What follows belongs to an exercise in optimizing a design on an open flow for small area, a short achievable clock period and few clock cycles per item; a production flow would make more cautious choices.
Where RTL was checked, it was by simulation tests only, not by an equivalence proof against the original.
The series may have gaps, and a smaller design here may also do less where the tests do not look.
No functional check of the RTL was part of runs 1 to 9.

## flow/design.v in outline (module list and top-level ports)
// module add_sub: 7 lines
// module multi: 1786 lines
module multi #(parameter N = 32) (a,b,clk,out,load,done);
  // ...
==> flow/run.sh <==
#!/bin/bash
# synth_recipe.tcl (not shown) runs the flow's synth.tcl, then flattens the netlist and writes it again
# the make line also repeats each setting of config.mk as NAME=value (left out here)
make -C /OpenROAD-flow-scripts/flow DESIGN_CONFIG=/design/flow/config.mk WORK_HOME=/design/flow/orfs CLKGATE_MAP_FILE= SYNTH_SCRIPT=/design/flow/synth_recipe.tcl finish
==> flow/config.mk <==
export PLATFORM = sky130hd
export DESIGN_NAME = multi
export DESIGN_NICKNAME = multi
export VERILOG_FILES = /design/flow/design.v
export SDC_FILE = /design/flow/constraint.sdc
export NUM_CORES = 4
export LEC_CHECK = 0
export CAP_MARGIN = 20
export CORE_MARGIN = 2
export CORE_UTILIZATION = 40
export SLEW_MARGIN = 20
==> flow/constraint.sdc <==
create_clock -name core_clock -period 4.0 [get_ports {clk}]
set_input_delay 0.8000 -clock core_clock [delete_from_list [all_inputs] [get_ports {clk}]]
set_output_delay 0.8000 -clock core_clock [all_outputs]
set_load 0.01 [all_outputs]
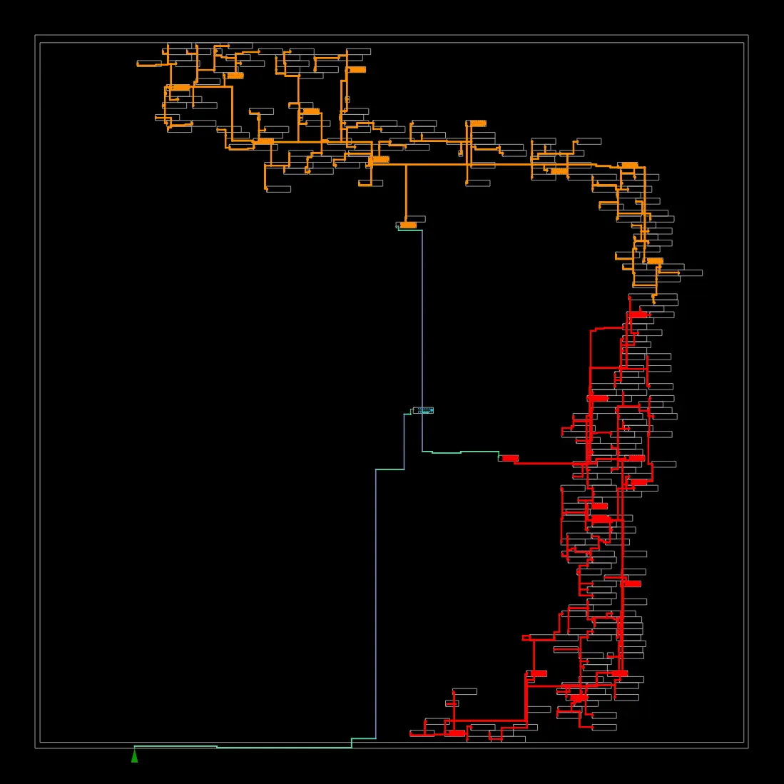
Run 1: clock tree branches
total clock buffers created by CTS: 24
H-tree depth reported by CTS: 1

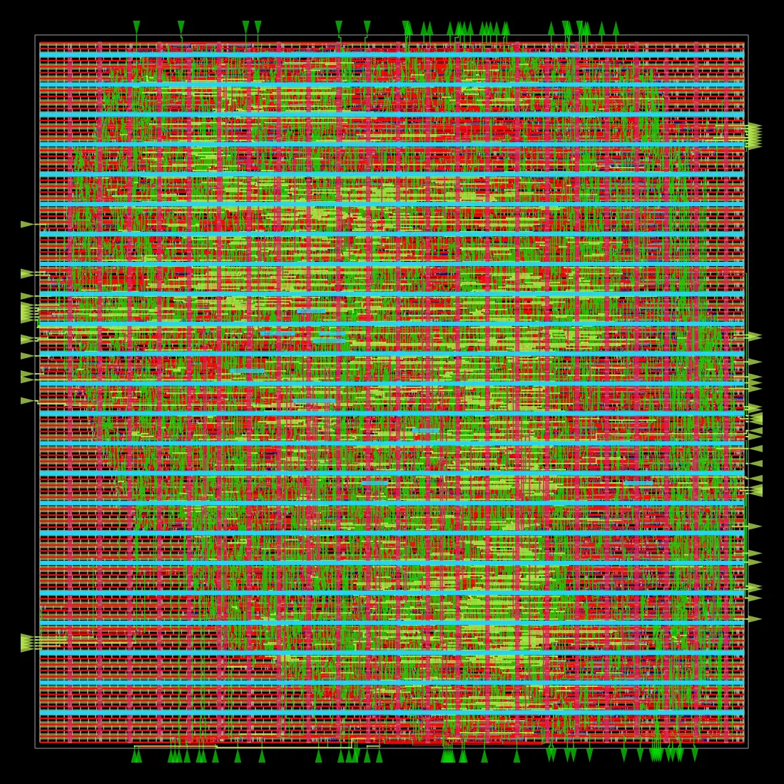
Run 1: finished layout with every layer on
final instance area: 0.0510 mm^2
number of placement rows: 117
area of the die: 0.105 mm^2
I/O pins: 131

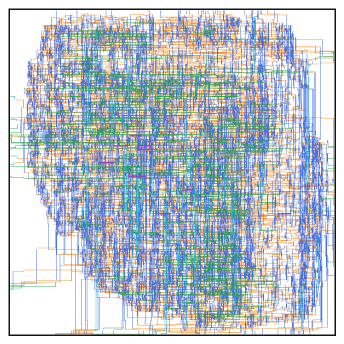
Run 1: signal wires by layer
(1 px per um)
| layer | color | wire length |
|---|---|---|
| metal 4 | cyan | 4,300 um |
| metal 1 | orange | 72.3 mm |
| metal 3 | green | 17,500 um |
| metal 2 | blue | 70.0 mm |
| metal 5 | purple | 110 um |
detail-routed net length per standard cell: 22.9 um
global-route total usage across every layer: 30.2%

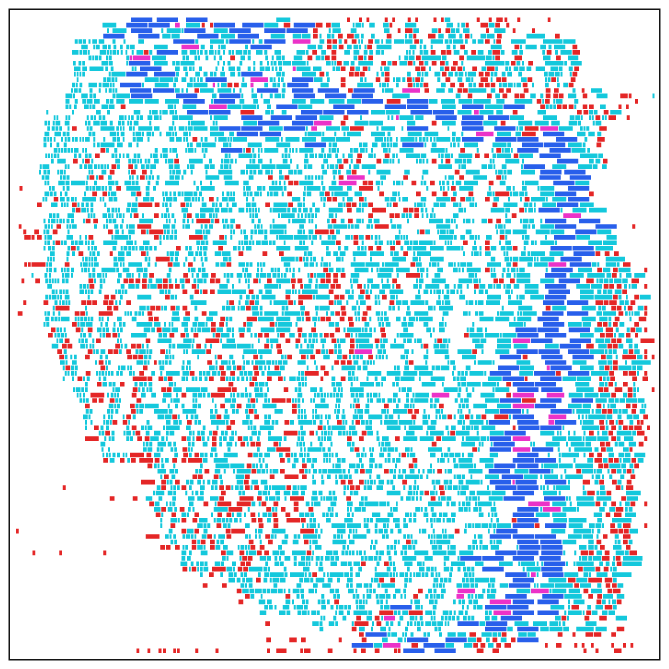
Run 1: cell classes on the final placement
(2 px per um)
| class | color | cells |
|---|---|---|
| combinational and other logic | cyan | 4,488 |
| flops | blue | 233 |
| other buffers and delay cells | red | 1,044 |
| clock drivers and dummy loads | magenta | 43 |
share of cell area taken by flip-flops and latches: 13.7%
Util after Layout: 50.0%
core area: 0.102 mm^2

==> summary.txt, run 1 <==
Total setup violations reported at the end of the flow: 55
Setup total negative slack: -48,380 ps
Top FF cell, synth: sky130_fd_sc_hd__edfxtp_1
Min Hold Slack: 734 ps
Final #Nets: 6,388
Proportion of layout cells with a drive suffix above 1: 22.3%
Wire length after detailed routing: 164 mm
Detailed-router iteration count before antenna repair: 6
Crit-path max FO: 5
Number of endpoints with negative hold slack in the final report: 0
Hold depth: 1
Ranking of synthesized cells by area: sky130_fd_sc_hd__fa_1 (20%), sky130_fd_sc_hd__edfxtp_1 (17%), sky130_fd_sc_hd__a21oi_1 (7.5%), sky130_fd_sc_hd__nor2_1 (5.6%), sky130_fd_sc_hd__clkbuf_1 (5.1%)
Number of max-capacitance violations reported: 0
Number of input and output port buffers inserted: 129
Critical setup path kind: reg2out
Largest net degree at the start of global routing: 72
Post-synth EDFFs: 233
DRC violation total after the first TritonRoute iteration: 6,130
Instance area at placement: 0.0487 mm^2
Pins over their slew limit: 0
Leading cell types by count after synthesis: sky130_fd_sc_hd__a21oi_1 (618), sky130_fd_sc_hd__nor2_1 (615), sky130_fd_sc_hd__clkbuf_1 (563)
Number of cells on the critical path: 17
Data required time at the worst endpoint: 3200 ps
Vias/cell: 5.97
Most common library cell in the layout ignoring fill and taps: sky130_fd_sc_hd__buf_4
Post-Place Setup Slack: -1300 ps
Commonest cells after routing, fill and taps aside: sky130_fd_sc_hd__buf_4 (827), sky130_fd_sc_hd__nor2_1 (594), sky130_fd_sc_hd__a21oi_1 (588)
Final WS setup: -1260 ps
HPWL after detailed placement: 130 mm
Area share of the largest cell type after synthesis: 20.4%
Arrival time reported for the critical path endpoint: 4460 ps
Via count of the first global-routing pass: 38,800
Portion of the post-synthesis area used by sequential elements: 17.0%
Post-Place Cells: 7,095
Cell-by-cell trace of the critical path: fa_1, inv_1, fa_1, inv_2, ha_4, buf_12, nand4_1, buf_4, o2bb2ai_4, or4_4, a21boi_4, buf_12, o41ai_4, buf_4, o31ai_4, xnor2_1, buf_2
Root buffer cell: sky130_fd_sc_hd__clkbuf_16
Count of instances resized after the clock tree is built: 441
Layout fillers: 9,741
Unrepaired setup endpoints after global routing: true
Syn-to-layout area delta: 24.0%
Delay-heaviest family, CP: adder cells
Synthesis warning total: 1
Violated checks: setup timing
Status: finished with violations
-- run 1: per-layer routing --
metal  vias to the layer above  GRT usage (%)  part of all wire (%)
met2                      2145           44.8                    43
li1                      19800              -                     -
met1                     20600           45.0                    44
met5                         -              0                 0.067
met3                       235           5.83                    11
met4                        18           7.38                   2.6
-- run 1: logic make-up after synthesis --
family / share of synthesized area (%)
buffers and inverters: 9.63
adders and majority gates: 26.2
AOI/OAI and AO/OA: 30.7
and+or+nand+nor: 13.8
DFF: 17.0
xor gates and xnor gates: 2.43
muxes: 0.180
other: 0.00913
-- run 1: cell type report --
cell class / count / area, um^2 / area share [%]
timing repair buffer: 1044 / 8490 / 16.7
antenna: 4 / 10.0 / 0.0196
clock inverter: 18 / 219 / 0.430
multi-input combinational: 4124 / 31500 / 61.9
inverter: 364 / 1370 / 2.69
tap: 1368 / 1710 / 3.36
sequential: 233 / 7000 / 13.7
clock buffer: 25 / 626 / 1.23
==> run 2: too many edits to list; what changed since run 1 <==
flow/design.v: 1793 -> 1801 lines; modules unchanged: 1
  multi: edited, 1786 -> 1786 lines
  fa: new, 4 lines
  ha: new, 4 lines
==> module fa as of run 2 <==
module fa (input x, input y, input z, output s, output c);
  assign s = x ^ y ^ z;
  assign c = (x & y) | (x & z) | (y & z);
endmodule
==> module ha as of run 2 <==
module ha (input x, input y, output s, output c);
  assign s = x ^ y;
  assign c = x & y;
endmodule
--- a/flow/config.mk
+++ b/flow/config.mk
@@ -6,6 +6,8 @@
 export NUM_CORES = 4
 export LEC_CHECK = 0
+export ABC_AREA = 1
 export CAP_MARGIN = 20
 export CORE_MARGIN = 2
-export CORE_UTILIZATION = 40
+export CORE_UTILIZATION = 55
 export SLEW_MARGIN = 20
+export SYNTH_HIERARCHICAL = 1
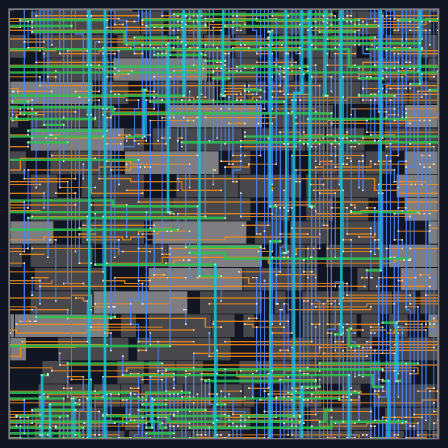
Run 2: zoomed window
Window x 97 to 147, y 146 to 196 um. Cells in gray, sequential cells in the stronger gray; small squares are vias.
| layer | color |
|---|---|
| metal 2 | blue |
| metal 1 | orange |
| metal 4 | cyan |
| metal 3 | green |
sequential cells in the window: 11
cells with their middle in the window: 146
most frequent: xor2_1 (37), o22ai_1 (30), fa_1 (27)

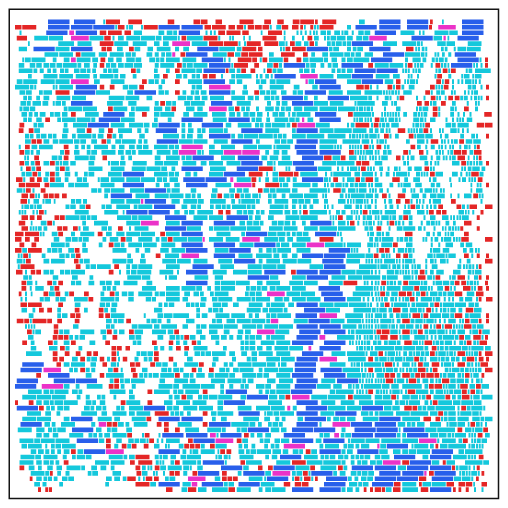
Run 2: cell classes on the final placement
(2 px per um)
| class | color | cells |
|---|---|---|
| combinational and other logic | cyan | 2,955 |
| other buffers and delay cells | red | 619 |
| clock drivers and dummy loads | magenta | 52 |
| flops | blue | 233 |
core area: 0.0566 mm^2
Util after Layout: 72.2%

==> run 2 against run 1 <==
- synthesized cell count fell by 36%
- area after synthesis fell by 23%
- critical path type unchanged
- the layout still fails its checks (setup timing)
- non-clock buffer count fell by 425
- clock-buffer cell count rose by 6
- final cell count fell by 36%
- worst hold slack got worse by 60 ps
- sequential share of layout area rose by 3.4 points
- routed wire length fell by 23%
- via count fell by 32%
- maximum frequency rose by 14%
- first-iteration DRC count fell by 44%
==> summary.txt, run 2 <==
Share of synthesized area spent on multiplexers: 0% (-0.18 points)
Syn-to-layout area delta: 29.1%
Detail-routed net length per standard cell: 27.2 um (+19%)
I/O pins: 131 (unchanged)
Pins over their slew limit: 0 (unchanged)
Leading cell types by count after synthesis: sky130_fd_sc_hd__nand2_1 (635), sky130_fd_sc_hd__xor2_1 (542), sky130_fd_sc_hd__o22ai_1 (476)
Unrepaired setup endpoints after global routing: true
Area of the die: 0.0595 mm^2 (-43%)
Status: finished with violations
Synthesis warning total: 7 (+6)
Met1 routed wirelength after detailed routing: 47.4 mm (-34%)
Simple-Gate Fraction of Synth Area: 11.1% (-2.7 points)
Final instance area: 0.0409 mm^2 (-20%)
Data required time at the worst endpoint: 3200 ps (about the same)
DRC violation total after the first TritonRoute iteration: 3,425 (-44%)
Final #Nets: 4,440 (-30%)
Instance area at placement: 0.0365 mm^2 (-25%)
Final WS setup: -621 ps (+642 ps)
Area fraction in compound gates after synthesis: 12.0% (-19 points)
Total clock buffers created by CTS: 28 (+17%)
Violated checks: setup timing
Post-synthesis share of cell area spent on xor and xnor gates: 15.0% (+13 points)
Routed wl met2: 55.7 mm (-20%)
Total setup violations reported at the end of the flow: 56 (+1.8%)
Arrival time reported for the critical path endpoint: 3820 ps (-640 ps)
Vias/cell: 6.31 (+5.7%)
Number of max-capacitance violations reported: 0 (unchanged)
Area share of the largest cell type after synthesis: 26.9% (+6.5 points)
Ranking of synthesized cells by area: sky130_fd_sc_hd__fa_1 (27%), sky130_fd_sc_hd__edfxtp_1 (22%), sky130_fd_sc_hd__xor2_1 (15%), sky130_fd_sc_hd__o22ai_1 (9.4%), sky130_fd_sc_hd__nand2_1 (7.5%)
Routing usage on met2: 62.2% (+17 points)
Portion of the post-synthesis area used by sequential elements: 22.1% (+5.1 points)
Root buffer cell: sky130_fd_sc_hd__clkbuf_16
Critical setup path kind: reg2out
Crit-path max FO: 4 (-1)
Most heavily used metal layer in global routing: met2
Proportion of layout cells with a drive suffix above 1: 32.6% (+10 points)
Cell-by-cell trace of the critical path: fa_1, fa_2, ha_4, nand2_4, nor2_4, nand2_2, buf_4, nor2_4, nand2_2, nand2_4, buf_6, xor2_2, buf_2
HPWL after detailed placement: 92.2 mm (-29%)
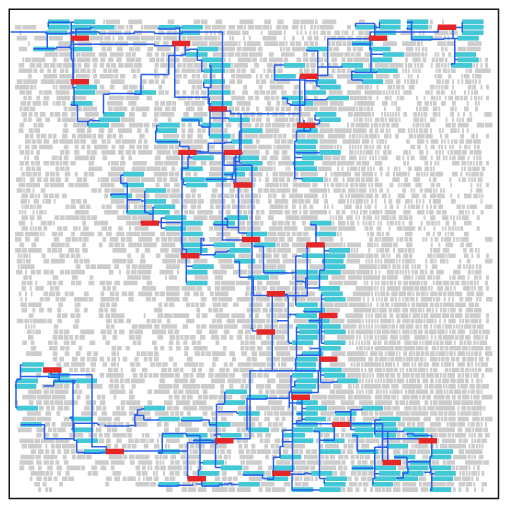
Run 2: clock network drawn from the DEF
(2 px per um)
[clock drivers] red | count: 28
[clock wires] blue | length: 3,510 um
[flip-flops] cyan | count: 233
flops lie: spread over the die

## run 2: changes by cell type after synthesis, sizes merged, moves of 97 or more
cell	previous run	this run
a211oi	204	15
a21oi	618	63
a221oi	111	0
a22oi	154	0
clkbuf	563	112
maj3	97	0
nand2	533	647
nor2	615	139
o21ai	427	20
o22ai	159	495
xor2	40	542
## run 2: critical path: cells and delay by family, from the launching register on
family | cells | cell delay [ps]
xor gates and xnor gates | 1 | 130
buffers and inverters | 3 | 430
DFF | 1 | 420
adders and majority gates | 3 | 1530
and+or+nand+nor | 6 | 710
## run 2: area by class of cell
class / count / area (um^2)
Sequential cell: 233 / 7000
Clock inverter: 21 / 230
Fill cell: 4043 / 15700
Tap cell: 756 / 946
Multi-Input combinational cell: 2550 / 25000
Inverter: 405 / 1540
Timing Repair Buffer: 619 / 5460
Antenna cell: 2 / 5.00
Clock buffer: 31 / 733
## run 2: timing repair
item                       CTS  global route
pin swaps                  245           220
buffers inserted            37            27
setup endpoints to repair   61            82
hold endpoints to repair     0             0
gates resized for setup    756           299
## run 2: metrics by stage
step                setup TNS [ps]  util [%]
finish                      -23250      72.2
global route                -27490      72.2
CTS                         -15720      70.0
detailed placement          -52640      64.5
global placement            -48150      64.5
floorplan                        0         -
==> inputs of run 3 (changes only) <==
--- a/flow/design.v
+++ b/flow/design.v
@@ -11,5 +11,5 @@
   output [2*N-1:0] out;
   output done;
-  reg [232:0] r;
+  reg [180:0] r;
   reg dn;
   wire one0 = b[0] ^ 1'b0;
@@ -1317,354 +1317,302 @@
   wire s727 = ~p13_31;
   wire c728 = p13_31;
-  always @(posedge clk) begin
-    if (load) begin
-      dn <= 1'b1;
-      r[0] <= p0_0;
-      r[1] <= neg0;
-      r[2] <= p0_1;
-      r[3] <= p0_2;
-      r[4] <= p1_0;
-      r[5] <= neg1;
-      r[6] <= p0_3;
-      r[7] <= p1_1;
-      r[8] <= p0_4;
-      r[9] <= p1_2;
-      r[10] <= p2_0;
-      r[11] <= neg2;
-      r[12] <= p0_5;
-      r[13] <= p1_3;
-      r[14] <= p2_1;
-      r[15] <= s529;
-      r[16] <= p2_2;
-      r[17] <= p3_0;
-      r[18] <= neg3;
-      r[19] <= c530;
-      r[20] <= s531;
-      r[21] <= p2_3;
-      r[22] <= p3_1;
-      r[23] <= c532;
-      r[24] <= s533;
-      r[25] <= s535;
-      r[26] <= neg4;
-      r[27] <= c534;
-      r[28] <= c536;
-      r[29] <= s537;
-      r[30] <= s539;
-      r[31] <= c538;
-      r[32] <= c540;
-      r[33] <= s541;
-      r[34] <= s543;
-      r[35] <= c542;
-      r[36] <= c544;
-      r[37] <= s545;
-      r[38] <= s547;
-      r[39] <= c546;
-      r[40] <= c548;
-      r[41] <= s549;
-      r[42] <= s551;
-      r[43] <= c550;
-      r[44] <= c552;
-      r[45] <= s553;
-      r[46] <= s555;
-      r[47] <= c554;
-      r[48] <= c556;
-      r[49] <= s557;
-      r[50] <= s559;
-      r[51] <= c558;
-      r[52] <= c560;
-      r[53] <= s561;
-      r[54] <= s563;
-      r[55] <= c562;
-      r[56] <= c564;
-      r[57] <= s565;
-      r[58] <= s567;
-      r[59] <= c566;
-      r[60] <= c568;
-      r[61] <= s569;
-      r[62] <= s571;
-      r[63] <= c570;
-      r[64] <= c572;
-      r[65] <= s573;
-      r[66] <= s575;
-      r[67] <= c574;
-      r[68] <= c576;
-      r[69] <= s577;
-      r[70] <= s579;
-      r[71] <= c578;
-      r[72] <= c580;
-      r[73] <= s581;
-      r[74] <= s583;
-      r[75] <= c582;
-      r[76] <= c584;
-      r[77] <= s585;
-      r[78] <= s587;
-      r[79] <= c586;
-      r[80] <= c588;
-      r[81] <= s589;
-      r[82] <= s591;
-      r[83] <= c590;
-      r[84] <= c592;
-      r[85] <= s593;
-      r[86] <= s595;
-      r[87] <= c594;
-      r[88] <= c596;
-      r[89] <= s597;
-      r[90] <= s599;
-      r[91] <= c598;
-      r[92] <= c600;
-      r[93] <= s601;
-      r[94] <= s603;
-      r[95] <= c602;
-      r[96] <= c604;
-      r[97] <= s605;
-      r[98] <= s607;
-      r[99] <= c606;
-      r[100] <= c608;
-      r[101] <= s609;
-      r[102] <= s611;
-      r[103] <= c610;
-      r[104] <= c612;
-      r[105] <= s613;
-      r[106] <= s615;
-      r[107] <= c614;
-      r[108] <= c616;
-      r[109] <= s617;
-      r[110] <= s619;
-      r[111] <= c618;
-      r[112] <= c620;
-      r[113] <= s621;
-      r[114] <= s623;
-      r[115] <= c622;
-      r[116] <= c624;
-      r[117] <= s625;
-      r[118] <= s627;
-      r[119] <= c626;
-      r[120] <= c628;
-      r[121] <= s629;
-      r[122] <= s631;
-      r[123] <= c630;
-      r[124] <= c632;
-      r[125] <= s633;
-      r[126] <= s635;
-      r[127] <= c634;
-      r[128] <= c636;
-      r[129] <= s637;
-      r[130] <= s639;
-      r[131] <= c638;
-      r[132] <= c640;
-      r[133] <= s641;
-      r[134] <= s643;
-      r[135] <= c642;
-      r[136] <= c644;
-      r[137] <= s645;
-      r[138] <= s647;
-      r[139] <= c646;
-      r[140] <= c648;
-      r[141] <= s649;
-      r[142] <= s651;
-      r[143] <= c650;
-      r[144] <= c652;
-      r[145] <= s653;
-      r[146] <= s655;
-      r[147] <= c654;
-      r[148] <= c656;
-      r[149] <= s657;
-      r[150] <= s659;
-      r[151] <= c658;
-      r[152] <= c660;
-      r[153] <= s661;
-      r[154] <= s663;
-      r[155] <= c662;
-      r[156] <= c664;
-      r[157] <= s665;
-      r[158] <= s667;
-      r[159] <= c666;
-      r[160] <= c668;
-      r[161] <= s669;
-      r[162] <= s671;
-      r[163] <= c670;
-      r[164] <= c672;
-      r[165] <= s673;
-      r[166] <= s675;
-      r[167] <= c674;
-      r[168] <= c676;
-      r[169] <= s677;
-      r[170] <= s679;
-      r[171] <= c678;
-      r[172] <= c680;
-      r[173] <= s681;
-      r[174] <= s683;
-      r[175] <= c682;
-      r[176] <= c684;
-      r[177] <= s685;
-      r[178] <= s687;
-      r[179] <= c686;
-      r[180] <= c688;
-      r[181] <= s689;
-      r[182] <= s691;
-      r[183] <= c690;
-      r[184] <= c692;
-      r[185] <= s693;
-      r[186] <= s695;
-      r[187] <= c694;
-      r[188] <= c696;
-      r[189] <= s697;
-      r[190] <= s699;
-      r[191] <= c698;
-      r[192] <= c700;
-      r[193] <= s701;
-      r[194] <= s703;
-      r[195] <= c702;
-      r[196] <= c704;
-      r[197] <= s705;
-      r[198] <= s707;
-      r[199] <= c706;
-      r[200] <= c708;
-      r[201] <= s709;
-      r[202] <= s711;
-      r[203] <= c710;
-      r[204] <= c712;
-      r[205] <= s713;
-      r[206] <= s715;
-      r[207] <= c714;
-      r[208] <= c716;
-      r[209] <= s717;
-      r[210] <= s719;
-      r[211] <= c718;
-      r[212] <= c720;
-      r[213] <= s721;
-      r[214] <= s723;
-      r[215] <= c722;
-      r[216] <= c724;
-      r[217] <= s725;
-      r[218] <= p15_26;
-      r[219] <= c726;
-      r[220] <= s727;
-      r[221] <= p14_29;
-      r[222] <= p15_27;
-      r[223] <= c728;
-      r[224] <= p13_32;
-      r[225] <= p14_30;
-      r[226] <= p15_28;
-      r[227] <= p14_31;
-      r[228] <= p15_29;
-      r[229] <= p14_32;
-      r[230] <= p15_30;
-      r[231] <= p15_31;
-      r[232] <= p15_32;
-    end
-  end
   wire s729, c730;
-  ha us729 (r[8], r[9], s729, c730);
+  ha us729 (p0_4, p1_2, s729, c730);
   wire s731, c732;
-  ha us731 (r[12], r[13], s731, c732);
+  ha us731 (p0_5, p1_3, s731, c732);
   wire s733, c734;
-  fa us733 (r[15], r[16], r[17], s733, c734);
+  fa us733 (s529, p2_2, p3_0, s733, c734);
   wire s735, c736;
-  fa us735 (r[19], r[20], r[21], s735, c736);
+  fa us735 (c530, s531, p2_3, s735, c736);
   wire s737, c738;
-  fa us737 (r[23], r[24], r[25], s737, c738);
+  fa us737 (c532, s533, s535, s737, c738);
   wire s739, c740;
-  fa us739 (r[27], r[28], r[29], s739, c740);
+  fa us739 (c534, c536, s537, s739, c740);
   wire s741, c742;
-  fa us741 (r[31], r[32], r[33], s741, c742);
+  fa us741 (c538, c540, s541, s741, c742);
   wire s743, c744;
-  fa us743 (r[35], r[36], r[37], s743, c744);
+  fa us743 (c542, c544, s545, s743, c744);
   wire s745, c746;
-  fa us745 (r[39], r[40], r[41], s745, c746);
+  fa us745 (c546, c548, s549, s745, c746);
   wire s747, c748;
-  fa us747 (r[43], r[44], r[45], s747, c748);
+  fa us747 (c550, c552, s553, s747, c748);
   wire s749, c750;
-  fa us749 (r[47], r[48], r[49], s749, c750);
+  fa us749 (c554, c556, s557, s749, c750);
   wire s751, c752;
-  fa us751 (r[51], r[52], r[53], s751, c752);
+  fa us751 (c558, c560, s561, s751, c752);
   wire s753, c754;
-  fa us753 (r[55], r[56], r[57], s753, c754);
+  fa us753 (c562, c564, s565, s753, c754);
   wire s755, c756;
-  fa us755 (r[59], r[60], r[61], s755, c756);
+  fa us755 (c566, c568, s569, s755, c756);
   wire s757, c758;
-  fa us757 (r[63], r[64], r[65], s757, c758);
+  fa us757 (c570, c572, s573, s757, c758);
   wire s759, c760;
-  fa us759 (r[67], r[68], r[69], s759, c760);
+  fa us759 (c574, c576, s577, s759, c760);
   wire s761, c762;
-  fa us761 (r[71], r[72], r[73], s761, c762);
+  fa us761 (c578, c580, s581, s761, c762);
   wire s763, c764;
-  fa us763 (r[75], r[76], r[77], s763, c764);
+  fa us763 (c582, c584, s585, s763, c764);
   wire s765, c766;
-  fa us765 (r[79], r[80], r[81], s765, c766);
+  fa us765 (c586, c588, s589, s765, c766);
   wire s767, c768;
-  fa us767 (r[83], r[84], r[85], s767, c768);
+  fa us767 (c590, c592, s593, s767, c768);
   wire s769, c770;
-  fa us769 (r[87], r[88], r[89], s769, c770);
+  fa us769 (c594, c596, s597, s769, c770);
   wire s771, c772;
-  fa us771 (r[91], r[92], r[93], s771, c772);
+  fa us771 (c598, c600, s601, s771, c772);
   wire s773, c774;
-  fa us773 (r[95], r[96], r[97], s773, c774);
+  fa us773 (c602, c604, s605, s773, c774);
   wire s775, c776;
-  fa us775 (r[99], r[100], r[101], s775, c776);
+  fa us775 (c606, c608, s609, s775, c776);
   wire s777, c778;
-  fa us777 (r[103], r[104], r[105], s777, c778);
+  fa us777 (c610, c612, s613, s777, c778);
   wire s779, c780;
-  fa us779 (r[107], r[108], r[109], s779, c780);
+  fa us779 (c614, c616, s617, s779, c780);
   wire s781, c782;
-  fa us781 (r[111], r[112], r[113], s781, c782);
+  fa us781 (c618, c620, s621, s781, c782);
   wire s783, c784;
-  fa us783 (r[115], r[116], r[117], s783, c784);
+  fa us783 (c622, c624, s625, s783, c784);
   wire s785, c786;
-  fa us785 (r[119], r[120], r[121], s785, c786);
+  fa us785 (c626, c628, s629, s785, c786);
   wire s787, c788;
-  fa us787 (r[123], r[124], r[125], s787, c788);
+  fa us787 (c630, c632, s633, s787, c788);
   wire s789, c790;
-  fa us789 (r[127], r[128], r[129], s789, c790);
+  fa us789 (c634, c636, s637, s789, c790);
   wire s791, c792;
-  fa us791 (r[131], r[132], r[133], s791, c792);
+  fa us791 (c638, c640, s641, s791, c792);
   wire s793, c794;
-  fa us793 (r[135], r[136], r[137], s793, c794);
+  fa us793 (c642, c644, s645, s793, c794);
   wire s795, c796;
-  fa us795 (r[139], r[140], r[141], s795, c796);
+  fa us795 (c646, c648, s649, s795, c796);
   wire s797, c798;
-  fa us797 (r[143], r[144], r[145], s797, c798);
+  fa us797 (c650, c652, s653, s797, c798);
   wire s799, c800;
-  fa us799 (r[147], r[148], r[149], s799, c800);
+  fa us799 (c654, c656, s657, s799, c800);
   wire s801, c802;
-  fa us801 (r[151], r[152], r[153], s801, c802);
+  fa us801 (c658, c660, s661, s801, c802);
   wire s803, c804;
-  fa us803 (r[155], r[156], r[157], s803, c804);
+  fa us803 (c662, c664, s665, s803, c804);
   wire s805, c806;
-  fa us805 (r[159], r[160], r[161], s805, c806);
+  fa us805 (c666, c668, s669, s805, c806);
   wire s807, c808;
-  fa us807 (r[163], r[164], r[165], s807, c808);
+  fa us807 (c670, c672, s673, s807, c808);
   wire s809, c810;
-  fa us809 (r[167], r[168], r[169], s809, c810);
+  fa us809 (c674, c676, s677, s809, c810);
   wire s811, c812;
-  fa us811 (r[171], r[172], r[173], s811, c812);
+  fa us811 (c678, c680, s681, s811, c812);
   wire s813, c814;
-  fa us813 (r[175], r[176], r[177], s813, c814);
+  fa us813 (c682, c684, s685, s813, c814);
   wire s815, c816;
-  fa us815 (r[179], r[180], r[181], s815, c816);
+  fa us815 (c686, c688, s689, s815, c816);
   wire s817, c818;
-  fa us817 (r[183], r[184], r[185], s817, c818);
+  fa us817 (c690, c692, s693, s817, c818);
   wire s819, c820;
-  fa us819 (r[187], r[188], r[189], s819, c820);
+  fa us819 (c694, c696, s697, s819, c820);
   wire s821, c822;
-  fa us821 (r[191], r[192], r[193], s821, c822);
+  fa us821 (c698, c700, s701, s821, c822);
   wire s823, c824;
-  fa us823 (r[195], r[196], r[197], s823, c824);
+  fa us823 (c702, c704, s705, s823, c824);
   wire s825, c826;
-  fa us825 (r[199], r[200], r[201], s825, c826);
+  fa us825 (c706, c708, s709, s825, c826);
   wire s827, c828;
-  fa us827 (r[203], r[204], r[205], s827, c828);
+  fa us827 (c710, c712, s713, s827, c828);
   wire s829, c830;
-  fa us829 (r[207], r[208], r[209], s829, c830);
+  fa us829 (c714, c716, s717, s829, c830);
   wire s831, c832;
-  fa us831 (r[211], r[212], r[213], s831, c832);
+  fa us831 (c718, c720, s721, s831, c832);
   wire s833, c834;
-  fa us833 (r[215], r[216], r[217], s833, c834);
+  fa us833 (c722, c724, s725, s833, c834);
   wire s835, c836;
-  fa us835 (r[219], r[220], r[221], s835, c836);
+  fa us835 (c726, s727, p14_29, s835, c836);
   wire s837, c838;
-  fa us837 (r[223], r[224], r[225], s837, c838);
-  wire s839 = ~r[227];
-  wire c840 = r[227];
+  fa us837 (c728, p13_32, p14_30, s837, c838);
+  wire s839 = ~p14_31;
+  wire c840 = p14_31;
+  always @(posedge clk) begin
+    if (load) begin
+      dn <= 1'b1;
+      r[0] <= p0_0;
+      r[1] <= neg0;
+      r[2] <= p0_1;
+      r[3] <= p0_2;
+      r[4] <= p1_0;
+      r[5] <= neg1;
+      r[6] <= p0_3;
+      r[7] <= p1_1;
+      r[8] <= s729;
+      r[9] <= p2_0;
+      r[10] <= neg2;
+      r[11] <= c730;
+      r[12] <= s731;
+      r[13] <= p2_1;
+      r[14] <= c732;
+      r[15] <= s733;
+      r[16] <= neg3;
+      r[17] <= c734;
+      r[18] <= s735;
+      r[19] <= p3_1;
+      r[20] <= c736;
+      r[21] <= s737;
+      r[22] <= neg4;
+      r[23] <= c738;
+      r[24] <= s739;
+      r[25] <= s539;
+      r[26] <= c740;
+      r[27] <= s741;
+      r[28] <= s543;
+      r[29] <= c742;
+      r[30] <= s743;
+      r[31] <= s547;
+      r[32] <= c744;
+      r[33] <= s745;
+      r[34] <= s551;
+      r[35] <= c746;
+      r[36] <= s747;
+      r[37] <= s555;
+      r[38] <= c748;
+      r[39] <= s749;
+      r[40] <= s559;
+      r[41] <= c750;
+      r[42] <= s751;
+      r[43] <= s563;
+      r[44] <= c752;
+      r[45] <= s753;
+      r[46] <= s567;
+      r[47] <= c754;
+      r[48] <= s755;
+      r[49] <= s571;
+      r[50] <= c756;
+      r[51] <= s757;
+      r[52] <= s575;
+      r[53] <= c758;
+      r[54] <= s759;
+      r[55] <= s579;
+      r[56] <= c760;
+      r[57] <= s761;
+      r[58] <= s583;
+      r[59] <= c762;
+      r[60] <= s763;
+      r[61] <= s587;
+      r[62] <= c764;
+      r[63] <= s765;
+      r[64] <= s591;
+      r[65] <= c766;
+      r[66] <= s767;
+      r[67] <= s595;
+      r[68] <= c768;
+      r[69] <= s769;
+      r[70] <= s599;
+      r[71] <= c770;
+      r[72] <= s771;
+      r[73] <= s603;
+      r[74] <= c772;
+      r[75] <= s773;
+      r[76] <= s607;
+      r[77] <= c774;
+      r[78] <= s775;
+      r[79] <= s611;
+      r[80] <= c776;
+      r[81] <= s777;
+      r[82] <= s615;
+      r[83] <= c778;
+      r[84] <= s779;
+      r[85] <= s619;
+      r[86] <= c780;
+      r[87] <= s781;
+      r[88] <= s623;
+      r[89] <= c782;
+      r[90] <= s783;
+      r[91] <= s627;
+      r[92] <= c784;
+      r[93] <= s785;
+      r[94] <= s631;
+      r[95] <= c786;
+      r[96] <= s787;
+      r[97] <= s635;
+      r[98] <= c788;
+      r[99] <= s789;
+      r[100] <= s639;
+      r[101] <= c790;
+      r[102] <= s791;
+      r[103] <= s643;
+      r[104] <= c792;
+      r[105] <= s793;
+      r[106] <= s647;
+      r[107] <= c794;
+      r[108] <= s795;
+      r[109] <= s651;
+      r[110] <= c796;
+      r[111] <= s797;
+      r[112] <= s655;
+      r[113] <= c798;
+      r[114] <= s799;
+      r[115] <= s659;
+      r[116] <= c800;
+      r[117] <= s801;
+      r[118] <= s663;
+      r[119] <= c802;
+      r[120] <= s803;
+      r[121] <= s667;
+      r[122] <= c804;
+      r[123] <= s805;
+      r[124] <= s671;
+      r[125] <= c806;
+      r[126] <= s807;
+      r[127] <= s675;
+      r[128] <= c808;
+      r[129] <= s809;
+      r[130] <= s679;
+      r[131] <= c810;
+      r[132] <= s811;
+      r[133] <= s683;
+      r[134] <= c812;
+      r[135] <= s813;
+      r[136] <= s687;
+      r[137] <= c814;
+      r[138] <= s815;
+      r[139] <= s691;
+      r[140] <= c816;
+      r[141] <= s817;
+      r[142] <= s695;
+      r[143] <= c818;
+      r[144] <= s819;
+      r[145] <= s699;
+      r[146] <= c820;
+      r[147] <= s821;
+      r[148] <= s703;
+      r[149] <= c822;
+      r[150] <= s823;
+      r[151] <= s707;
+      r[152] <= c824;
+      r[153] <= s825;
+      r[154] <= s711;
+      r[155] <= c826;
+      r[156] <= s827;
+      r[157] <= s715;
+      r[158] <= c828;
+      r[159] <= s829;
+      r[160] <= s719;
+      r[161] <= c830;
+      r[162] <= s831;
+      r[163] <= s723;
+      r[164] <= c832;
+      r[165] <= s833;
+      r[166] <= p15_26;
+      r[167] <= c834;
+      r[168] <= s835;
+      r[169] <= p15_27;
+      r[170] <= c836;
+      r[171] <= s837;
+      r[172] <= p15_28;
+      r[173] <= c838;
+      r[174] <= s839;
+      r[175] <= p15_29;
+      r[176] <= c840;
+      r[177] <= p14_32;
+      r[178] <= p15_30;
+      r[179] <= p15_31;
+      r[180] <= p15_32;
+    end
+  end
   wire s841, c842;
   ha us841 (r[3], r[4], s841, c842);
@@ -1672,121 +1620,121 @@
   ha us843 (r[6], r[7], s843, c844);
   wire s845, c846;
-  fa us845 (s729, r[10], r[11], s845, c846);
+  fa us845 (r[8], r[9], r[10], s845, c846);
   wire s847, c848;
-  fa us847 (c730, s731, r[14], s847, c848);
+  fa us847 (r[11], r[12], r[13], s847, c848);
   wire s849, c850;
-  fa us849 (c732, s733, r[18], s849, c850);
+  fa us849 (r[14], r[15], r[16], s849, c850);
   wire s851, c852;
-  fa us851 (c734, s735, r[22], s851, c852);
+  fa us851 (r[17], r[18], r[19], s851, c852);
   wire s853, c854;
-  fa us853 (c736, s737, r[26], s853, c854);
+  fa us853 (r[20], r[21], r[22], s853, c854);
   wire s855, c856;
-  fa us855 (c738, s739, r[30], s855, c856);
+  fa us855 (r[23], r[24], r[25], s855, c856);
   wire s857, c858;
-  fa us857 (c740, s741, r[34], s857, c858);
+  fa us857 (r[26], r[27], r[28], s857, c858);
   wire s859, c860;
-  fa us859 (c742, s743, r[38], s859, c860);
+  fa us859 (r[29], r[30], r[31], s859, c860);
   wire s861, c862;
-  fa us861 (c744, s745, r[42], s861, c862);
+  fa us861 (r[32], r[33], r[34], s861, c862);
   wire s863, c864;
-  fa us863 (c746, s747, r[46], s863, c864);
+  fa us863 (r[35], r[36], r[37], s863, c864);
   wire s865, c866;
-  fa us865 (c748, s749, r[50], s865, c866);
+  fa us865 (r[38], r[39], r[40], s865, c866);
   wire s867, c868;
-  fa us867 (c750, s751, r[54], s867, c868);
+  fa us867 (r[41], r[42], r[43], s867, c868);
   wire s869, c870;
-  fa us869 (c752, s753, r[58], s869, c870);
+  fa us869 (r[44], r[45], r[46], s869, c870);
   wire s871, c872;
-  fa us871 (c754, s755, r[62], s871, c872);
+  fa us871 (r[47], r[48], r[49], s871, c872);
   wire s873, c874;
-  fa us873 (c756, s757, r[66], s873, c874);
+  fa us873 (r[50], r[51], r[52], s873, c874);
   wire s875, c876;
-  fa us875 (c758, s759, r[70], s875, c876);
+  fa us875 (r[53], r[54], r[55], s875, c876);
   wire s877, c878;
-  fa us877 (c760, s761, r[74], s877, c878);
+  fa us877 (r[56], r[57], r[58], s877, c878);
   wire s879, c880;
-  fa us879 (c762, s763, r[78], s879, c880);
+  fa us879 (r[59], r[60], r[61], s879, c880);
   wire s881, c882;
-  fa us881 (c764, s765, r[82], s881, c882);
+  fa us881 (r[62], r[63], r[64], s881, c882);
   wire s883, c884;
-  fa us883 (c766, s767, r[86], s883, c884);
+  fa us883 (r[65], r[66], r[67], s883, c884);
   wire s885, c886;
-  fa us885 (c768, s769, r[90], s885, c886);
+  fa us885 (r[68], r[69], r[70], s885, c886);
   wire s887, c888;
-  fa us887 (c770, s771, r[94], s887, c888);
+  fa us887 (r[71], r[72], r[73], s887, c888);
   wire s889, c890;
-  fa us889 (c772, s773, r[98], s889, c890);
+  fa us889 (r[74], r[75], r[76], s889, c890);
   wire s891, c892;
-  fa us891 (c774, s775, r[102], s891, c892);
+  fa us891 (r[77], r[78], r[79], s891, c892);
   wire s893, c894;
-  fa us893 (c776, s777, r[106], s893, c894);
+  fa us893 (r[80], r[81], r[82], s893, c894);
   wire s895, c896;
-  fa us895 (c778, s779, r[110], s895, c896);
+  fa us895 (r[83], r[84], r[85], s895, c896);
   wire s897, c898;
-  fa us897 (c780, s781, r[114], s897, c898);
+  fa us897 (r[86], r[87], r[88], s897, c898);
   wire s899, c900;
-  fa us899 (c782, s783, r[118], s899, c900);
+  fa us899 (r[89], r[90], r[91], s899, c900);
   wire s901, c902;
-  fa us901 (c784, s785, r[122], s901, c902);
+  fa us901 (r[92], r[93], r[94], s901, c902);
   wire s903, c904;
-  fa us903 (c786, s787, r[126], s903, c904);
+  fa us903 (r[95], r[96], r[97], s903, c904);
   wire s905, c906;
-  fa us905 (c788, s789, r[130], s905, c906);
+  fa us905 (r[98], r[99], r[100], s905, c906);
   wire s907, c908;
-  fa us907 (c790, s791, r[134], s907, c908);
+  fa us907 (r[101], r[102], r[103], s907, c908);
   wire s909, c910;
-  fa us909 (c792, s793, r[138], s909, c910);
+  fa us909 (r[104], r[105], r[106], s909, c910);
   wire s911, c912;
-  fa us911 (c794, s795, r[142], s911, c912);
+  fa us911 (r[107], r[108], r[109], s911, c912);
   wire s913, c914;
-  fa us913 (c796, s797, r[146], s913, c914);
+  fa us913 (r[110], r[111], r[112], s913, c914);
   wire s915, c916;
-  fa us915 (c798, s799, r[150], s915, c916);
+  fa us915 (r[113], r[114], r[115], s915, c916);
   wire s917, c918;
-  fa us917 (c800, s801, r[154], s917, c918);
+  fa us917 (r[116], r[117], r[118], s917, c918);
   wire s919, c920;
-  fa us919 (c802, s803, r[158], s919, c920);
+  fa us919 (r[119], r[120], r[121], s919, c920);
   wire s921, c922;
-  fa us921 (c804, s805, r[162], s921, c922);
+  fa us921 (r[122], r[123], r[124], s921, c922);
   wire s923, c924;
-  fa us923 (c806, s807, r[166], s923, c924);
+  fa us923 (r[125], r[126], r[127], s923, c924);
   wire s925, c926;
-  fa us925 (c808, s809, r[170], s925, c926);
+  fa us925 (r[128], r[129], r[130], s925, c926);
   wire s927, c928;
-  fa us927 (c810, s811, r[174], s927, c928);
+  fa us927 (r[131], r[132], r[133], s927, c928);
   wire s929, c930;
-  fa us929 (c812, s813, r[178], s929, c930);
+  fa us929 (r[134], r[135], r[136], s929, c930);
   wire s931, c932;
-  fa us931 (c814, s815, r[182], s931, c932);
+  fa us931 (r[137], r[138], r[139], s931, c932);
   wire s933, c934;
-  fa us933 (c816, s817, r[186], s933, c934);
+  fa us933 (r[140], r[141], r[142], s933, c934);
   wire s935, c936;
-  fa us935 (c818, s819, r[190], s935, c936);
+  fa us935 (r[143], r[144], r[145], s935, c936);
   wire s937, c938;
-  fa us937 (c820, s821, r[194], s937, c938);
+  fa us937 (r[146], r[147], r[148], s937, c938);
   wire s939, c940;
-  fa us939 (c822, s823, r[198], s939, c940);
+  fa us939 (r[149], r[150], r[151], s939, c940);
   wire s941, c942;
-  fa us941 (c824, s825, r[202], s941, c942);
+  fa us941 (r[152], r[153], r[154], s941, c942);
   wire s943, c944;
-  fa us943 (c826, s827, r[206], s943, c944);
+  fa us943 (r[155], r[156], r[157], s943, c944);
   wire s945, c946;
-  fa us945 (c828, s829, r[210], s945, c946);
+  fa us945 (r[158], r[159], r[160], s945, c946);
   wire s947, c948;
-  fa us947 (c830, s831, r[214], s947, c948);
+  fa us947 (r[161], r[162], r[163], s947, c948);
   wire s949, c950;
-  fa us949 (c832, s833, r[218], s949, c950);
+  fa us949 (r[164], r[165], r[166], s949, c950);
   wire s951, c952;
-  fa us951 (c834, s835, r[222], s951, c952);
+  fa us951 (r[167], r[168], r[169], s951, c952);
   wire s953, c954;
-  fa us953 (c836, s837, r[226], s953, c954);
+  fa us953 (r[170], r[171], r[172], s953, c954);
   wire s955, c956;
-  fa us955 (c838, s839, r[228], s955, c956);
+  fa us955 (r[173], r[174], r[175], s955, c956);
   wire s957, c958;
-  fa us957 (c840, r[229], r[230], s957, c958);
-  wire s959 = ~r[231];
-  wire c960 = r[231];
+  fa us957 (r[176], r[177], r[178], s957, c958);
+  wire s959 = ~r[179];
+  wire c960 = r[179];
   wire [2*N-1:0] x0 = {1'b1, c960, c958, c956, c954, c952, c950, c948, c946, c944, c942, c940, c938, c936, c934, c932, c930, c928, c926, c924, c922, c920, c918, c916, c914, c912, c910, c908, c906, c904, c902, c900, c898, c896, c894, c892, c890, c888, c886, c884, c882, c880, c878, c876, c874, c872, c870, c868, c866, c864, c862, c860, c858, c856, c854, c852, c850, c848, c846, c844, c842, s841, r[2], r[0]};
-  wire [2*N-1:0] x1 = {1'b0, r[232], s959, s957, s955, s953, s951, s949, s947, s945, s943, s941, s939, s937, s935, s933, s931, s929, s927, s925, s923, s921, s919, s917, s915, s913, s911, s909, s907, s905, s903, s901, s899, s897, s895, s893, s891, s889, s887, s885, s883, s881, s879, s877, s875, s873, s871, s869, s867, s865, s863, s861, s859, s857, s855, s853, s851, s849, s847, s845, s843, r[5], 1'b0, r[1]};
+  wire [2*N-1:0] x1 = {1'b0, r[180], s959, s957, s955, s953, s951, s949, s947, s945, s943, s941, s939, s937, s935, s933, s931, s929, s927, s925, s923, s921, s919, s917, s915, s913, s911, s909, s907, s905, s903, s901, s899, s897, s895, s893, s891, s889, s887, s885, s883, s881, s879, s877, s875, s873, s871, s869, s867, s865, s863, s861, s859, s857, s855, s853, s851, s849, s847, s845, s843, r[5], 1'b0, r[1]};
   assign out = x0 + x1;
   assign done = dn;
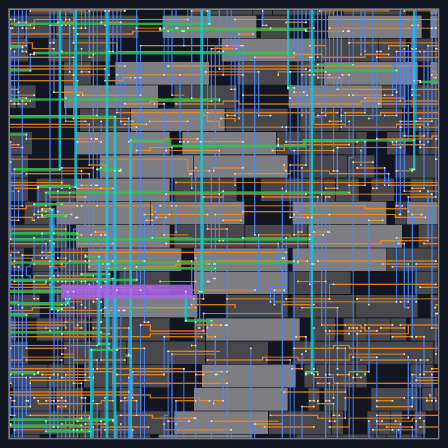
Run 3: zoomed window
Window x 94 to 144, y 141 to 191 um. Cells in gray, sequential cells in the stronger gray; small squares are vias.
| layer | color |
|---|---|
| metal 5 | purple |
| metal 1 | orange |
| metal 2 | blue |
| metal 4 | cyan |
| metal 3 | green |
most frequent: edfxtp_1 (27), buf_4 (17), fa_1 (16)
cells with their middle in the window: 125
sequential cells in the window: 27

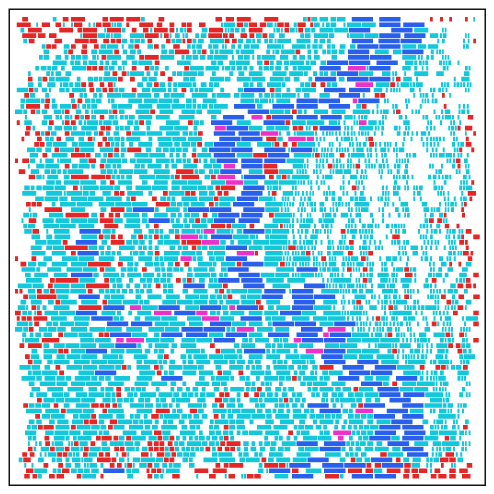
Run 3: cell classes on the final placement
(2 px per um)
| class | color | cells |
|---|---|---|
| clock drivers and dummy loads | magenta | 32 |
| other buffers and delay cells | red | 558 |
| flops | blue | 181 |
| combinational and other logic | cyan | 2,962 |
share of cell area taken by flip-flops and latches: 14.1%
core area: 0.0538 mm^2
final instance area: 0.0385 mm^2

==> run 3 against run 2 <==
- the layout still fails its checks (setup timing)
- critical path type is now in2reg
- sequential cell count shrank 52
- core utilization shrank 0.67 points
- critical endpoint is now r[87]$_DFFE_PP_
- non-clock buffer count down 61
- design area decreased by 5.8%
- via count decreased by 4.8%
==> summary.txt, run 3 <==
Status: finished with violations
Violated checks: setup timing
Setup total negative slack: -141 ps (+23,110 ps)
Detail-routed net length per standard cell: 26.7 um (-2.0%)
Crit-path max FO: 4 (unchanged)
Final WS setup: -91.3 ps (+530 ps)
Vias/cell: 6.25 (-0.87%)
Final weighted congestion in routability-driven placement: 1.03
Postcts setup bufs: 30 (-19%)
Proportion of layout cells with a drive suffix above 1: 29.8% (-2.8 points)
Count of instances resized after the clock tree is built: 393 (-48%)
HPWL after detailed placement: 90.6 mm (-1.7%)
Routing usage on met2: 64.3% (+2.1 points)
Root buffer cell: sky130_fd_sc_hd__clkbuf_16
Ranking of synthesized cells by area: sky130_fd_sc_hd__fa_1 (28%), sky130_fd_sc_hd__edfxtp_1 (18%), sky130_fd_sc_hd__xor2_1 (16%), sky130_fd_sc_hd__o22ai_1 (10%), sky130_fd_sc_hd__nand2_1 (8.1%)
Portion of the post-synthesis area used by sequential elements: 18.2% (-3.9 points)
Sequential standard cell area: 0.00544 mm^2 (-22%)
Instance area at placement: 0.0348 mm^2 (-4.8%)
Data required time at the worst endpoint: 4210 ps (+1010 ps)
Syn-to-layout area delta: 28.7%
Synthesis warning total: 7 (unchanged)
Post-synthesis share of cell area spent on xor and xnor gates: 15.9% (+0.88 points)
Util after Layout: 71.5% (-0.67 points)
Pins over their slew limit: 0 (unchanged)
DRC violation total after the first TritonRoute iteration: 3,152 (-8.0%)
Number of max-capacitance violations reported: 0 (unchanged)
Final #Nets: 4,323 (-2.6%)
Routed wl met2: 52.8 mm (-5.1%)
Total setup violations reported at the end of the flow: 5 (-91%)
Arrival time reported for the critical path endpoint: 4300 ps (+480 ps)
Area share of the largest cell type after synthesis: 28.4% (+1.6 points)
Total clock buffers created by CTS: 17 (-39%)
Simple-Gate Fraction of Synth Area: 11.6% (+0.46 points)
Critical setup path kind: in2reg
Share of synthesized area spent on multiplexers: 0% (unchanged)
I/O pins: 131 (unchanged)
Layout fillers: 4,035 (-0.20%)
Met1 routed wirelength after detailed routing: 43.8 mm (-7.6%)
Unrepaired setup endpoints after global routing: true
Grt met3 use: 9.15%
Area taken by multi-input logic gates: 0.0247 mm^2 (-0.87%)
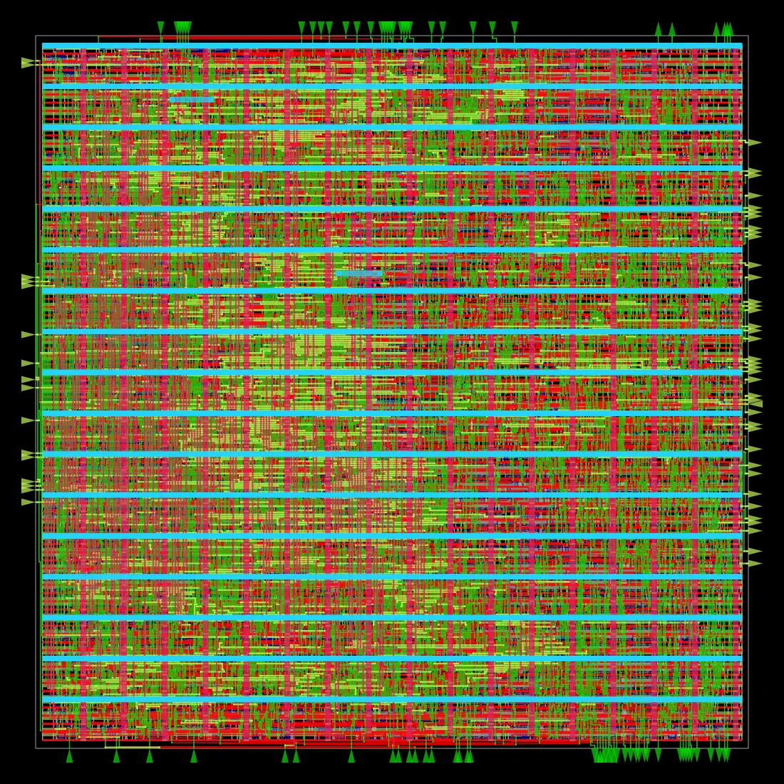
Run 3: finished layout with every layer on
width of the chip: 237 um
Non-Filler Instances: 4,433
area of the die: 0.0563 mm^2
number of placement rows: 85

[run 3: cell type report]
class / instances / share of cell area, %
inverter: 410 / 4.10
tap: 696 / 2.26
multi-input combinational: 2552 / 64.3
clock buffer: 17 / 1.11
clock inverter: 15 / 0.501
timing repair buffer: 558 / 13.6
sequential: 181 / 14.1
antenna: 4 / 0.0260
[run 3: worst max-delay path, cell delays in order]
cell                         delay [ps]
sky130_fd_sc_hd__buf_12             120
sky130_fd_sc_hd__nand2_8             70
sky130_fd_sc_hd__inv_4               30
sky130_fd_sc_hd__nor2_4             110
sky130_fd_sc_hd__clkinvlp_4         150
sky130_fd_sc_hd__buf_12             160
sky130_fd_sc_hd__buf_8              120
sky130_fd_sc_hd__o22ai_4            170
sky130_fd_sc_hd__xor2_2             100
sky130_fd_sc_hd__fa_1               580
sky130_fd_sc_hd__fa_2               470
sky130_fd_sc_hd__fa_2               410
sky130_fd_sc_hd__fa_2               580
sky130_fd_sc_hd__fa_2               420
## Run 4: large edit since run 3, in outline
flow/design.v: 1749 -> 1848 lines; modules unchanged: 3
  multi: edited, 1734 -> 1822 lines
  benc: new, 5 lines
  x2: new, 3 lines
  mj: new, 3 lines
==> module mj as of run 4 <==
module mj (input x, input y, input z, output c);
  assign c = (x & y) | (x & z) | (y & z);
endmodule
==> module x2 as of run 4 <==
module x2 (input x, input y, output s);
  assign s = x ^ y;
endmodule
==> module benc as of run 4 <==
module benc (input b1, input b0, input bm1, output one, output two, output neg);
  assign one = b0 ^ bm1;
  assign two = (b1 & ~b0 & ~bm1) | (~b1 & b0 & bm1);
  assign neg = b1;
endmodule
--- a/flow/config.mk
+++ b/flow/config.mk
@@ -9,5 +9,5 @@
 export CAP_MARGIN = 20
 export CORE_MARGIN = 2
-export CORE_UTILIZATION = 55
+export CORE_UTILIZATION = 50
 export SLEW_MARGIN = 20
 export SYNTH_HIERARCHICAL = 1
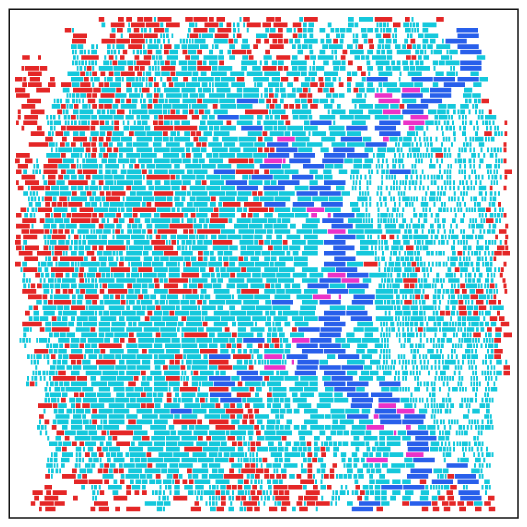
Run 4: cell classes on the final placement
(2 px per um)
| class | color | cells |
|---|---|---|
| clock drivers and dummy loads | magenta | 31 |
| other buffers and delay cells | red | 768 |
| combinational and other logic | cyan | 3,472 |
| flops | blue | 137 |

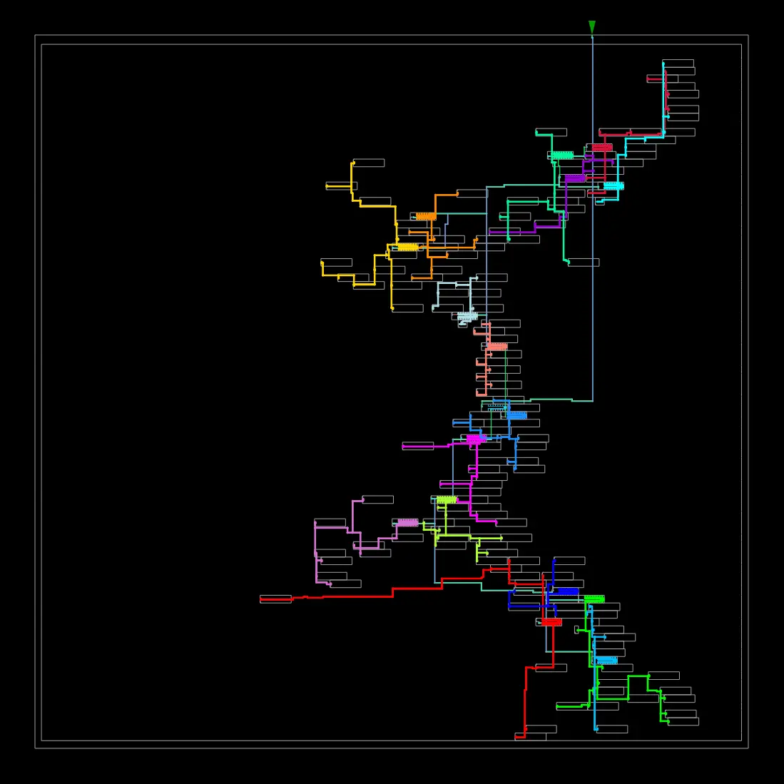
Run 4: clock tree branches
H-tree depth reported by CTS: 4
clock net sink count: 137
total clock buffers created by CTS: 17

==> run 4 against run 3 <==
- still fails the layout checks on setup timing
- area after synthesis rose by 4.1%
- synthesized cell count increased by 12%
- final cell count is 18% higher
- design area increased by 17%
- clock-buffer cell count increased by 2
==> summary.txt, run 4 <==
Status: finished with violations
Violated checks: setup timing
Share of cell area taken by flip-flops and latches: 9.11% (-5.0 points)
Area of the die: 0.0643 mm^2 (+14%)
Unrepaired setup endpoints after global routing: true
Number of buffers and inverters on the critical path: 4 (-1)
Instance area at placement: 0.0367 mm^2 (+5.7%)
Total setup violations reported at the end of the flow: 48 (+43)
Cell-by-cell trace of the critical path: buf_12, buf_16, buf_4, xor2_4, inv_6, o22ai_1, xor2_1, fa_2, fa_2, fa_1, fa_2, fa_2
Width of the chip: 254 um (+6.9%)
Final instance area: 0.0452 mm^2 (+17%)
Final WS setup: -272 ps (-181 ps)
Ranking of synthesized cells by area: sky130_fd_sc_hd__fa_1 (27%), sky130_fd_sc_hd__xor2_1 (17%), sky130_fd_sc_hd__edfxtp_1 (13%), sky130_fd_sc_hd__o22ai_1 (10%), sky130_fd_sc_hd__inv_1 (8.4%)
Root buffer cell: sky130_fd_sc_hd__clkbuf_16
Proportion of layout cells with a drive suffix above 1: 39.6% (+9.8 points)
Area fraction of clock buffers and clock inverters: 1.35% (-0.26 points)
Number of cells on the critical path: 12 (-2)
Routed wl met2: 55.3 mm (+4.8%)
Non-Filler Instances: 5,245 (+18%)
Delay-heaviest family, CP: adder cells
Total number of multi-input combinational cells: 2,765 (+8.3%)
Arrival time reported for the critical path endpoint: 4440 ps (+140 ps)
Total number of tap cells: 837 (+20%)
Util after Layout: 73.3% (+1.8 points)
Grt met3 use: 10.1% (+0.96 points)
Number of signal-net buffers in the layout: 768 (+38%)
Dominant class by area: multi-input gates
Setup total negative slack: -4120 ps (-3980 ps)
Number of placement rows: 91 (+7.1%)
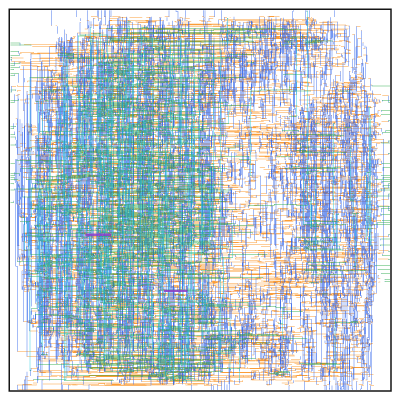
Run 4: signal wires by layer
(1.5 px per um)
| layer | color | wire length |
|---|---|---|
| metal 3 | green | 16,600 um |
| metal 5 | purple | 29.4 um |
| metal 2 | blue | 55.3 mm |
| metal 1 | orange | 48.3 mm |
| metal 4 | cyan | 10,600 um |
global-route total usage across every layer: 37.1%
count of vias placed by the detailed router: 30,800
wire length after detailed routing: 131 mm
detail-routed net length per standard cell: 24.9 um

run 4: cell types whose count changed after synthesis, moves of 20 or more:
cell	previous run	this run
sky130_fd_sc_hd__nor2_1	134	89
sky130_fd_sc_hd__buf_1	25	0
sky130_fd_sc_hd__edfxtp_1	181	137
sky130_fd_sc_hd__nand2_1	648	668
sky130_fd_sc_hd__clkbuf_1	121	158
sky130_fd_sc_hd__buf_4	1	65
sky130_fd_sc_hd__nand3_1	47	176
sky130_fd_sc_hd__inv_1	405	697
sky130_fd_sc_hd__buf_2	108	1
sky130_fd_sc_hd__ha_1	112	142
sky130_fd_sc_hd__xor2_1	542	606
run 4: cell families (layout without fill, tap and decap cells):
kind of cell | count (synthesis) | after routing | synth area share (%)
AND/OR/NAND/NOR | 999 | 999 | 13.4
buffers and inverters | 931 | 1506 | 12.0
adder cells (fa/ha/maj) | 561 | 561 | 32.6
flip-flops | 137 | 137 | 13.2
AO/OA/AOI/OAI | 569 | 569 | 11.2
XOR/XNOR | 623 | 623 | 17.5
other | 2 | 13 | 0.0241
run 4: what timing repair did:
action	4_1_cts	5_1_grt
setup endpoints to repair	140	120
pin swaps	310	375
cloned	41	16
gates resized for setup	877	680
buffers inserted	87	57
==> inputs of run 5 (changes only) <==
--- a/flow/config.mk
+++ b/flow/config.mk
@@ -9,5 +9,5 @@
 export CAP_MARGIN = 20
 export CORE_MARGIN = 2
-export CORE_UTILIZATION = 50
+export CORE_UTILIZATION = 65
 export SLEW_MARGIN = 20
 export SYNTH_HIERARCHICAL = 1
==> run 5 against run 4 <==
- the run now fails in global routing (5_1_grt)
- synthesized cell count did not move
- area after synthesis unchanged
==> summary.txt, run 5 <==
Dominant combinational cell family by area after synthesis: adder cells
Post-synth EDFFs: 137
Synthesis warning total: 7
Global-route total usage across every layer: 97.2%
Die Height: 223 um
Clock net sink count: 137 (unchanged)
Status: stopped before the end
Mapped Cells: 3,822
Portion of the post-synthesis area used by sequential elements: 13.2%
Syn Area/Cell: 8.15 um^2
Area share of the largest cell type after synthesis: 26.9%
Worst endpoint type: register data pin
Distinct cell type count after synthesis: 32
Adder-cell share of the synthesized area: 32.6% (unchanged)
Share of synthesized area spent on multiplexers: 0% (unchanged)
Initial core utilization: 65.5%
H-tree depth reported by CTS: 4 (unchanged)
GR Overflow Total: 1,722
Library cell with the largest summed area after synthesis: sky130_fd_sc_hd__fa_1
Width of the chip: 223 um (-12%)
Ranking of synthesized cells by area: sky130_fd_sc_hd__fa_1 (27%), sky130_fd_sc_hd__xor2_1 (17%), sky130_fd_sc_hd__edfxtp_1 (13%), sky130_fd_sc_hd__o22ai_1 (10%), sky130_fd_sc_hd__inv_1 (8.4%)
Stopped at: global routing (5_1_grt)
Number of placement rows: 80 (-12%)
Cell with the most instances after synthesis: sky130_fd_sc_hd__inv_1
Buffer depth of the longest clock path: 2
First error: [ERROR GRT-0232] Routing congestion too high. Check the congestion heatmap in the GUI.
Root buffer cell: sky130_fd_sc_hd__clkbuf_16
Area fraction in compound gates after synthesis: 11.2% (unchanged)
Largest net degree at the start of global routing: 93
Post-synthesis cell area: 0.0311 mm^2
Flops & latches, synth: 137
I/O pins: 131
Post-synthesis share of cell area spent on xor and xnor gates: 17.5% (unchanged)
Total clock buffers created by CTS: 17 (unchanged)
Leading cell types by count after synthesis: sky130_fd_sc_hd__inv_1 (697), sky130_fd_sc_hd__nand2_1 (668), sky130_fd_sc_hd__xor2_1 (606)
Final weighted congestion in routability-driven placement: 1.06
Number of input and output port buffers inserted: 129
HPWL after detailed placement: 87.3 mm
Number of buffers inserted for hold repair after clock tree synthesis: 0
Ys async rst share: 0%
Top FF cell, synth: sky130_fd_sc_hd__edfxtp_1
Simple-Gate Fraction of Synth Area: 13.4% (unchanged)
-- run 5: layer usage --
layer / overflow / global-route usage [%]
met1: 85 / 93.0
met2: 947 / 108
met3: 102 / 88.1
met4: 570 / 106
met5: 18 / 65.6
-- run 5: cells by family after synthesis --
logic type	Yosys count
buffers and inverters	931
AOI/OAI and AO/OA	569
xor gates and xnor gates	623
and+or+nand+nor	999
other	2
DFF	137
adders and majority gates	561
-- run 5: per-stage QoR --
step / worst slack [ps] / area [um^2] / utilization, % / cells
after floorplan: -16.3 / 31500 / - / 3833
after global placement: -1180 / 36000 / 75.7 / 4784
after detailed placement: -1220 / 36000 / 75.7 / 4784
after CTS: -186 / 41300 / 86.8 / 4961
-- run 5: what timing repair did --
item / in CTS
buffers inserted: 106
pin swaps: 305
resized for setup: 931
endpoints found under the setup margin: 134
cloned: 40
## Run 6: large edit since run 5, in outline
flow/design.v: 1848 -> 1870 lines; modules unchanged: 6
  multi: edited, 1822 -> 1844 lines
--- a/flow/config.mk
+++ b/flow/config.mk
@@ -9,5 +9,5 @@
 export CAP_MARGIN = 20
 export CORE_MARGIN = 2
-export CORE_UTILIZATION = 65
+export CORE_UTILIZATION = 50
 export SLEW_MARGIN = 20
 export SYNTH_HIERARCHICAL = 1
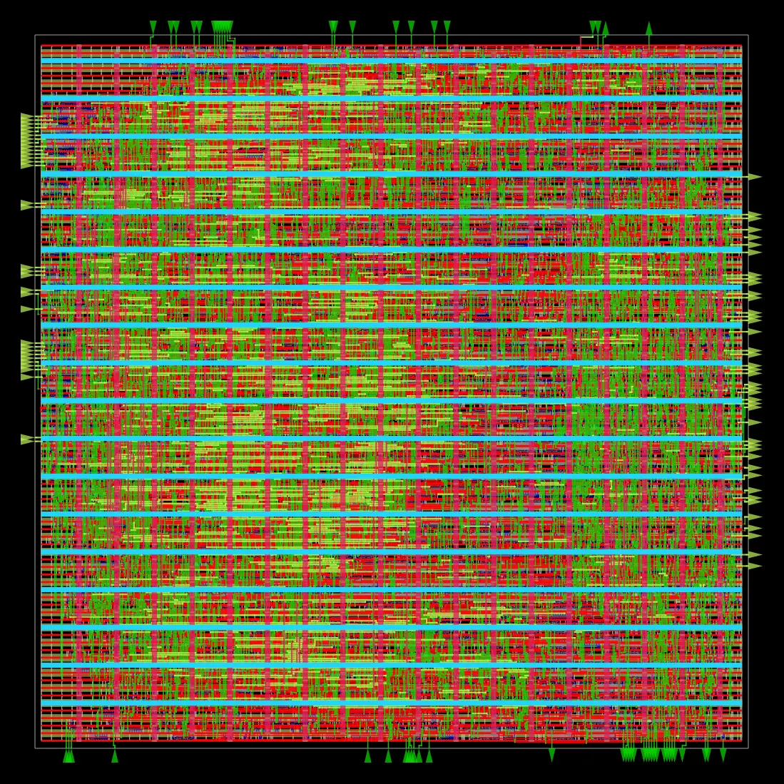
Run 6: finished layout with every layer on
Non-Filler Instances: 5,210
width of the chip: 257 um
final instance area: 0.0413 mm^2

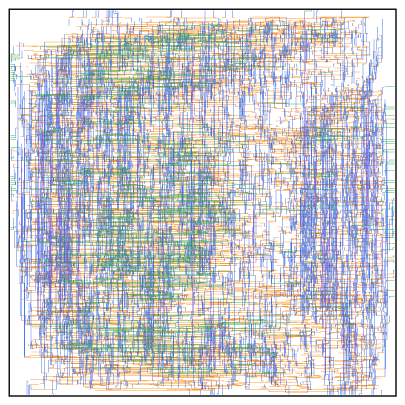
Run 6: signal wires by layer
(1.5 px per um)
| layer | color | wire length |
|---|---|---|
| metal 1 | orange | 50.2 mm |
| metal 4 | purple | 2,730 um |
| metal 2 | blue | 47.8 mm |
| metal 3 | green | 12,000 um |
wire length after detailed routing: 113 mm
detail-routed net length per standard cell: 21.6 um
count of vias placed by the detailed router: 28,800

==> run 6 against run 5 <==
- the layout now fails its checks (setup timing)
- area after synthesis grew 2.6%
- synthesized cell count grew 0.65%
==> summary.txt, run 6 <==
Violated checks: setup timing
Portion of the post-synthesis area used by sequential elements: 15.5% (+2.3 points)
Flops & latches, synth: 165 (+20%)
Largest net degree at the start of global routing: 69
Syn Area/Cell: 8.30 um^2 (+1.9%)
Share of synthesized area spent on multiplexers: 0% (unchanged)
Post-synth EDFFs: 165 (+20%)
Mapped Cells: 3,847 (+0.65%)
Number of buffers inserted for hold repair after clock tree synthesis: 0 (unchanged)
Routing usage on met2: 49.1%
Simple-Gate Fraction of Synth Area: 13.1% (-0.34 points)
Clock net sink count: 165 (+20%)
Total setup violations reported at the end of the flow: 35
Ranking of synthesized cells by area: sky130_fd_sc_hd__fa_1 (26%), sky130_fd_sc_hd__xor2_1 (17%), sky130_fd_sc_hd__edfxtp_1 (16%), sky130_fd_sc_hd__o22ai_1 (9.7%), sky130_fd_sc_hd__inv_1 (8.2%)
H-tree depth reported by CTS: 4 (unchanged)
Most heavily used metal layer in global routing: met1
Global-route total usage across every layer: 33.5%
Final WS setup: -444 ps
Adder-cell share of the synthesized area: 31.7% (-0.94 points)
I/O pins: 131 (unchanged)
Total clock buffers created by CTS: 17 (unchanged)
Post-synthesis cell area: 0.0319 mm^2 (+2.6%)
Initial core utilization: 50.6% (-15 points)
Synthesis warning total: 7 (unchanged)
Post-Place Cells: 5,134 (+7.3%)
GR Overflow Total: 0
Post-synthesis share of cell area spent on xor and xnor gates: 17.1% (-0.44 points)
Distinct cell type count after synthesis: 32 (unchanged)
Number of input and output port buffers inserted: 129 (unchanged)
Buffer depth of the longest clock path: 2 (unchanged)
Area share of the largest cell type after synthesis: 26.3% (-0.68 points)
Leading cell types by count after synthesis: sky130_fd_sc_hd__inv_1 (697), sky130_fd_sc_hd__nand2_1 (668), sky130_fd_sc_hd__xor2_1 (606)
Status: finished with violations
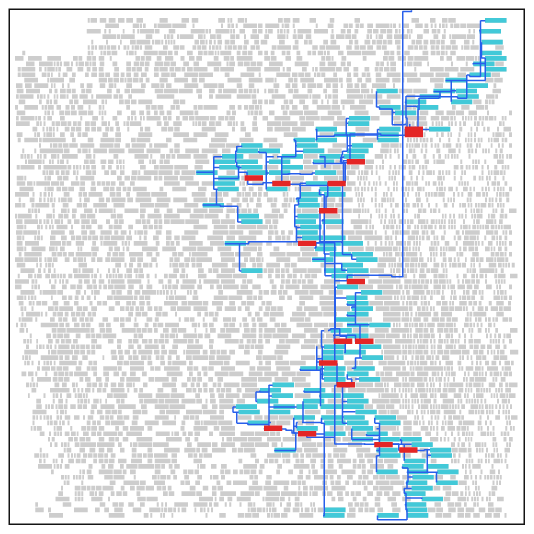
Run 6: clock network drawn from the DEF
(2 px per um)
[flip-flops] cyan | count: 165
[clock drivers] red | count: 17
[clock wires] blue | length: 2,020 um
routed clock nets: 18

[run 6: area by class of cell]
type                            count  area [um^2]
Multi-Input combinational cell   2762        25400
Fill cell                        5408        21800
Timing Repair Buffer              698         6530
Sequential cell                   165         4950
Inverter                          707         2680
Tap cell                          846         1060
Clock buffer                       18          429
Clock inverter                     14          170
[run 6: critical path: cells and delay by family, from the launching register on]
kind / cells / cell delay (ps)
simple gates: 9 / 780
fa+ha+maj: 4 / 1680
flops: 1 / 400
buf+inv: 3 / 360
[run 6: through the flow]
step                      worst slack (ps)  cell area [um^2]  util [%]  TNS (ps)
after floorplan                        117             32000         -         0
after global placement                -656             38000      60.2    -61440
after detailed placement              -675             38000      60.2    -65180
after CTS                             -543             40100      63.5    -13140
after global routing                  -562             41300      65.4    -16100
final                                 -444             41300      65.4    -10510
[run 6: timing repair]
| action | in CTS | in global routing |
|---|---|---|
| cloned | 4 | 7 |
| buffers inserted | 22 | 13 |
| setup endpoints to repair | 98 | 122 |
| gates resized for setup | 531 | 261 |
| pin swaps | 153 | 169 |
--- run 7: outline of the changes from run 6 ---
flow/design.v: 1870 -> 1786 lines; modules unchanged: 4
  multi: edited, 1844 -> 1766 lines
  removed: x2, mj
--- a/flow/config.mk
+++ b/flow/config.mk
@@ -9,5 +9,5 @@
 export CAP_MARGIN = 20
 export CORE_MARGIN = 2
-export CORE_UTILIZATION = 50
+export CORE_UTILIZATION = 45
 export SLEW_MARGIN = 20
 export SYNTH_HIERARCHICAL = 1
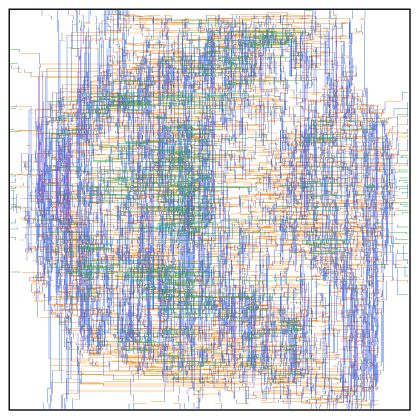
Run 7: signal wires by layer
(1.5 px per um)
| layer | color | wire length |
|---|---|---|
| metal 4 | purple | 3,300 um |
| metal 1 | orange | 43.9 mm |
| metal 2 | blue | 48.7 mm |
| metal 3 | green | 8,950 um |

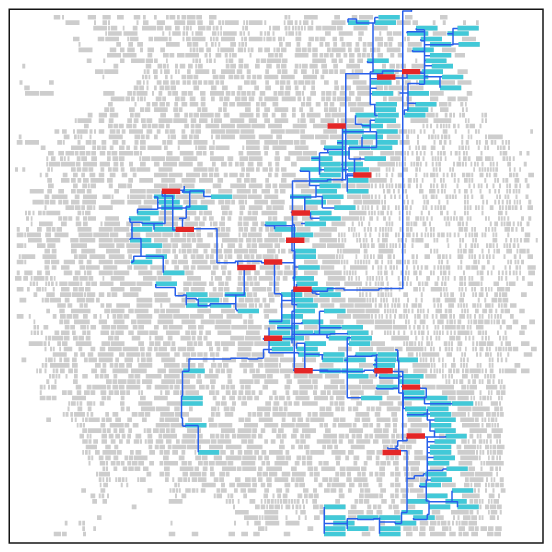
Run 7: clock network drawn from the DEF
(2 px per um)
[flip-flops] cyan | count: 181
[clock drivers] red | count: 17
[clock wires] blue | length: 2,270 um
routed clock nets: 18

==> run 7 against run 6 <==
- still fails the layout checks on setup timing
- via count fell by 7.3%
- setup slack improved by 420 ps
- sequential cell count rose by 16
- final cell count fell by 7.9%
- critical path depth fell by 1
- first-iteration DRC count rose by 1.3%
==> summary.txt, run 7 <==
Number of cells on the critical path: 15 (-1)
Count of vias placed by the detailed router: 26,700 (-7.3%)
Global-route total usage across every layer: 29.5% (-3.9 points)
Max reg flops: 181
Wire length after detailed routing: 105 mm (-7.0%)
Number of buffers inserted for hold repair after clock tree synthesis: 0 (unchanged)
Critical setup path kind: reg2out
Syn Area/Cell: 8.62 um^2 (+3.9%)
Largest net degree at the start of global routing: 70 (+1.4%)
Width of the chip: 266 um (+3.6%)
Area taken by multi-input logic gates: 0.0241 mm^2 (-5.1%)
Detail-routed net length per standard cell: 21.9 um (+0.95%)
H-tree depth reported by CTS: 4 (unchanged)
Area share of the largest cell type after synthesis: 27.5% (+1.3 points)
Status: finished with violations
GR Overflow Total: 0 (unchanged)
Final instance area: 0.0384 mm^2 (-6.9%)
Cell with the largest stage delay on the worst path: sky130_fd_sc_hd__fa_2
Mapped Cells: 3,584 (-6.8%)
Final WS setup: -19.3 ps (+424 ps)
Distinct cell type count after synthesis: 33 (+3.1%)
Instance area at placement: 0.0356 mm^2 (-6.1%)
Buffer depth of the longest clock path: 2 (unchanged)
Flops & latches, synth: 181 (+9.7%)
Number of input and output port buffers inserted: 129 (unchanged)
Total setup violations reported at the end of the flow: 1 (-97%)
Post-Place Cells: 4,720 (-8.1%)
Post-synthesis cell area: 0.0309 mm^2 (-3.2%)
Leading cell types by count after synthesis: sky130_fd_sc_hd__nand2_1 (642), sky130_fd_sc_hd__xor2_1 (571), sky130_fd_sc_hd__inv_1 (536)
Violated checks: setup timing
Non-Filler Instances: 4,801 (-7.9%)
Worst rel slew slack: 53.4%
Layout fillers: 6,151 (+14%)
Post-DRT Antenna Nets: 0
Portion of the post-synthesis area used by sequential elements: 17.6% (+2.1 points)
Synthesis warning total: 7 (unchanged)
Post-Place Setup Slack: -863 ps (-188 ps)
Post-synth EDFFs: 181 (+9.7%)
Number of buffers and inverters on the critical path: 3 (unchanged)
Ranking of synthesized cells by area: sky130_fd_sc_hd__fa_1 (28%), sky130_fd_sc_hd__edfxtp_1 (18%), sky130_fd_sc_hd__xor2_1 (16%), sky130_fd_sc_hd__o22ai_1 (10%), sky130_fd_sc_hd__nand2_1 (7.8%)
I/O pins: 131 (unchanged)
Util after Layout: 56.2% (-9.2 points)
Setup total negative slack: -19.3 ps (+10,490 ps)
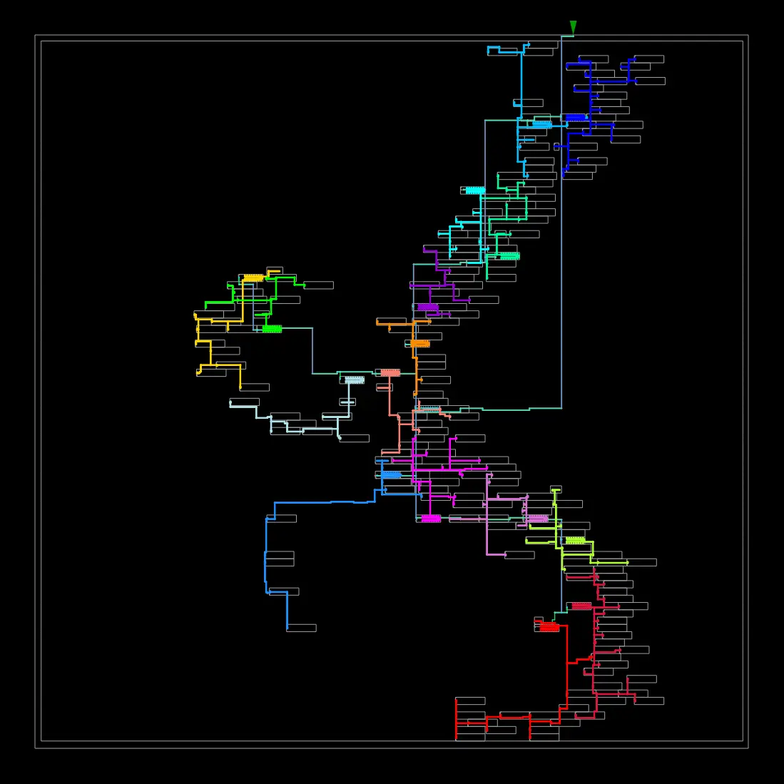
Run 7: clock tree branches
root buffer cell: sky130_fd_sc_hd__clkbuf_16
clock net sink count: 181
number of sequential cells in the layout: 181

## run 7: cell families after synthesis
| family | count (synthesis) | synth area share (%) |
|---|---|---|
| compound gates | 569 | 11.3 |
| other cells | 2 | 0.0243 |
| fa+ha+maj | 537 | 32.1 |
| buf+inv | 799 | 10.3 |
| flops | 181 | 17.6 |
| simple gates | 905 | 12.0 |
| xor+xnor | 591 | 16.7 |
## run 7: routing by layer
layer / vias to the layer above / track usage [%]
li1: 12200 / -
met1: 13100 / 41.3
met2: 1285 / 47.4
met3: 168 / 4.55
met4: 0 / 8.84
met5: - / 0
## run 7: timing repair
| action | CTS | global route |
|---|---|---|
| endpoints found under the hold margin | 0 | 0 |
| resized for setup | 309 | 262 |
| setup buffers | 19 | 29 |
| endpoints found under the setup margin | 116 | 93 |
| pin swaps | 89 | 92 |
| cloned | 1 | 0 |
## run 7: cell type report
type	count	share of cell area (%)
clock inverters	15	0.515
inverters	543	5.35
flip-flops and latches	181	14.1
well taps	882	2.87
clock buffers	17	1.11
multi-input cells	2609	62.8
repair inverters	1	0.0195
repair buffers	553	13.2
==> inputs of run 8 (changes only) <==
--- a/flow/config.mk
+++ b/flow/config.mk
@@ -9,5 +9,5 @@
 export CAP_MARGIN = 20
 export CORE_MARGIN = 2
-export CORE_UTILIZATION = 45
+export CORE_UTILIZATION = 50
 export SLEW_MARGIN = 20
 export SYNTH_HIERARCHICAL = 1
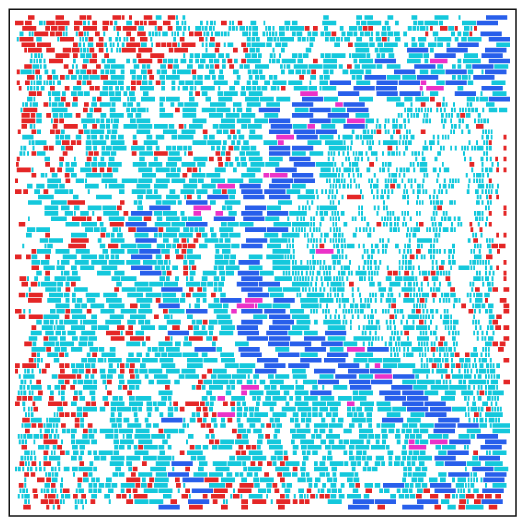
Run 8: cell classes on the final placement
(2 px per um)
| class | color | cells |
|---|---|---|
| other buffers and delay cells | red | 582 |
| combinational and other logic | cyan | 3,152 |
| clock drivers and dummy loads | magenta | 32 |
| flops | blue | 181 |
number of placement rows: 91
share of cell area taken by flip-flops and latches: 14.1%
core area: 0.0614 mm^2
final instance area: 0.0387 mm^2
Util after Layout: 63.0%

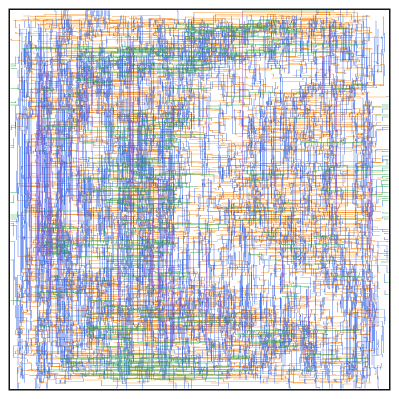
Run 8: signal wires by layer
(1.5 px per um)
| layer | color | wire length |
|---|---|---|
| metal 3 | green | 9,130 um |
| metal 2 | blue | 50.7 mm |
| metal 1 | orange | 46.3 mm |
| metal 4 | purple | 4,550 um |
detail-routed net length per standard cell: 23.3 um
wire length after detailed routing: 111 mm
count of vias placed by the detailed router: 27,200
global-route total usage across every layer: 34.4%

==> run 8 against run 7 <==
- still fails the layout checks on setup timing
- sequential share of layout area shrank 0.099 points
- clock-buffer cell count is the same
- global-route usage grew 4.8 points
- worst hold slack lost 28 ps
- sequential cell count is the same
- maximum frequency grew 0.24%
- first-iteration DRC count shrank 13%
- critical path type is now in2reg
- critical endpoint is now r[102]$_DFFE_PP_
- largest cell class unchanged
==> summary.txt, run 8 <==
Number of cells on the critical path: 12 (-3)
Non-Filler Instances: 4,738 (-1.3%)
Largest net degree at the start of global routing: 66 (-5.7%)
H-tree depth reported by CTS: 4 (unchanged)
Worst rel slew slack: 52.7% (-0.70 points)
Instance area at placement: 0.0356 mm^2 (about the same)
Setup total negative slack: -9.79 ps (+9.53 ps)
Critical setup path kind: in2reg
Area taken by multi-input logic gates: 0.0244 mm^2 (+1.1%)
Post-Place Setup Slack: -855 ps (+7.82 ps)
Violated checks: setup timing
Most heavily used metal layer in global routing: met2
Portion of the post-synthesis area used by sequential elements: 17.6% (unchanged)
Post-Place Cells: 4,653 (-1.4%)
Mapped Cells: 3,584 (unchanged)
GR Overflow Total: 0 (unchanged)
Width of the chip: 253 um (-5.1%)
Transition at the pin with the smallest max-transition slack: 709 ps
Number of buffers and inverters on the critical path: 3 (unchanged)
Post-DRT Antenna Nets: 0 (unchanged)
Cell with the largest stage delay on the worst path: sky130_fd_sc_hd__fa_1
Synthesis warning total: 7 (unchanged)
Post-synthesis cell area: 0.0309 mm^2 (unchanged)
Layout fillers: 5,264 (-14%)
Total setup violations reported at the end of the flow: 1 (unchanged)
Flops & latches, synth: 181 (unchanged)
I/O pins: 131 (unchanged)
Number of input and output port buffers inserted: 129 (unchanged)
Final WS setup: -9.79 ps (+9.53 ps)
Max reg flops: 181 (unchanged)
Routing usage on met2: 54.9% (+7.6 points)
Number of buffers inserted for hold repair after clock tree synthesis: 0 (unchanged)
Distinct cell type count after synthesis: 33 (unchanged)
Root buffer cell: sky130_fd_sc_hd__clkbuf_16
Ranking of synthesized cells by area: sky130_fd_sc_hd__fa_1 (28%), sky130_fd_sc_hd__edfxtp_1 (18%), sky130_fd_sc_hd__xor2_1 (16%), sky130_fd_sc_hd__o22ai_1 (10%), sky130_fd_sc_hd__nand2_1 (7.8%)
Grt met3 use: 5.68% (+1.1 points)
Ys async rst share: 0%
Status: finished with violations
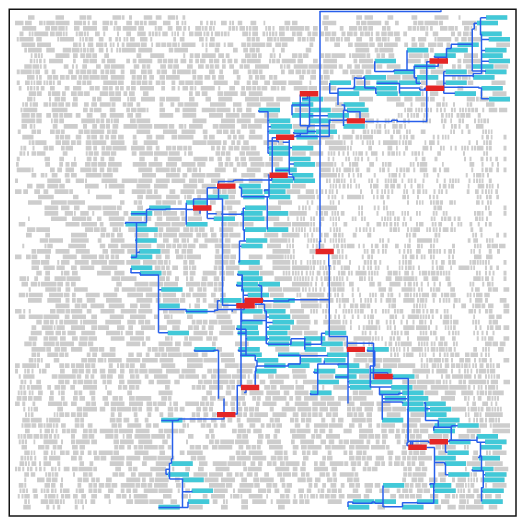
Run 8: clock network drawn from the DEF
(2 px per um)
[flip-flops] cyan | count: 181
[clock drivers] red | count: 17
[clock wires] blue | length: 2,420 um
routed clock nets: 18

[run 8: cell counts after synthesis]
Identical to the previous run, type by type.
[run 8: final cells by class]
| type | instances | share of cell area [%] |
|---|---|---|
| Multi-Input combinational cell | 2609 | 63.0 |
| Sequential cell | 181 | 14.1 |
| Clock buffer | 17 | 1.10 |
| Antenna cell | 1 | 0.00647 |
| Tap cell | 790 | 2.56 |
| Timing Repair Buffer | 582 | 13.6 |
| Inverter | 543 | 5.32 |
| Clock inverter | 15 | 0.356 |
[run 8: logic make-up (layout without fill, tap and decap cells)]
| family | count (synthesis) | after routing | synth area share, % |
|---|---|---|---|
| and+or+nand+nor | 905 | 905 | 12.0 |
| buffers and inverters | 799 | 1157 | 10.3 |
| xor gates and xnor gates | 591 | 591 | 16.7 |
| adders and majority gates | 537 | 537 | 32.1 |
| DFF | 181 | 181 | 17.6 |
| other | 2 | 8 | 0.0243 |
| AOI/OAI and AO/OA | 569 | 569 | 11.3 |
[run 8: repair_timing]
| action | 4_1_cts | 5_1_grt |
|---|---|---|
| cloned | 0 | 4 |
| pin swaps | 78 | 126 |
| buffers inserted | 13 | 36 |
| gates resized for setup | 317 | 342 |
| endpoints found under the setup margin | 111 | 102 |
## Run 9: large edit since run 8, in outline
flow/design.v: 1786 -> 1770 lines; modules unchanged: 4
  multi: edited, 1766 -> 1750 lines
--- a/flow/config.mk
+++ b/flow/config.mk
@@ -10,4 +10,5 @@
 export CORE_MARGIN = 2
 export CORE_UTILIZATION = 50
+export SETUP_SLACK_MARGIN = 0.1
 export SLEW_MARGIN = 20
 export SYNTH_HIERARCHICAL = 1
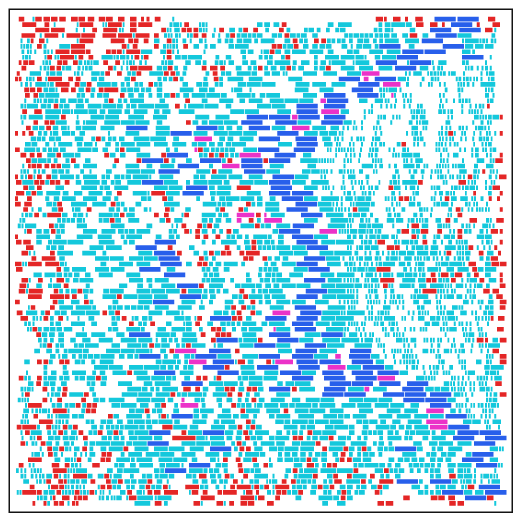
Run 9: cell classes on the final placement
(2 px per um)
| class | color | cells |
|---|---|---|
| combinational and other logic | cyan | 3,147 |
| clock drivers and dummy loads | magenta | 31 |
| other buffers and delay cells | red | 625 |
| flops | blue | 165 |
core area: 0.0602 mm^2
number of placement rows: 90
share of cell area taken by flip-flops and latches: 12.9%

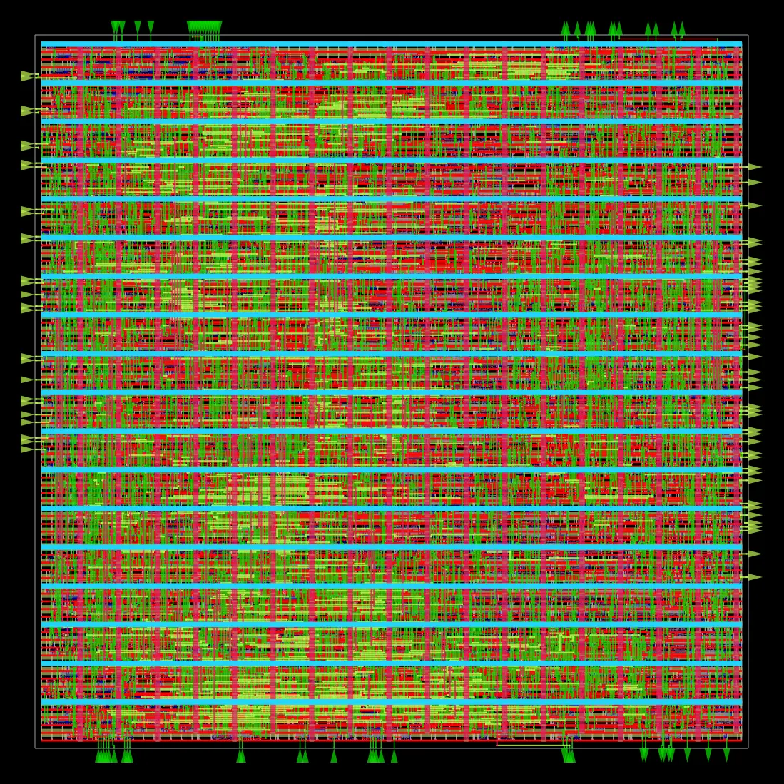
Run 9: finished layout with every layer on
Non-Filler Instances: 4,751
Util after Layout: 63.7%

==> run 9 against run 8 <==
- maximum frequency is 5.0% lower
- sequential share of layout area fell by 1.1 points
- area after synthesis shrank 1.5%
- synthesized cell count is 0.59% lower
- via count hardly changed
- final cell count up 0.27%
- setup slack worse by 210 ps
- the layout still fails its checks (setup timing)
- critical endpoint is now out[60]
- routed wire length shrank 2.1%
- critical path depth grew 2
- clock-buffer cell count stayed put
==> summary.txt, run 9 <==
Status: finished with violations
Violated checks: setup timing
Adder-cell share of the synthesized area: 32.6% (+0.50 points)
Simple-Gate Fraction of Synth Area: 12.2% (+0.21 points)
Detail-routed net length per standard cell: 22.8 um (-2.4%)
Post-Place Cells: 4,678 (+0.54%)
GR Overflow Total: 0 (unchanged)
Final WS setup: -219 ps (-209 ps)
Mapped Cells: 3,563 (-0.59%)
Area taken by multi-input logic gates: 0.0241 mm^2 (-1.0%)
Portion of the post-synthesis area used by sequential elements: 16.3% (-1.3 points)
Wire length after detailed routing: 108 mm (-2.1%)
Ys async rst share: 0% (unchanged)
Ranking of synthesized cells by area: sky130_fd_sc_hd__fa_1 (28%), sky130_fd_sc_hd__xor2_1 (16%), sky130_fd_sc_hd__edfxtp_1 (16%), sky130_fd_sc_hd__o22ai_1 (10%), sky130_fd_sc_hd__nand2_1 (7.9%)
Post-Place Setup Slack: -703 ps (+152 ps)
I/O pins: 131 (unchanged)
Instance area at placement: 0.0356 mm^2 (-0.22%)
Max reg flops: 165 (-8.8%)
Layout fillers: 5,151 (-2.1%)
Postcts setup bufs: 21 (+8)
Largest net degree at the start of global routing: 67 (+1.5%)
Count of instances resized after the clock tree is built: 494 (+56%)
Critical setup path kind: reg2out
Post-DRT Antenna Nets: 0 (unchanged)
Synthesis warning total: 7 (unchanged)
Total setup violations reported at the end of the flow: 32 (+31)
Most heavily used metal layer in global routing: met2
Root buffer cell: sky130_fd_sc_hd__clkbuf_16
Distinct cell type count after synthesis: 34 (+3.0%)
Transition at the pin with the smallest max-transition slack: 769 ps (+59.4 ps)
Routing usage on met2: 53.2% (-1.7 points)
Post-synthesis cell area: 0.0304 mm^2 (-1.5%)
Count of vias placed by the detailed router: 27,200 (-0.015%)
Number of input and output port buffers inserted: 129 (unchanged)
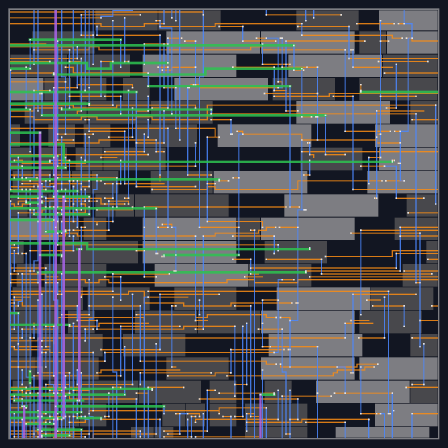
Run 9: zoomed window
Window x 100 to 150, y 151 to 201 um. Cells in gray, sequential cells in the stronger gray; small squares are vias.
| layer | color |
|---|---|
| metal 2 | blue |
| metal 1 | orange |
| metal 3 | green |
| metal 4 | purple |
cells with their middle in the window: 103
sequential cells in the window: 26
most frequent: fa_1 (31), edfxtp_1 (26), xor2_1 (17)

[run 9: final cells by class]
| class | instances | area share (%) |
|---|---|---|
| multi-input cells | 2607 | 62.9 |
| flip-flops and latches | 165 | 12.9 |
| clock buffers | 17 | 1.11 |
| well taps | 782 | 2.55 |
| inverters | 540 | 5.40 |
| clock inverters | 14 | 0.418 |
| diodes | 1 | 0.00653 |
| repair buffers | 625 | 14.6 |
[run 9: critical path: stages, from the launching register on]
cell                       delay, ps
sky130_fd_sc_hd__edfxtp_1        490
sky130_fd_sc_hd__fa_1            560
sky130_fd_sc_hd__fa_1            450
sky130_fd_sc_hd__ha_4            350
sky130_fd_sc_hd__nand2_4          70
sky130_fd_sc_hd__nor2_4          110
sky130_fd_sc_hd__inv_2            70
sky130_fd_sc_hd__nor3_4          260
sky130_fd_sc_hd__nand2_2         120
sky130_fd_sc_hd__nor2_1           90
sky130_fd_sc_hd__nand2_1          80
sky130_fd_sc_hd__nand2_1          60
sky130_fd_sc_hd__nand2_1          40
sky130_fd_sc_hd__nand2_1          60
sky130_fd_sc_hd__buf_2           130
==> inputs of run 10 (changes only) <==
--- a/flow/design.v
+++ b/flow/design.v
@@ -11,5 +11,5 @@
   output [2*N-1:0] out;
   output done;
-  reg [164:0] r;
+  reg [152:0] r;
   reg dn;
   wire neg0 = b[1];
@@ -1399,4 +1399,24 @@
   wire s777, c778;
   fa us777 (c612, c610, s613, s777, c778);
+  wire s779, c780;
+  fa us779 (c616, c614, s617, s779, c780);
+  wire s781, c782;
+  fa us781 (c620, c618, s621, s781, c782);
+  wire s783, c784;
+  fa us783 (c624, c622, s625, s783, c784);
+  wire s785, c786;
+  fa us785 (c628, c626, s629, s785, c786);
+  wire s787, c788;
+  fa us787 (c632, c630, s633, s787, c788);
+  wire s789, c790;
+  fa us789 (c636, c634, s637, s789, c790);
+  wire s791, c792;
+  fa us791 (c640, c638, s641, s791, c792);
+  wire s793, c794;
+  fa us793 (c644, c642, s645, s793, c794);
+  wire s795, c796;
+  fa us795 (c648, c646, s649, s795, c796);
+  wire s797, c798;
+  fa us797 (c652, c650, s653, s797, c798);
   wire s799, c800;
   fa us799 (s659, c654, s657, s799, c800);
@@ -1439,4 +1459,6 @@
   wire s837, c838;
   fa us837 (p14_30, c728, p13_32, s837, c838);
+  wire s839 = ~p14_31;
+  wire c840 = p14_31;
   wire s841, c842;
   ha us841 (neg1, p0_2, s841, c842);
@@ -1473,4 +1495,6 @@
   wire s873, c874;
   fa us873 (s757, s575, c756, s873, c874);
+  wire s933, c934;
+  fa us933 (c816, c692, s817, s933, c934);
   wire s935, c936;
   fa us935 (c818, c696, s819, s935, c936);
@@ -1493,264 +1517,228 @@
   wire s953, c954;
   fa us953 (s837, p15_28, c836, s953, c954);
+  wire s955, c956;
+  fa us955 (c838, p15_29, s839, s955, c956);
+  wire s957, c958;
+  fa us957 (p15_30, c840, p14_32, s957, c958);
   always @(posedge clk) begin
     if (load) begin
       dn <= 1'b1;
-      r[0] <= c614;
-      r[1] <= s617;
-      r[2] <= c616;
-      r[3] <= c618;
-      r[4] <= s621;
-      r[5] <= c620;
-      r[6] <= c622;
-      r[7] <= s625;
-      r[8] <= c624;
-      r[9] <= c626;
-      r[10] <= s629;
-      r[11] <= c628;
-      r[12] <= c630;
-      r[13] <= s633;
-      r[14] <= c632;
-      r[15] <= c634;
-      r[16] <= s637;
-      r[17] <= c636;
-      r[18] <= c638;
-      r[19] <= s641;
-      r[20] <= c640;
-      r[21] <= c642;
-      r[22] <= s645;
-      r[23] <= c644;
-      r[24] <= c646;
-      r[25] <= s649;
-      r[26] <= c648;
-      r[27] <= c650;
-      r[28] <= s653;
-      r[29] <= c652;
-      r[30] <= p14_31;
-      r[31] <= s579;
-      r[32] <= c758;
-      r[33] <= s759;
-      r[34] <= s583;
-      r[35] <= c760;
-      r[36] <= s761;
-      r[37] <= s587;
-      r[38] <= c762;
-      r[39] <= s763;
-      r[40] <= s591;
-      r[41] <= c764;
-      r[42] <= s765;
-      r[43] <= s595;
-      r[44] <= c766;
-      r[45] <= s767;
-      r[46] <= s599;
-      r[47] <= c768;
-      r[48] <= s769;
-      r[49] <= s603;
-      r[50] <= c770;
-      r[51] <= s771;
-      r[52] <= s607;
-      r[53] <= c772;
-      r[54] <= s773;
-      r[55] <= s611;
-      r[56] <= c774;
-      r[57] <= s775;
-      r[58] <= s615;
-      r[59] <= c776;
-      r[60] <= s777;
-      r[61] <= s619;
-      r[62] <= c778;
-      r[63] <= s623;
-      r[64] <= s627;
-      r[65] <= s631;
-      r[66] <= s635;
-      r[67] <= s639;
-      r[68] <= s643;
-      r[69] <= s647;
-      r[70] <= s651;
-      r[71] <= s655;
-      r[72] <= c656;
-      r[73] <= s799;
-      r[74] <= s663;
-      r[75] <= s801;
-      r[76] <= c800;
-      r[77] <= s667;
-      r[78] <= c802;
-      r[79] <= s803;
-      r[80] <= s671;
-      r[81] <= c804;
-      r[82] <= s805;
-      r[83] <= s675;
-      r[84] <= c806;
-      r[85] <= s807;
-      r[86] <= s679;
-      r[87] <= s809;
-      r[88] <= c808;
-      r[89] <= s683;
-      r[90] <= c810;
-      r[91] <= s811;
-      r[92] <= s687;
-      r[93] <= s813;
-      r[94] <= c812;
-      r[95] <= s691;
-      r[96] <= c814;
-      r[97] <= s815;
-      r[98] <= c692;
-      r[99] <= s817;
-      r[100] <= c816;
-      r[101] <= p15_29;
-      r[102] <= c838;
-      r[103] <= p14_32;
-      r[104] <= p15_30;
-      r[105] <= p15_31;
-      r[106] <= neg0;
-      r[107] <= p0_0;
-      r[108] <= p0_1;
-      r[109] <= s841;
-      r[110] <= p1_0;
-      r[111] <= c842;
-      r[112] <= s843;
-      r[113] <= c844;
-      r[114] <= s845;
-      r[115] <= c846;
-      r[116] <= s847;
-      r[117] <= c848;
-      r[118] <= s849;
-      r[119] <= c850;
-      r[120] <= s851;
-      r[121] <= c852;
-      r[122] <= s853;
-      r[123] <= c854;
-      r[124] <= s855;
-      r[125] <= c856;
-      r[126] <= s857;
-      r[127] <= c858;
-      r[128] <= s859;
-      r[129] <= c860;
-      r[130] <= s861;
-      r[131] <= c862;
-      r[132] <= s863;
-      r[133] <= c864;
-      r[134] <= s865;
-      r[135] <= c866;
-      r[136] <= s867;
-      r[137] <= c868;
-      r[138] <= s869;
-      r[139] <= c870;
-      r[140] <= s871;
-      r[141] <= c872;
-      r[142] <= s873;
-      r[143] <= c874;
-      r[144] <= s935;
-      r[145] <= c936;
-      r[146] <= s937;
-      r[147] <= c938;
-      r[148] <= s939;
-      r[149] <= c940;
-      r[150] <= s941;
-      r[151] <= c942;
-      r[152] <= s943;
-      r[153] <= c944;
-      r[154] <= s945;
-      r[155] <= c946;
-      r[156] <= s947;
-      r[157] <= c948;
-      r[158] <= s949;
-      r[159] <= c950;
-      r[160] <= s951;
-      r[161] <= c952;
-      r[162] <= s953;
-      r[163] <= c954;
-      r[164] <= p15_32;
+      r[0] <= s579;
+      r[1] <= c758;
+      r[2] <= s759;
+      r[3] <= s583;
+      r[4] <= c760;
+      r[5] <= s761;
+      r[6] <= s587;
+      r[7] <= c762;
+      r[8] <= s763;
+      r[9] <= s591;
+      r[10] <= c764;
+      r[11] <= s765;
+      r[12] <= s595;
+      r[13] <= c766;
+      r[14] <= s767;
+      r[15] <= s599;
+      r[16] <= c768;
+      r[17] <= s769;
+      r[18] <= s603;
+      r[19] <= c770;
+      r[20] <= s771;
+      r[21] <= s607;
+      r[22] <= c772;
+      r[23] <= s773;
+      r[24] <= s611;
+      r[25] <= c774;
+      r[26] <= s775;
+      r[27] <= s615;
+      r[28] <= c776;
+      r[29] <= s777;
+      r[30] <= s619;
+      r[31] <= c778;
+      r[32] <= s779;
+      r[33] <= s623;
+      r[34] <= c780;
+      r[35] <= s781;
+      r[36] <= s627;
+      r[37] <= c782;
+      r[38] <= s783;
+      r[39] <= s631;
+      r[40] <= c784;
+      r[41] <= s785;
+      r[42] <= s635;
+      r[43] <= c786;
+      r[44] <= s787;
+      r[45] <= s639;
+      r[46] <= c788;
+      r[47] <= s789;
+      r[48] <= s643;
+      r[49] <= c790;
+      r[50] <= s791;
+      r[51] <= s647;
+      r[52] <= c792;
+      r[53] <= s793;
+      r[54] <= s651;
+      r[55] <= c794;
+      r[56] <= s795;
+      r[57] <= s655;
+      r[58] <= c796;
+      r[59] <= s797;
+      r[60] <= c656;
+      r[61] <= s799;
+      r[62] <= c798;
+      r[63] <= s663;
+      r[64] <= s801;
+      r[65] <= c800;
+      r[66] <= s667;
+      r[67] <= c802;
+      r[68] <= s803;
+      r[69] <= s671;
+      r[70] <= c804;
+      r[71] <= s805;
+      r[72] <= s675;
+      r[73] <= c806;
+      r[74] <= s807;
+      r[75] <= s679;
+      r[76] <= s809;
+      r[77] <= c808;
+      r[78] <= s683;
+      r[79] <= c810;
+      r[80] <= s811;
+      r[81] <= s687;
+      r[82] <= s813;
+      r[83] <= c812;
+      r[84] <= s691;
+      r[85] <= c814;
+      r[86] <= s815;
+      r[87] <= p15_31;
+      r[88] <= neg0;
+      r[89] <= p0_0;
+      r[90] <= p0_1;
+      r[91] <= s841;
+      r[92] <= p1_0;
+      r[93] <= c842;
+      r[94] <= s843;
+      r[95] <= c844;
+      r[96] <= s845;
+      r[97] <= c846;
+      r[98] <= s847;
+      r[99] <= c848;
+      r[100] <= s849;
+      r[101] <= c850;
+      r[102] <= s851;
+      r[103] <= c852;
+      r[104] <= s853;
+      r[105] <= c854;
+      r[106] <= s855;
+      r[107] <= c856;
+      r[108] <= s857;
+      r[109] <= c858;
+      r[110] <= s859;
+      r[111] <= c860;
+      r[112] <= s861;
+      r[113] <= c862;
+      r[114] <= s863;
+      r[115] <= c864;
+      r[116] <= s865;
+      r[117] <= c866;
+      r[118] <= s867;
+      r[119] <= c868;
+      r[120] <= s869;
+      r[121] <= c870;
+      r[122] <= s871;
+      r[123] <= c872;
+      r[124] <= s873;
+      r[125] <= c874;
+      r[126] <= s933;
+      r[127] <= c934;
+      r[128] <= s935;
+      r[129] <= c936;
+      r[130] <= s937;
+      r[131] <= c938;
+      r[132] <= s939;
+      r[133] <= c940;
+      r[134] <= s941;
+      r[135] <= c942;
+      r[136] <= s943;
+      r[137] <= c944;
+      r[138] <= s945;
+      r[139] <= c946;
+      r[140] <= s947;
+      r[141] <= c948;
+      r[142] <= s949;
+      r[143] <= c950;
+      r[144] <= s951;
+      r[145] <= c952;
+      r[146] <= s953;
+      r[147] <= c954;
+      r[148] <= s955;
+      r[149] <= c956;
+      r[150] <= s957;
+      r[151] <= c958;
+      r[152] <= p15_32;
     end
   end
-  wire s779, c780;
-  fa us779 (r[2], r[0], r[1], s779, c780);
-  wire s781, c782;
-  fa us781 (r[5], r[3], r[4], s781, c782);
-  wire s783, c784;
-  fa us783 (r[8], r[6], r[7], s783, c784);
-  wire s785, c786;
-  fa us785 (r[11], r[9], r[10], s785, c786);
-  wire s787, c788;
-  fa us787 (r[14], r[12], r[13], s787, c788);
-  wire s789, c790;
-  fa us789 (r[17], r[15], r[16], s789, c790);
-  wire s791, c792;
-  fa us791 (r[20], r[18], r[19], s791, c792);
-  wire s793, c794;
-  fa us793 (r[23], r[21], r[22], s793, c794);
-  wire s795, c796;
-  fa us795 (r[26], r[24], r[25], s795, c796);
-  wire s797, c798;
-  fa us797 (r[29], r[27], r[28], s797, c798);
-  wire s839 = ~r[30];
-  wire c840 = r[30];
   wire s875, c876;
-  fa us875 (r[33], r[31], r[32], s875, c876);
+  fa us875 (r[2], r[0], r[1], s875, c876);
   wire s877, c878;
-  fa us877 (r[36], r[34], r[35], s877, c878);
+  fa us877 (r[5], r[3], r[4], s877, c878);
   wire s879, c880;
-  fa us879 (r[39], r[37], r[38], s879, c880);
+  fa us879 (r[8], r[6], r[7], s879, c880);
   wire s881, c882;
-  fa us881 (r[42], r[40], r[41], s881, c882);
+  fa us881 (r[11], r[9], r[10], s881, c882);
   wire s883, c884;
-  fa us883 (r[45], r[43], r[44], s883, c884);
+  fa us883 (r[14], r[12], r[13], s883, c884);
   wire s885, c886;
-  fa us885 (r[48], r[46], r[47], s885, c886);
+  fa us885 (r[17], r[15], r[16], s885, c886);
   wire s887, c888;
-  fa us887 (r[51], r[49], r[50], s887, c888);
+  fa us887 (r[20], r[18], r[19], s887, c888);
   wire s889, c890;
-  fa us889 (r[54], r[52], r[53], s889, c890);
+  fa us889 (r[23], r[21], r[22], s889, c890);
   wire s891, c892;
-  fa us891 (r[57], r[55], r[56], s891, c892);
+  fa us891 (r[26], r[24], r[25], s891, c892);
   wire s893, c894;
-  fa us893 (r[60], r[58], r[59], s893, c894);
+  fa us893 (r[29], r[27], r[28], s893, c894);
   wire s895, c896;
-  fa us895 (s779, r[61], r[62], s895, c896);
+  fa us895 (r[32], r[30], r[31], s895, c896);
   wire s897, c898;
-  fa us897 (s781, r[63], c780, s897, c898);
+  fa us897 (r[35], r[33], r[34], s897, c898);
   wire s899, c900;
-  fa us899 (s783, r[64], c782, s899, c900);
+  fa us899 (r[38], r[36], r[37], s899, c900);
   wire s901, c902;
-  fa us901 (s785, r[65], c784, s901, c902);
+  fa us901 (r[41], r[39], r[40], s901, c902);
   wire s903, c904;
-  fa us903 (s787, r[66], c786, s903, c904);
+  fa us903 (r[44], r[42], r[43], s903, c904);
   wire s905, c906;
-  fa us905 (s789, r[67], c788, s905, c906);
+  fa us905 (r[47], r[45], r[46], s905, c906);
   wire s907, c908;
-  fa us907 (s791, r[68], c790, s907, c908);
+  fa us907 (r[50], r[48], r[49], s907, c908);
   wire s909, c910;
-  fa us909 (s793, r[69], c792, s909, c910);
+  fa us909 (r[53], r[51], r[52], s909, c910);
   wire s911, c912;
-  fa us911 (s795, r[70], c794, s911, c912);
+  fa us911 (r[56], r[54], r[55], s911, c912);
   wire s913, c914;
-  fa us913 (s797, r[71], c796, s913, c914);
+  fa us913 (r[59], r[57], r[58], s913, c914);
   wire s915, c916;
-  fa us915 (c798, r[72], r[73], s915, c916);
+  fa us915 (r[62], r[60], r[61], s915, c916);
   wire s917, c918;
-  fa us917 (r[76], r[74], r[75], s917, c918);
+  fa us917 (r[65], r[63], r[64], s917, c918);
   wire s919, c920;
-  fa us919 (r[79], r[77], r[78], s919, c920);
+  fa us919 (r[68], r[66], r[67], s919, c920);
   wire s921, c922;
-  fa us921 (r[82], r[80], r[81], s921, c922);
+  fa us921 (r[71], r[69], r[70], s921, c922);
   wire s923, c924;
-  fa us923 (r[85], r[83], r[84], s923, c924);
+  fa us923 (r[74], r[72], r[73], s923, c924);
   wire s925, c926;
-  fa us925 (r[88], r[86], r[87], s925, c926);
+  fa us925 (r[77], r[75], r[76], s925, c926);
   wire s927, c928;
-  fa us927 (r[91], r[89], r[90], s927, c928);
+  fa us927 (r[80], r[78], r[79], s927, c928);
   wire s929, c930;
-  fa us929 (r[94], r[92], r[93], s929, c930);
+  fa us929 (r[83], r[81], r[82], s929, c930);
   wire s931, c932;
-  fa us931 (r[97], r[95], r[96], s931, c932);
-  wire s933, c934;
-  fa us933 (r[100], r[98], r[99], s933, c934);
-  wire s955, c956;
-  fa us955 (s839, r[101], r[102], s955, c956);
-  wire s957, c958;
-  fa us957 (r[104], c840, r[103], s957, c958);
-  wire s959 = ~r[105];
-  wire c960 = r[105];
-  wire [2*N-1:0] x0 = {1'b1, c960, c958, c956, r[163], r[161], r[159], r[157], r[155], r[153], r[151], r[149], r[147], r[145], c934, c932, c930, c928, c926, c924, c922, c920, c918, c916, c914, c912, c910, c908, c906, c904, c902, c900, c898, c896, c894, c892, c890, c888, c886, c884, c882, c880, c878, c876, r[143], r[141], r[139], r[137], r[135], r[133], r[131], r[129], r[127], r[125], r[123], r[121], r[119], r[117], r[115], r[113], r[111], r[109], r[108], r[106]};
-  wire [2*N-1:0] x1 = {1'b0, r[164], s959, s957, s955, r[162], r[160], r[158], r[156], r[154], r[152], r[150], r[148], r[146], r[144], s933, s931, s929, s927, s925, s923, s921, s919, s917, s915, s913, s911, s909, s907, s905, s903, s901, s899, s897, s895, s893, s891, s889, s887, s885, s883, s881, s879, s877, s875, r[142], r[140], r[138], r[136], r[134], r[132], r[130], r[128], r[126], r[124], r[122], r[120], r[118], r[116], r[114], r[112], r[110], 1'b0, r[107]};
+  fa us931 (r[86], r[84], r[85], s931, c932);
+  wire s959 = ~r[87];
+  wire c960 = r[87];
+  wire [2*N-1:0] x0 = {1'b1, c960, r[151], r[149], r[147], r[145], r[143], r[141], r[139], r[137], r[135], r[133], r[131], r[129], r[127], c932, c930, c928, c926, c924, c922, c920, c918, c916, c914, c912, c910, c908, c906, c904, c902, c900, c898, c896, c894, c892, c890, c888, c886, c884, c882, c880, c878, c876, r[125], r[123], r[121], r[119], r[117], r[115], r[113], r[111], r[109], r[107], r[105], r[103], r[101], r[99], r[97], r[95], r[93], r[91], r[90], r[88]};
+  wire [2*N-1:0] x1 = {1'b0, r[152], s959, r[150], r[148], r[146], r[144], r[142], r[140], r[138], r[136], r[134], r[132], r[130], r[128], r[126], s931, s929, s927, s925, s923, s921, s919, s917, s915, s913, s911, s909, s907, s905, s903, s901, s899, s897, s895, s893, s891, s889, s887, s885, s883, s881, s879, s877, s875, r[124], r[122], r[120], r[118], r[116], r[114], r[112], r[110], r[108], r[106], r[104], r[102], r[100], r[98], r[96], r[94], r[92], 1'b0, r[89]};
   assign out = x0 + x1;
   assign done = dn;
--- a/flow/config.mk
+++ b/flow/config.mk
@@ -7,8 +7,8 @@
 export LEC_CHECK = 0
 export ABC_AREA = 1
-export CAP_MARGIN = 20
+export CAP_MARGIN = 5
 export CORE_MARGIN = 2
 export CORE_UTILIZATION = 50
 export SETUP_SLACK_MARGIN = 0.1
-export SLEW_MARGIN = 20
+export SLEW_MARGIN = 5
 export SYNTH_HIERARCHICAL = 1
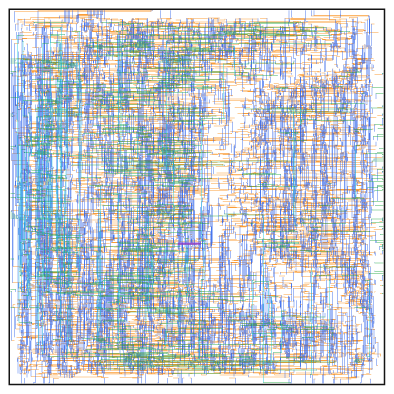
Run 10: signal wires by layer
(1.5 px per um)
| layer | color | wire length |
|---|---|---|
| metal 5 | purple | 13.8 um |
| metal 1 | orange | 46.1 mm |
| metal 2 | blue | 50.1 mm |
| metal 4 | cyan | 4,910 um |
| metal 3 | green | 10,800 um |
detail-routed net length per standard cell: 23.5 um
wire length after detailed routing: 112 mm

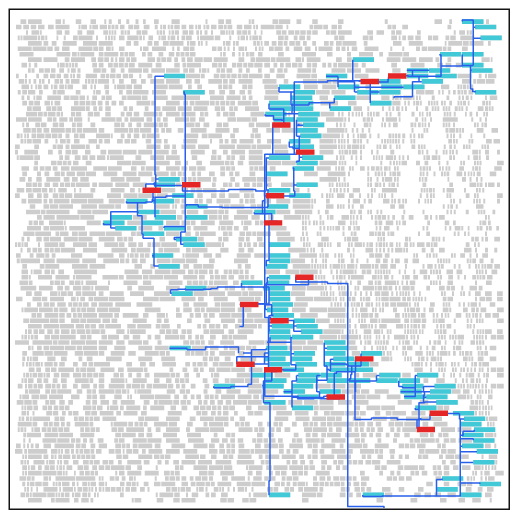
Run 10: clock network drawn from the DEF
(2 px per um)
[clock wires] blue | length: 2,220 um
[flip-flops] cyan | count: 153
[clock drivers] red | count: 17
routed clock nets: 18

==> run 10 against run 9 <==
- sequential cell count down 12
- synthesized cell count down 0.20%
- critical path type is now in2reg
- the run now finishes clean
- sequential share of layout area down 1.2 points
- setup slack better by 290 ps
- maximum frequency up 7.4%
- design area up 1.8%
- global-route usage up 1.2 points
==> summary.txt, run 10 <==
Status: complete, no violations
Max reg flops: 153 (-7.3%)
Area taken by multi-input logic gates: 0.0247 mm^2 (+2.1%)
Mapped Cells: 3,556 (-0.20%)
Total number of tap cells: 773 (-1.2%)
Count of vias placed by the detailed router: 27,500 (+1.4%)
Top FF cell, synth: sky130_fd_sc_hd__edfxtp_1
Post-DRT Antenna Nets: 0 (unchanged)
Delay of the slowest cell on the worst path: 600 ps (+40 ps)
Dominant class by area: multi-input gates
Post-Place Cells: 4,634 (-0.94%)
Non-clock buffer contribution to total cell area: 15.7% (+1.0 points)
Ranking of synthesized cells by area: sky130_fd_sc_hd__fa_1 (28%), sky130_fd_sc_hd__xor2_1 (17%), sky130_fd_sc_hd__edfxtp_1 (15%), sky130_fd_sc_hd__o22ai_1 (10%), sky130_fd_sc_hd__nand2_1 (8.0%)
Number of signal-net buffers in the layout: 653 (+4.5%)
Antenna Diode Count: 2 (+1)
Post-Place Setup Slack: -840 ps (-137 ps)
Transition at the pin with the smallest max-transition slack: 921 ps (+152 ps)
Cell-by-cell trace of the critical path: dlygate4sd2_1, inv_2, buf_12, buf_6, o22ai_4, xor2_2, fa_2, fa_2, fa_2, fa_2, fa_1
Portion of the post-synthesis area used by sequential elements: 15.3% (-1.0 points)
Total number of multi-input combinational cells: 2,609 (+0.077%)
Synthesis warning total: 7 (unchanged)
Postcts setup bufs: 69 (+230%)
Area fraction of clock buffers and clock inverters: 1.48% (-0.043 points)
Critical setup path kind: in2reg
Layout fillers: 4,891 (-5.0%)
Post-synth EDFFs: 153
Total setup violations reported at the end of the flow: 0 (-100%)
Fraction of area in multi-input gates: 63.1% (+0.18 points)
Simple-Gate Fraction of Synth Area: 12.4% (+0.13 points)
I/O pins: 131 (unchanged)
Share of cell area taken by flip-flops and latches: 11.8% (-1.2 points)
GR Overflow Total: 0 (unchanged)
Root buffer cell: sky130_fd_sc_hd__clkbuf_16
Non-Filler Instances: 4,771 (+0.42%)
Distinct cell type count after synthesis: 33 (-2.9%)
Final weighted congestion in routability-driven placement: 0.987
TritonCTS clock tree: yes
Invs w/o clock: 549 (+1.7%)
Number of buffers and inverters on the critical path: 4 (+2)
Post-synthesis cell area: 0.0301 mm^2 (-1.2%)
Largest net degree at the start of global routing: 87 (+30%)
Util after Layout: 65.9% (+2.3 points)
Ys async rst share: 0% (unchanged)
Number of input and output port buffers inserted: 129 (unchanged)
Instance area at placement: 0.0351 mm^2 (-1.3%)
Final WS setup: 70.8 ps (+290 ps)
CP dominant cell by count: sky130_fd_sc_hd__fa_2
Cell with the largest stage delay on the worst path: sky130_fd_sc_hd__fa_2
Clock buffer count: 19 (+2)
Leading cell types by count after synthesis: sky130_fd_sc_hd__nand2_1 (642), sky130_fd_sc_hd__xor2_1 (571), sky130_fd_sc_hd__inv_1 (536)
Testbench counts for the RTL of run 10, summed over its fixed seeds: cycles 2,048, items 2,048.
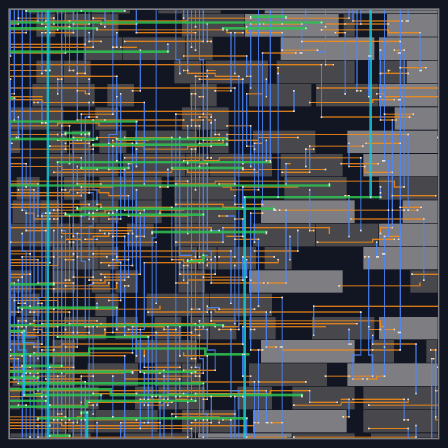
Run 10: zoomed window
Window x 100 to 150, y 149 to 199 um. Cells in gray, sequential cells in the stronger gray; small squares are vias.
| layer | color |
|---|---|
| metal 4 | cyan |
| metal 3 | green |
| metal 1 | orange |
| metal 2 | blue |
most frequent: fa_1 (26), xor2_1 (25), o22ai_1 (21)
sequential cells in the window: 15
cells with their middle in the window: 117

==> run 10: cell count changes in the layout (fill, tap and decap cells not counted), moves of 13 or more <==
cell / before / now
sky130_fd_sc_hd__o22ai_2: 40 / 60
sky130_fd_sc_hd__buf_4: 410 / 429
sky130_fd_sc_hd__buf_2: 32 / 17
sky130_fd_sc_hd__o22ai_4: 2 / 21
sky130_fd_sc_hd__fa_2: 53 / 76
sky130_fd_sc_hd__xor2_1: 547 / 526
sky130_fd_sc_hd__o22ai_1: 454 / 415
sky130_fd_sc_hd__nand2_1: 514 / 570
sky130_fd_sc_hd__clkdlybuf4s50_1: 50 / 36
sky130_fd_sc_hd__dlygate4sd2_1: 12 / 31
sky130_fd_sc_hd__nand2_4: 29 / 12
sky130_fd_sc_hd__xor2_2: 24 / 37
sky130_fd_sc_hd__nand2_2: 106 / 69
sky130_fd_sc_hd__fa_1: 372 / 349
==> run 10: per-layer routing <==
metal / global-route usage, % / vias up / wire, um
met2: 55.3 / 1374 / 50100
met5: 0 / - / 13
met3: 7.44 / 236 / 10800
met1: 48.6 / 13600 / 46100
li1: - / 12300 / -
met4: 14.2 / 2 / 4910

==> gallery <==
Cell classes on the final placement.
(2 px per um)
picture 1
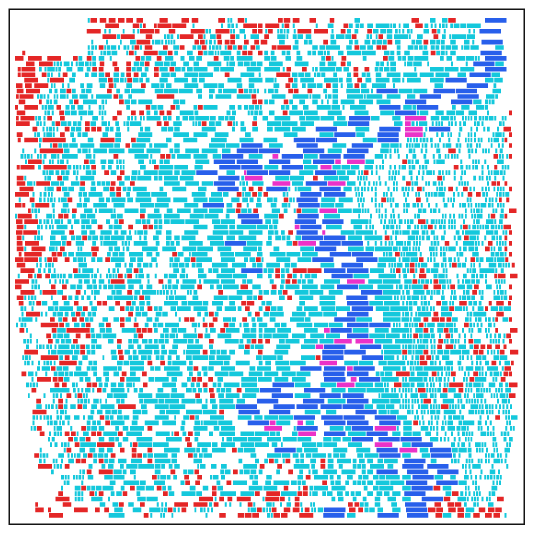
picture 2
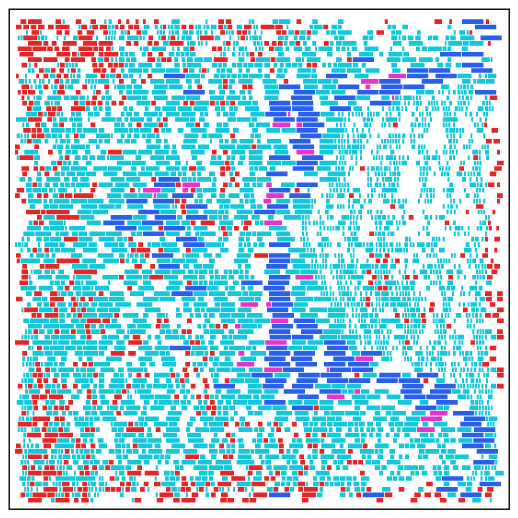
| picture | from |
|---|---|
| picture 2 | run 10 |
| picture 1 | run 6 |


==> notes/layouts.md <==
Pictures saved along the way, in no particular order.

Zoomed window.
shot_01.png
Window x 103 to 153, y 155 to 205 um. Cells in gray, sequential cells in the stronger gray; small squares are vias.
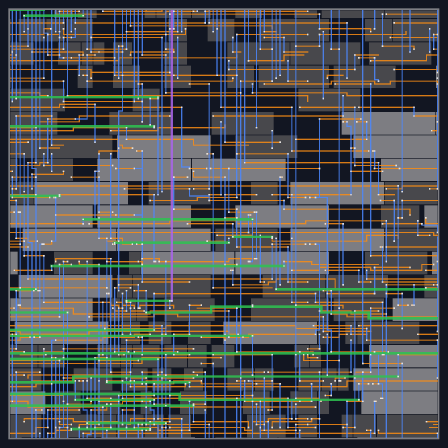
shot_02.png
Window x 137 to 187, y 202 to 252 um. Cells in gray, sequential cells in the stronger gray; small squares are vias.
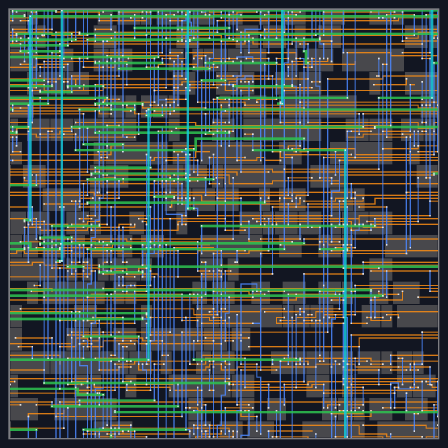
shot_03.png
Window x 102 to 152, y 152 to 202 um. Cells in gray, sequential cells in the stronger gray; small squares are vias.
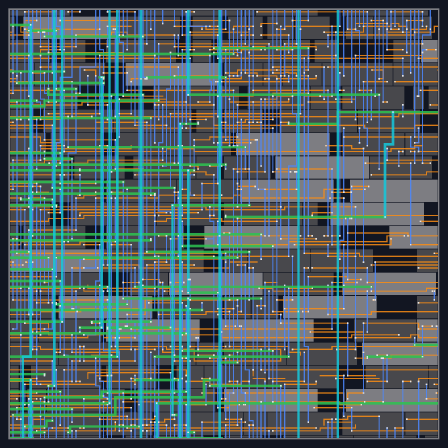
shot_04.png
Window x 101 to 151, y 152 to 202 um. Cells in gray, sequential cells in the stronger gray; small squares are vias.
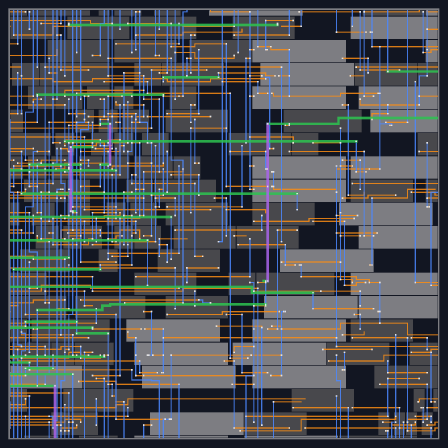
shot_05.png
Window x 108 to 158, y 161 to 211 um. Cells in gray, sequential cells in the stronger gray; small squares are vias.
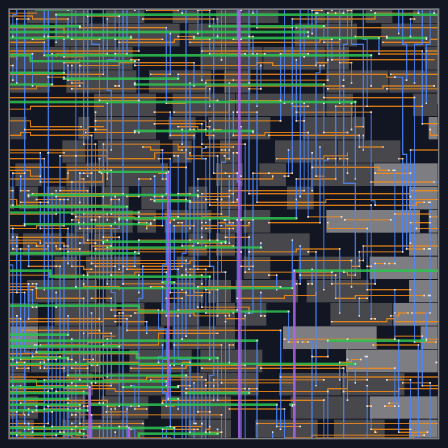
shot_03.png is run 4.
shot_01.png is run 6.
shot_04.png is run 8.
shot_05.png is run 7.
shot_02.png is run 1.

Key to shot_01.png:
| layer | color |
|---|---|
| metal 2 | blue |
| metal 4 | purple |
| metal 3 | green |
| metal 1 | orange |
sequential cells in the window: 23
cells with their middle in the window: 121
most frequent: edfxtp_1 (23), fa_1 (20), xor2_1 (17)

## what the ideal ports hide
Ports are ideal in the flow. The routed layouts listed here were re-timed in OpenROAD. Step 1: set_driving_cell puts a clkbuf_16 on clk and a buf_2 on each other input, an assumption about the parent block. Step 2, shift: input delay + t, output delay - t, t = (earliest + latest rising clock arrival at the registers) / 2. This alone moves slack from input paths to output paths. Three values: no drivers, after step 1, after step 2; two values: the first two.
| run | t (ns) | slack for setup (ns) | pins driven straight from the clock port |
|---|---|---|---|
| run 1 | 0.619 | -1.263 / -1.332 / -0.713 | 1 |
| run 2 | 0.641 | -0.621 / -0.683 / -0.575 | 1 |
| run 3 | 0.520 | -0.091 / -0.089 / -0.609 | 1 |
| run 4 | 0.489 | -0.272 / -0.265 / -0.754 | 1 |
| run 6 | 0.484 | -0.444 / -0.499 / -0.440 | 1 |
| run 7 | 0.516 | -0.019 / -0.081 / -0.449 | 1 |
| run 8 | 0.518 | -0.010 / 0.012 / -0.506 | 1 |
| run 9 | 0.496 | -0.219 / -0.269 / -0.346 | 1 |
| run 10 | 0.500 | 0.071 / 0.028 / -0.472 | 1 |
With both steps, setup timing fails in run 10, where it was met with ideal ports. For run 10, which loses most, drivers alone change the setup slack by -0.043 ns; drivers and shift together by -0.543 ns.
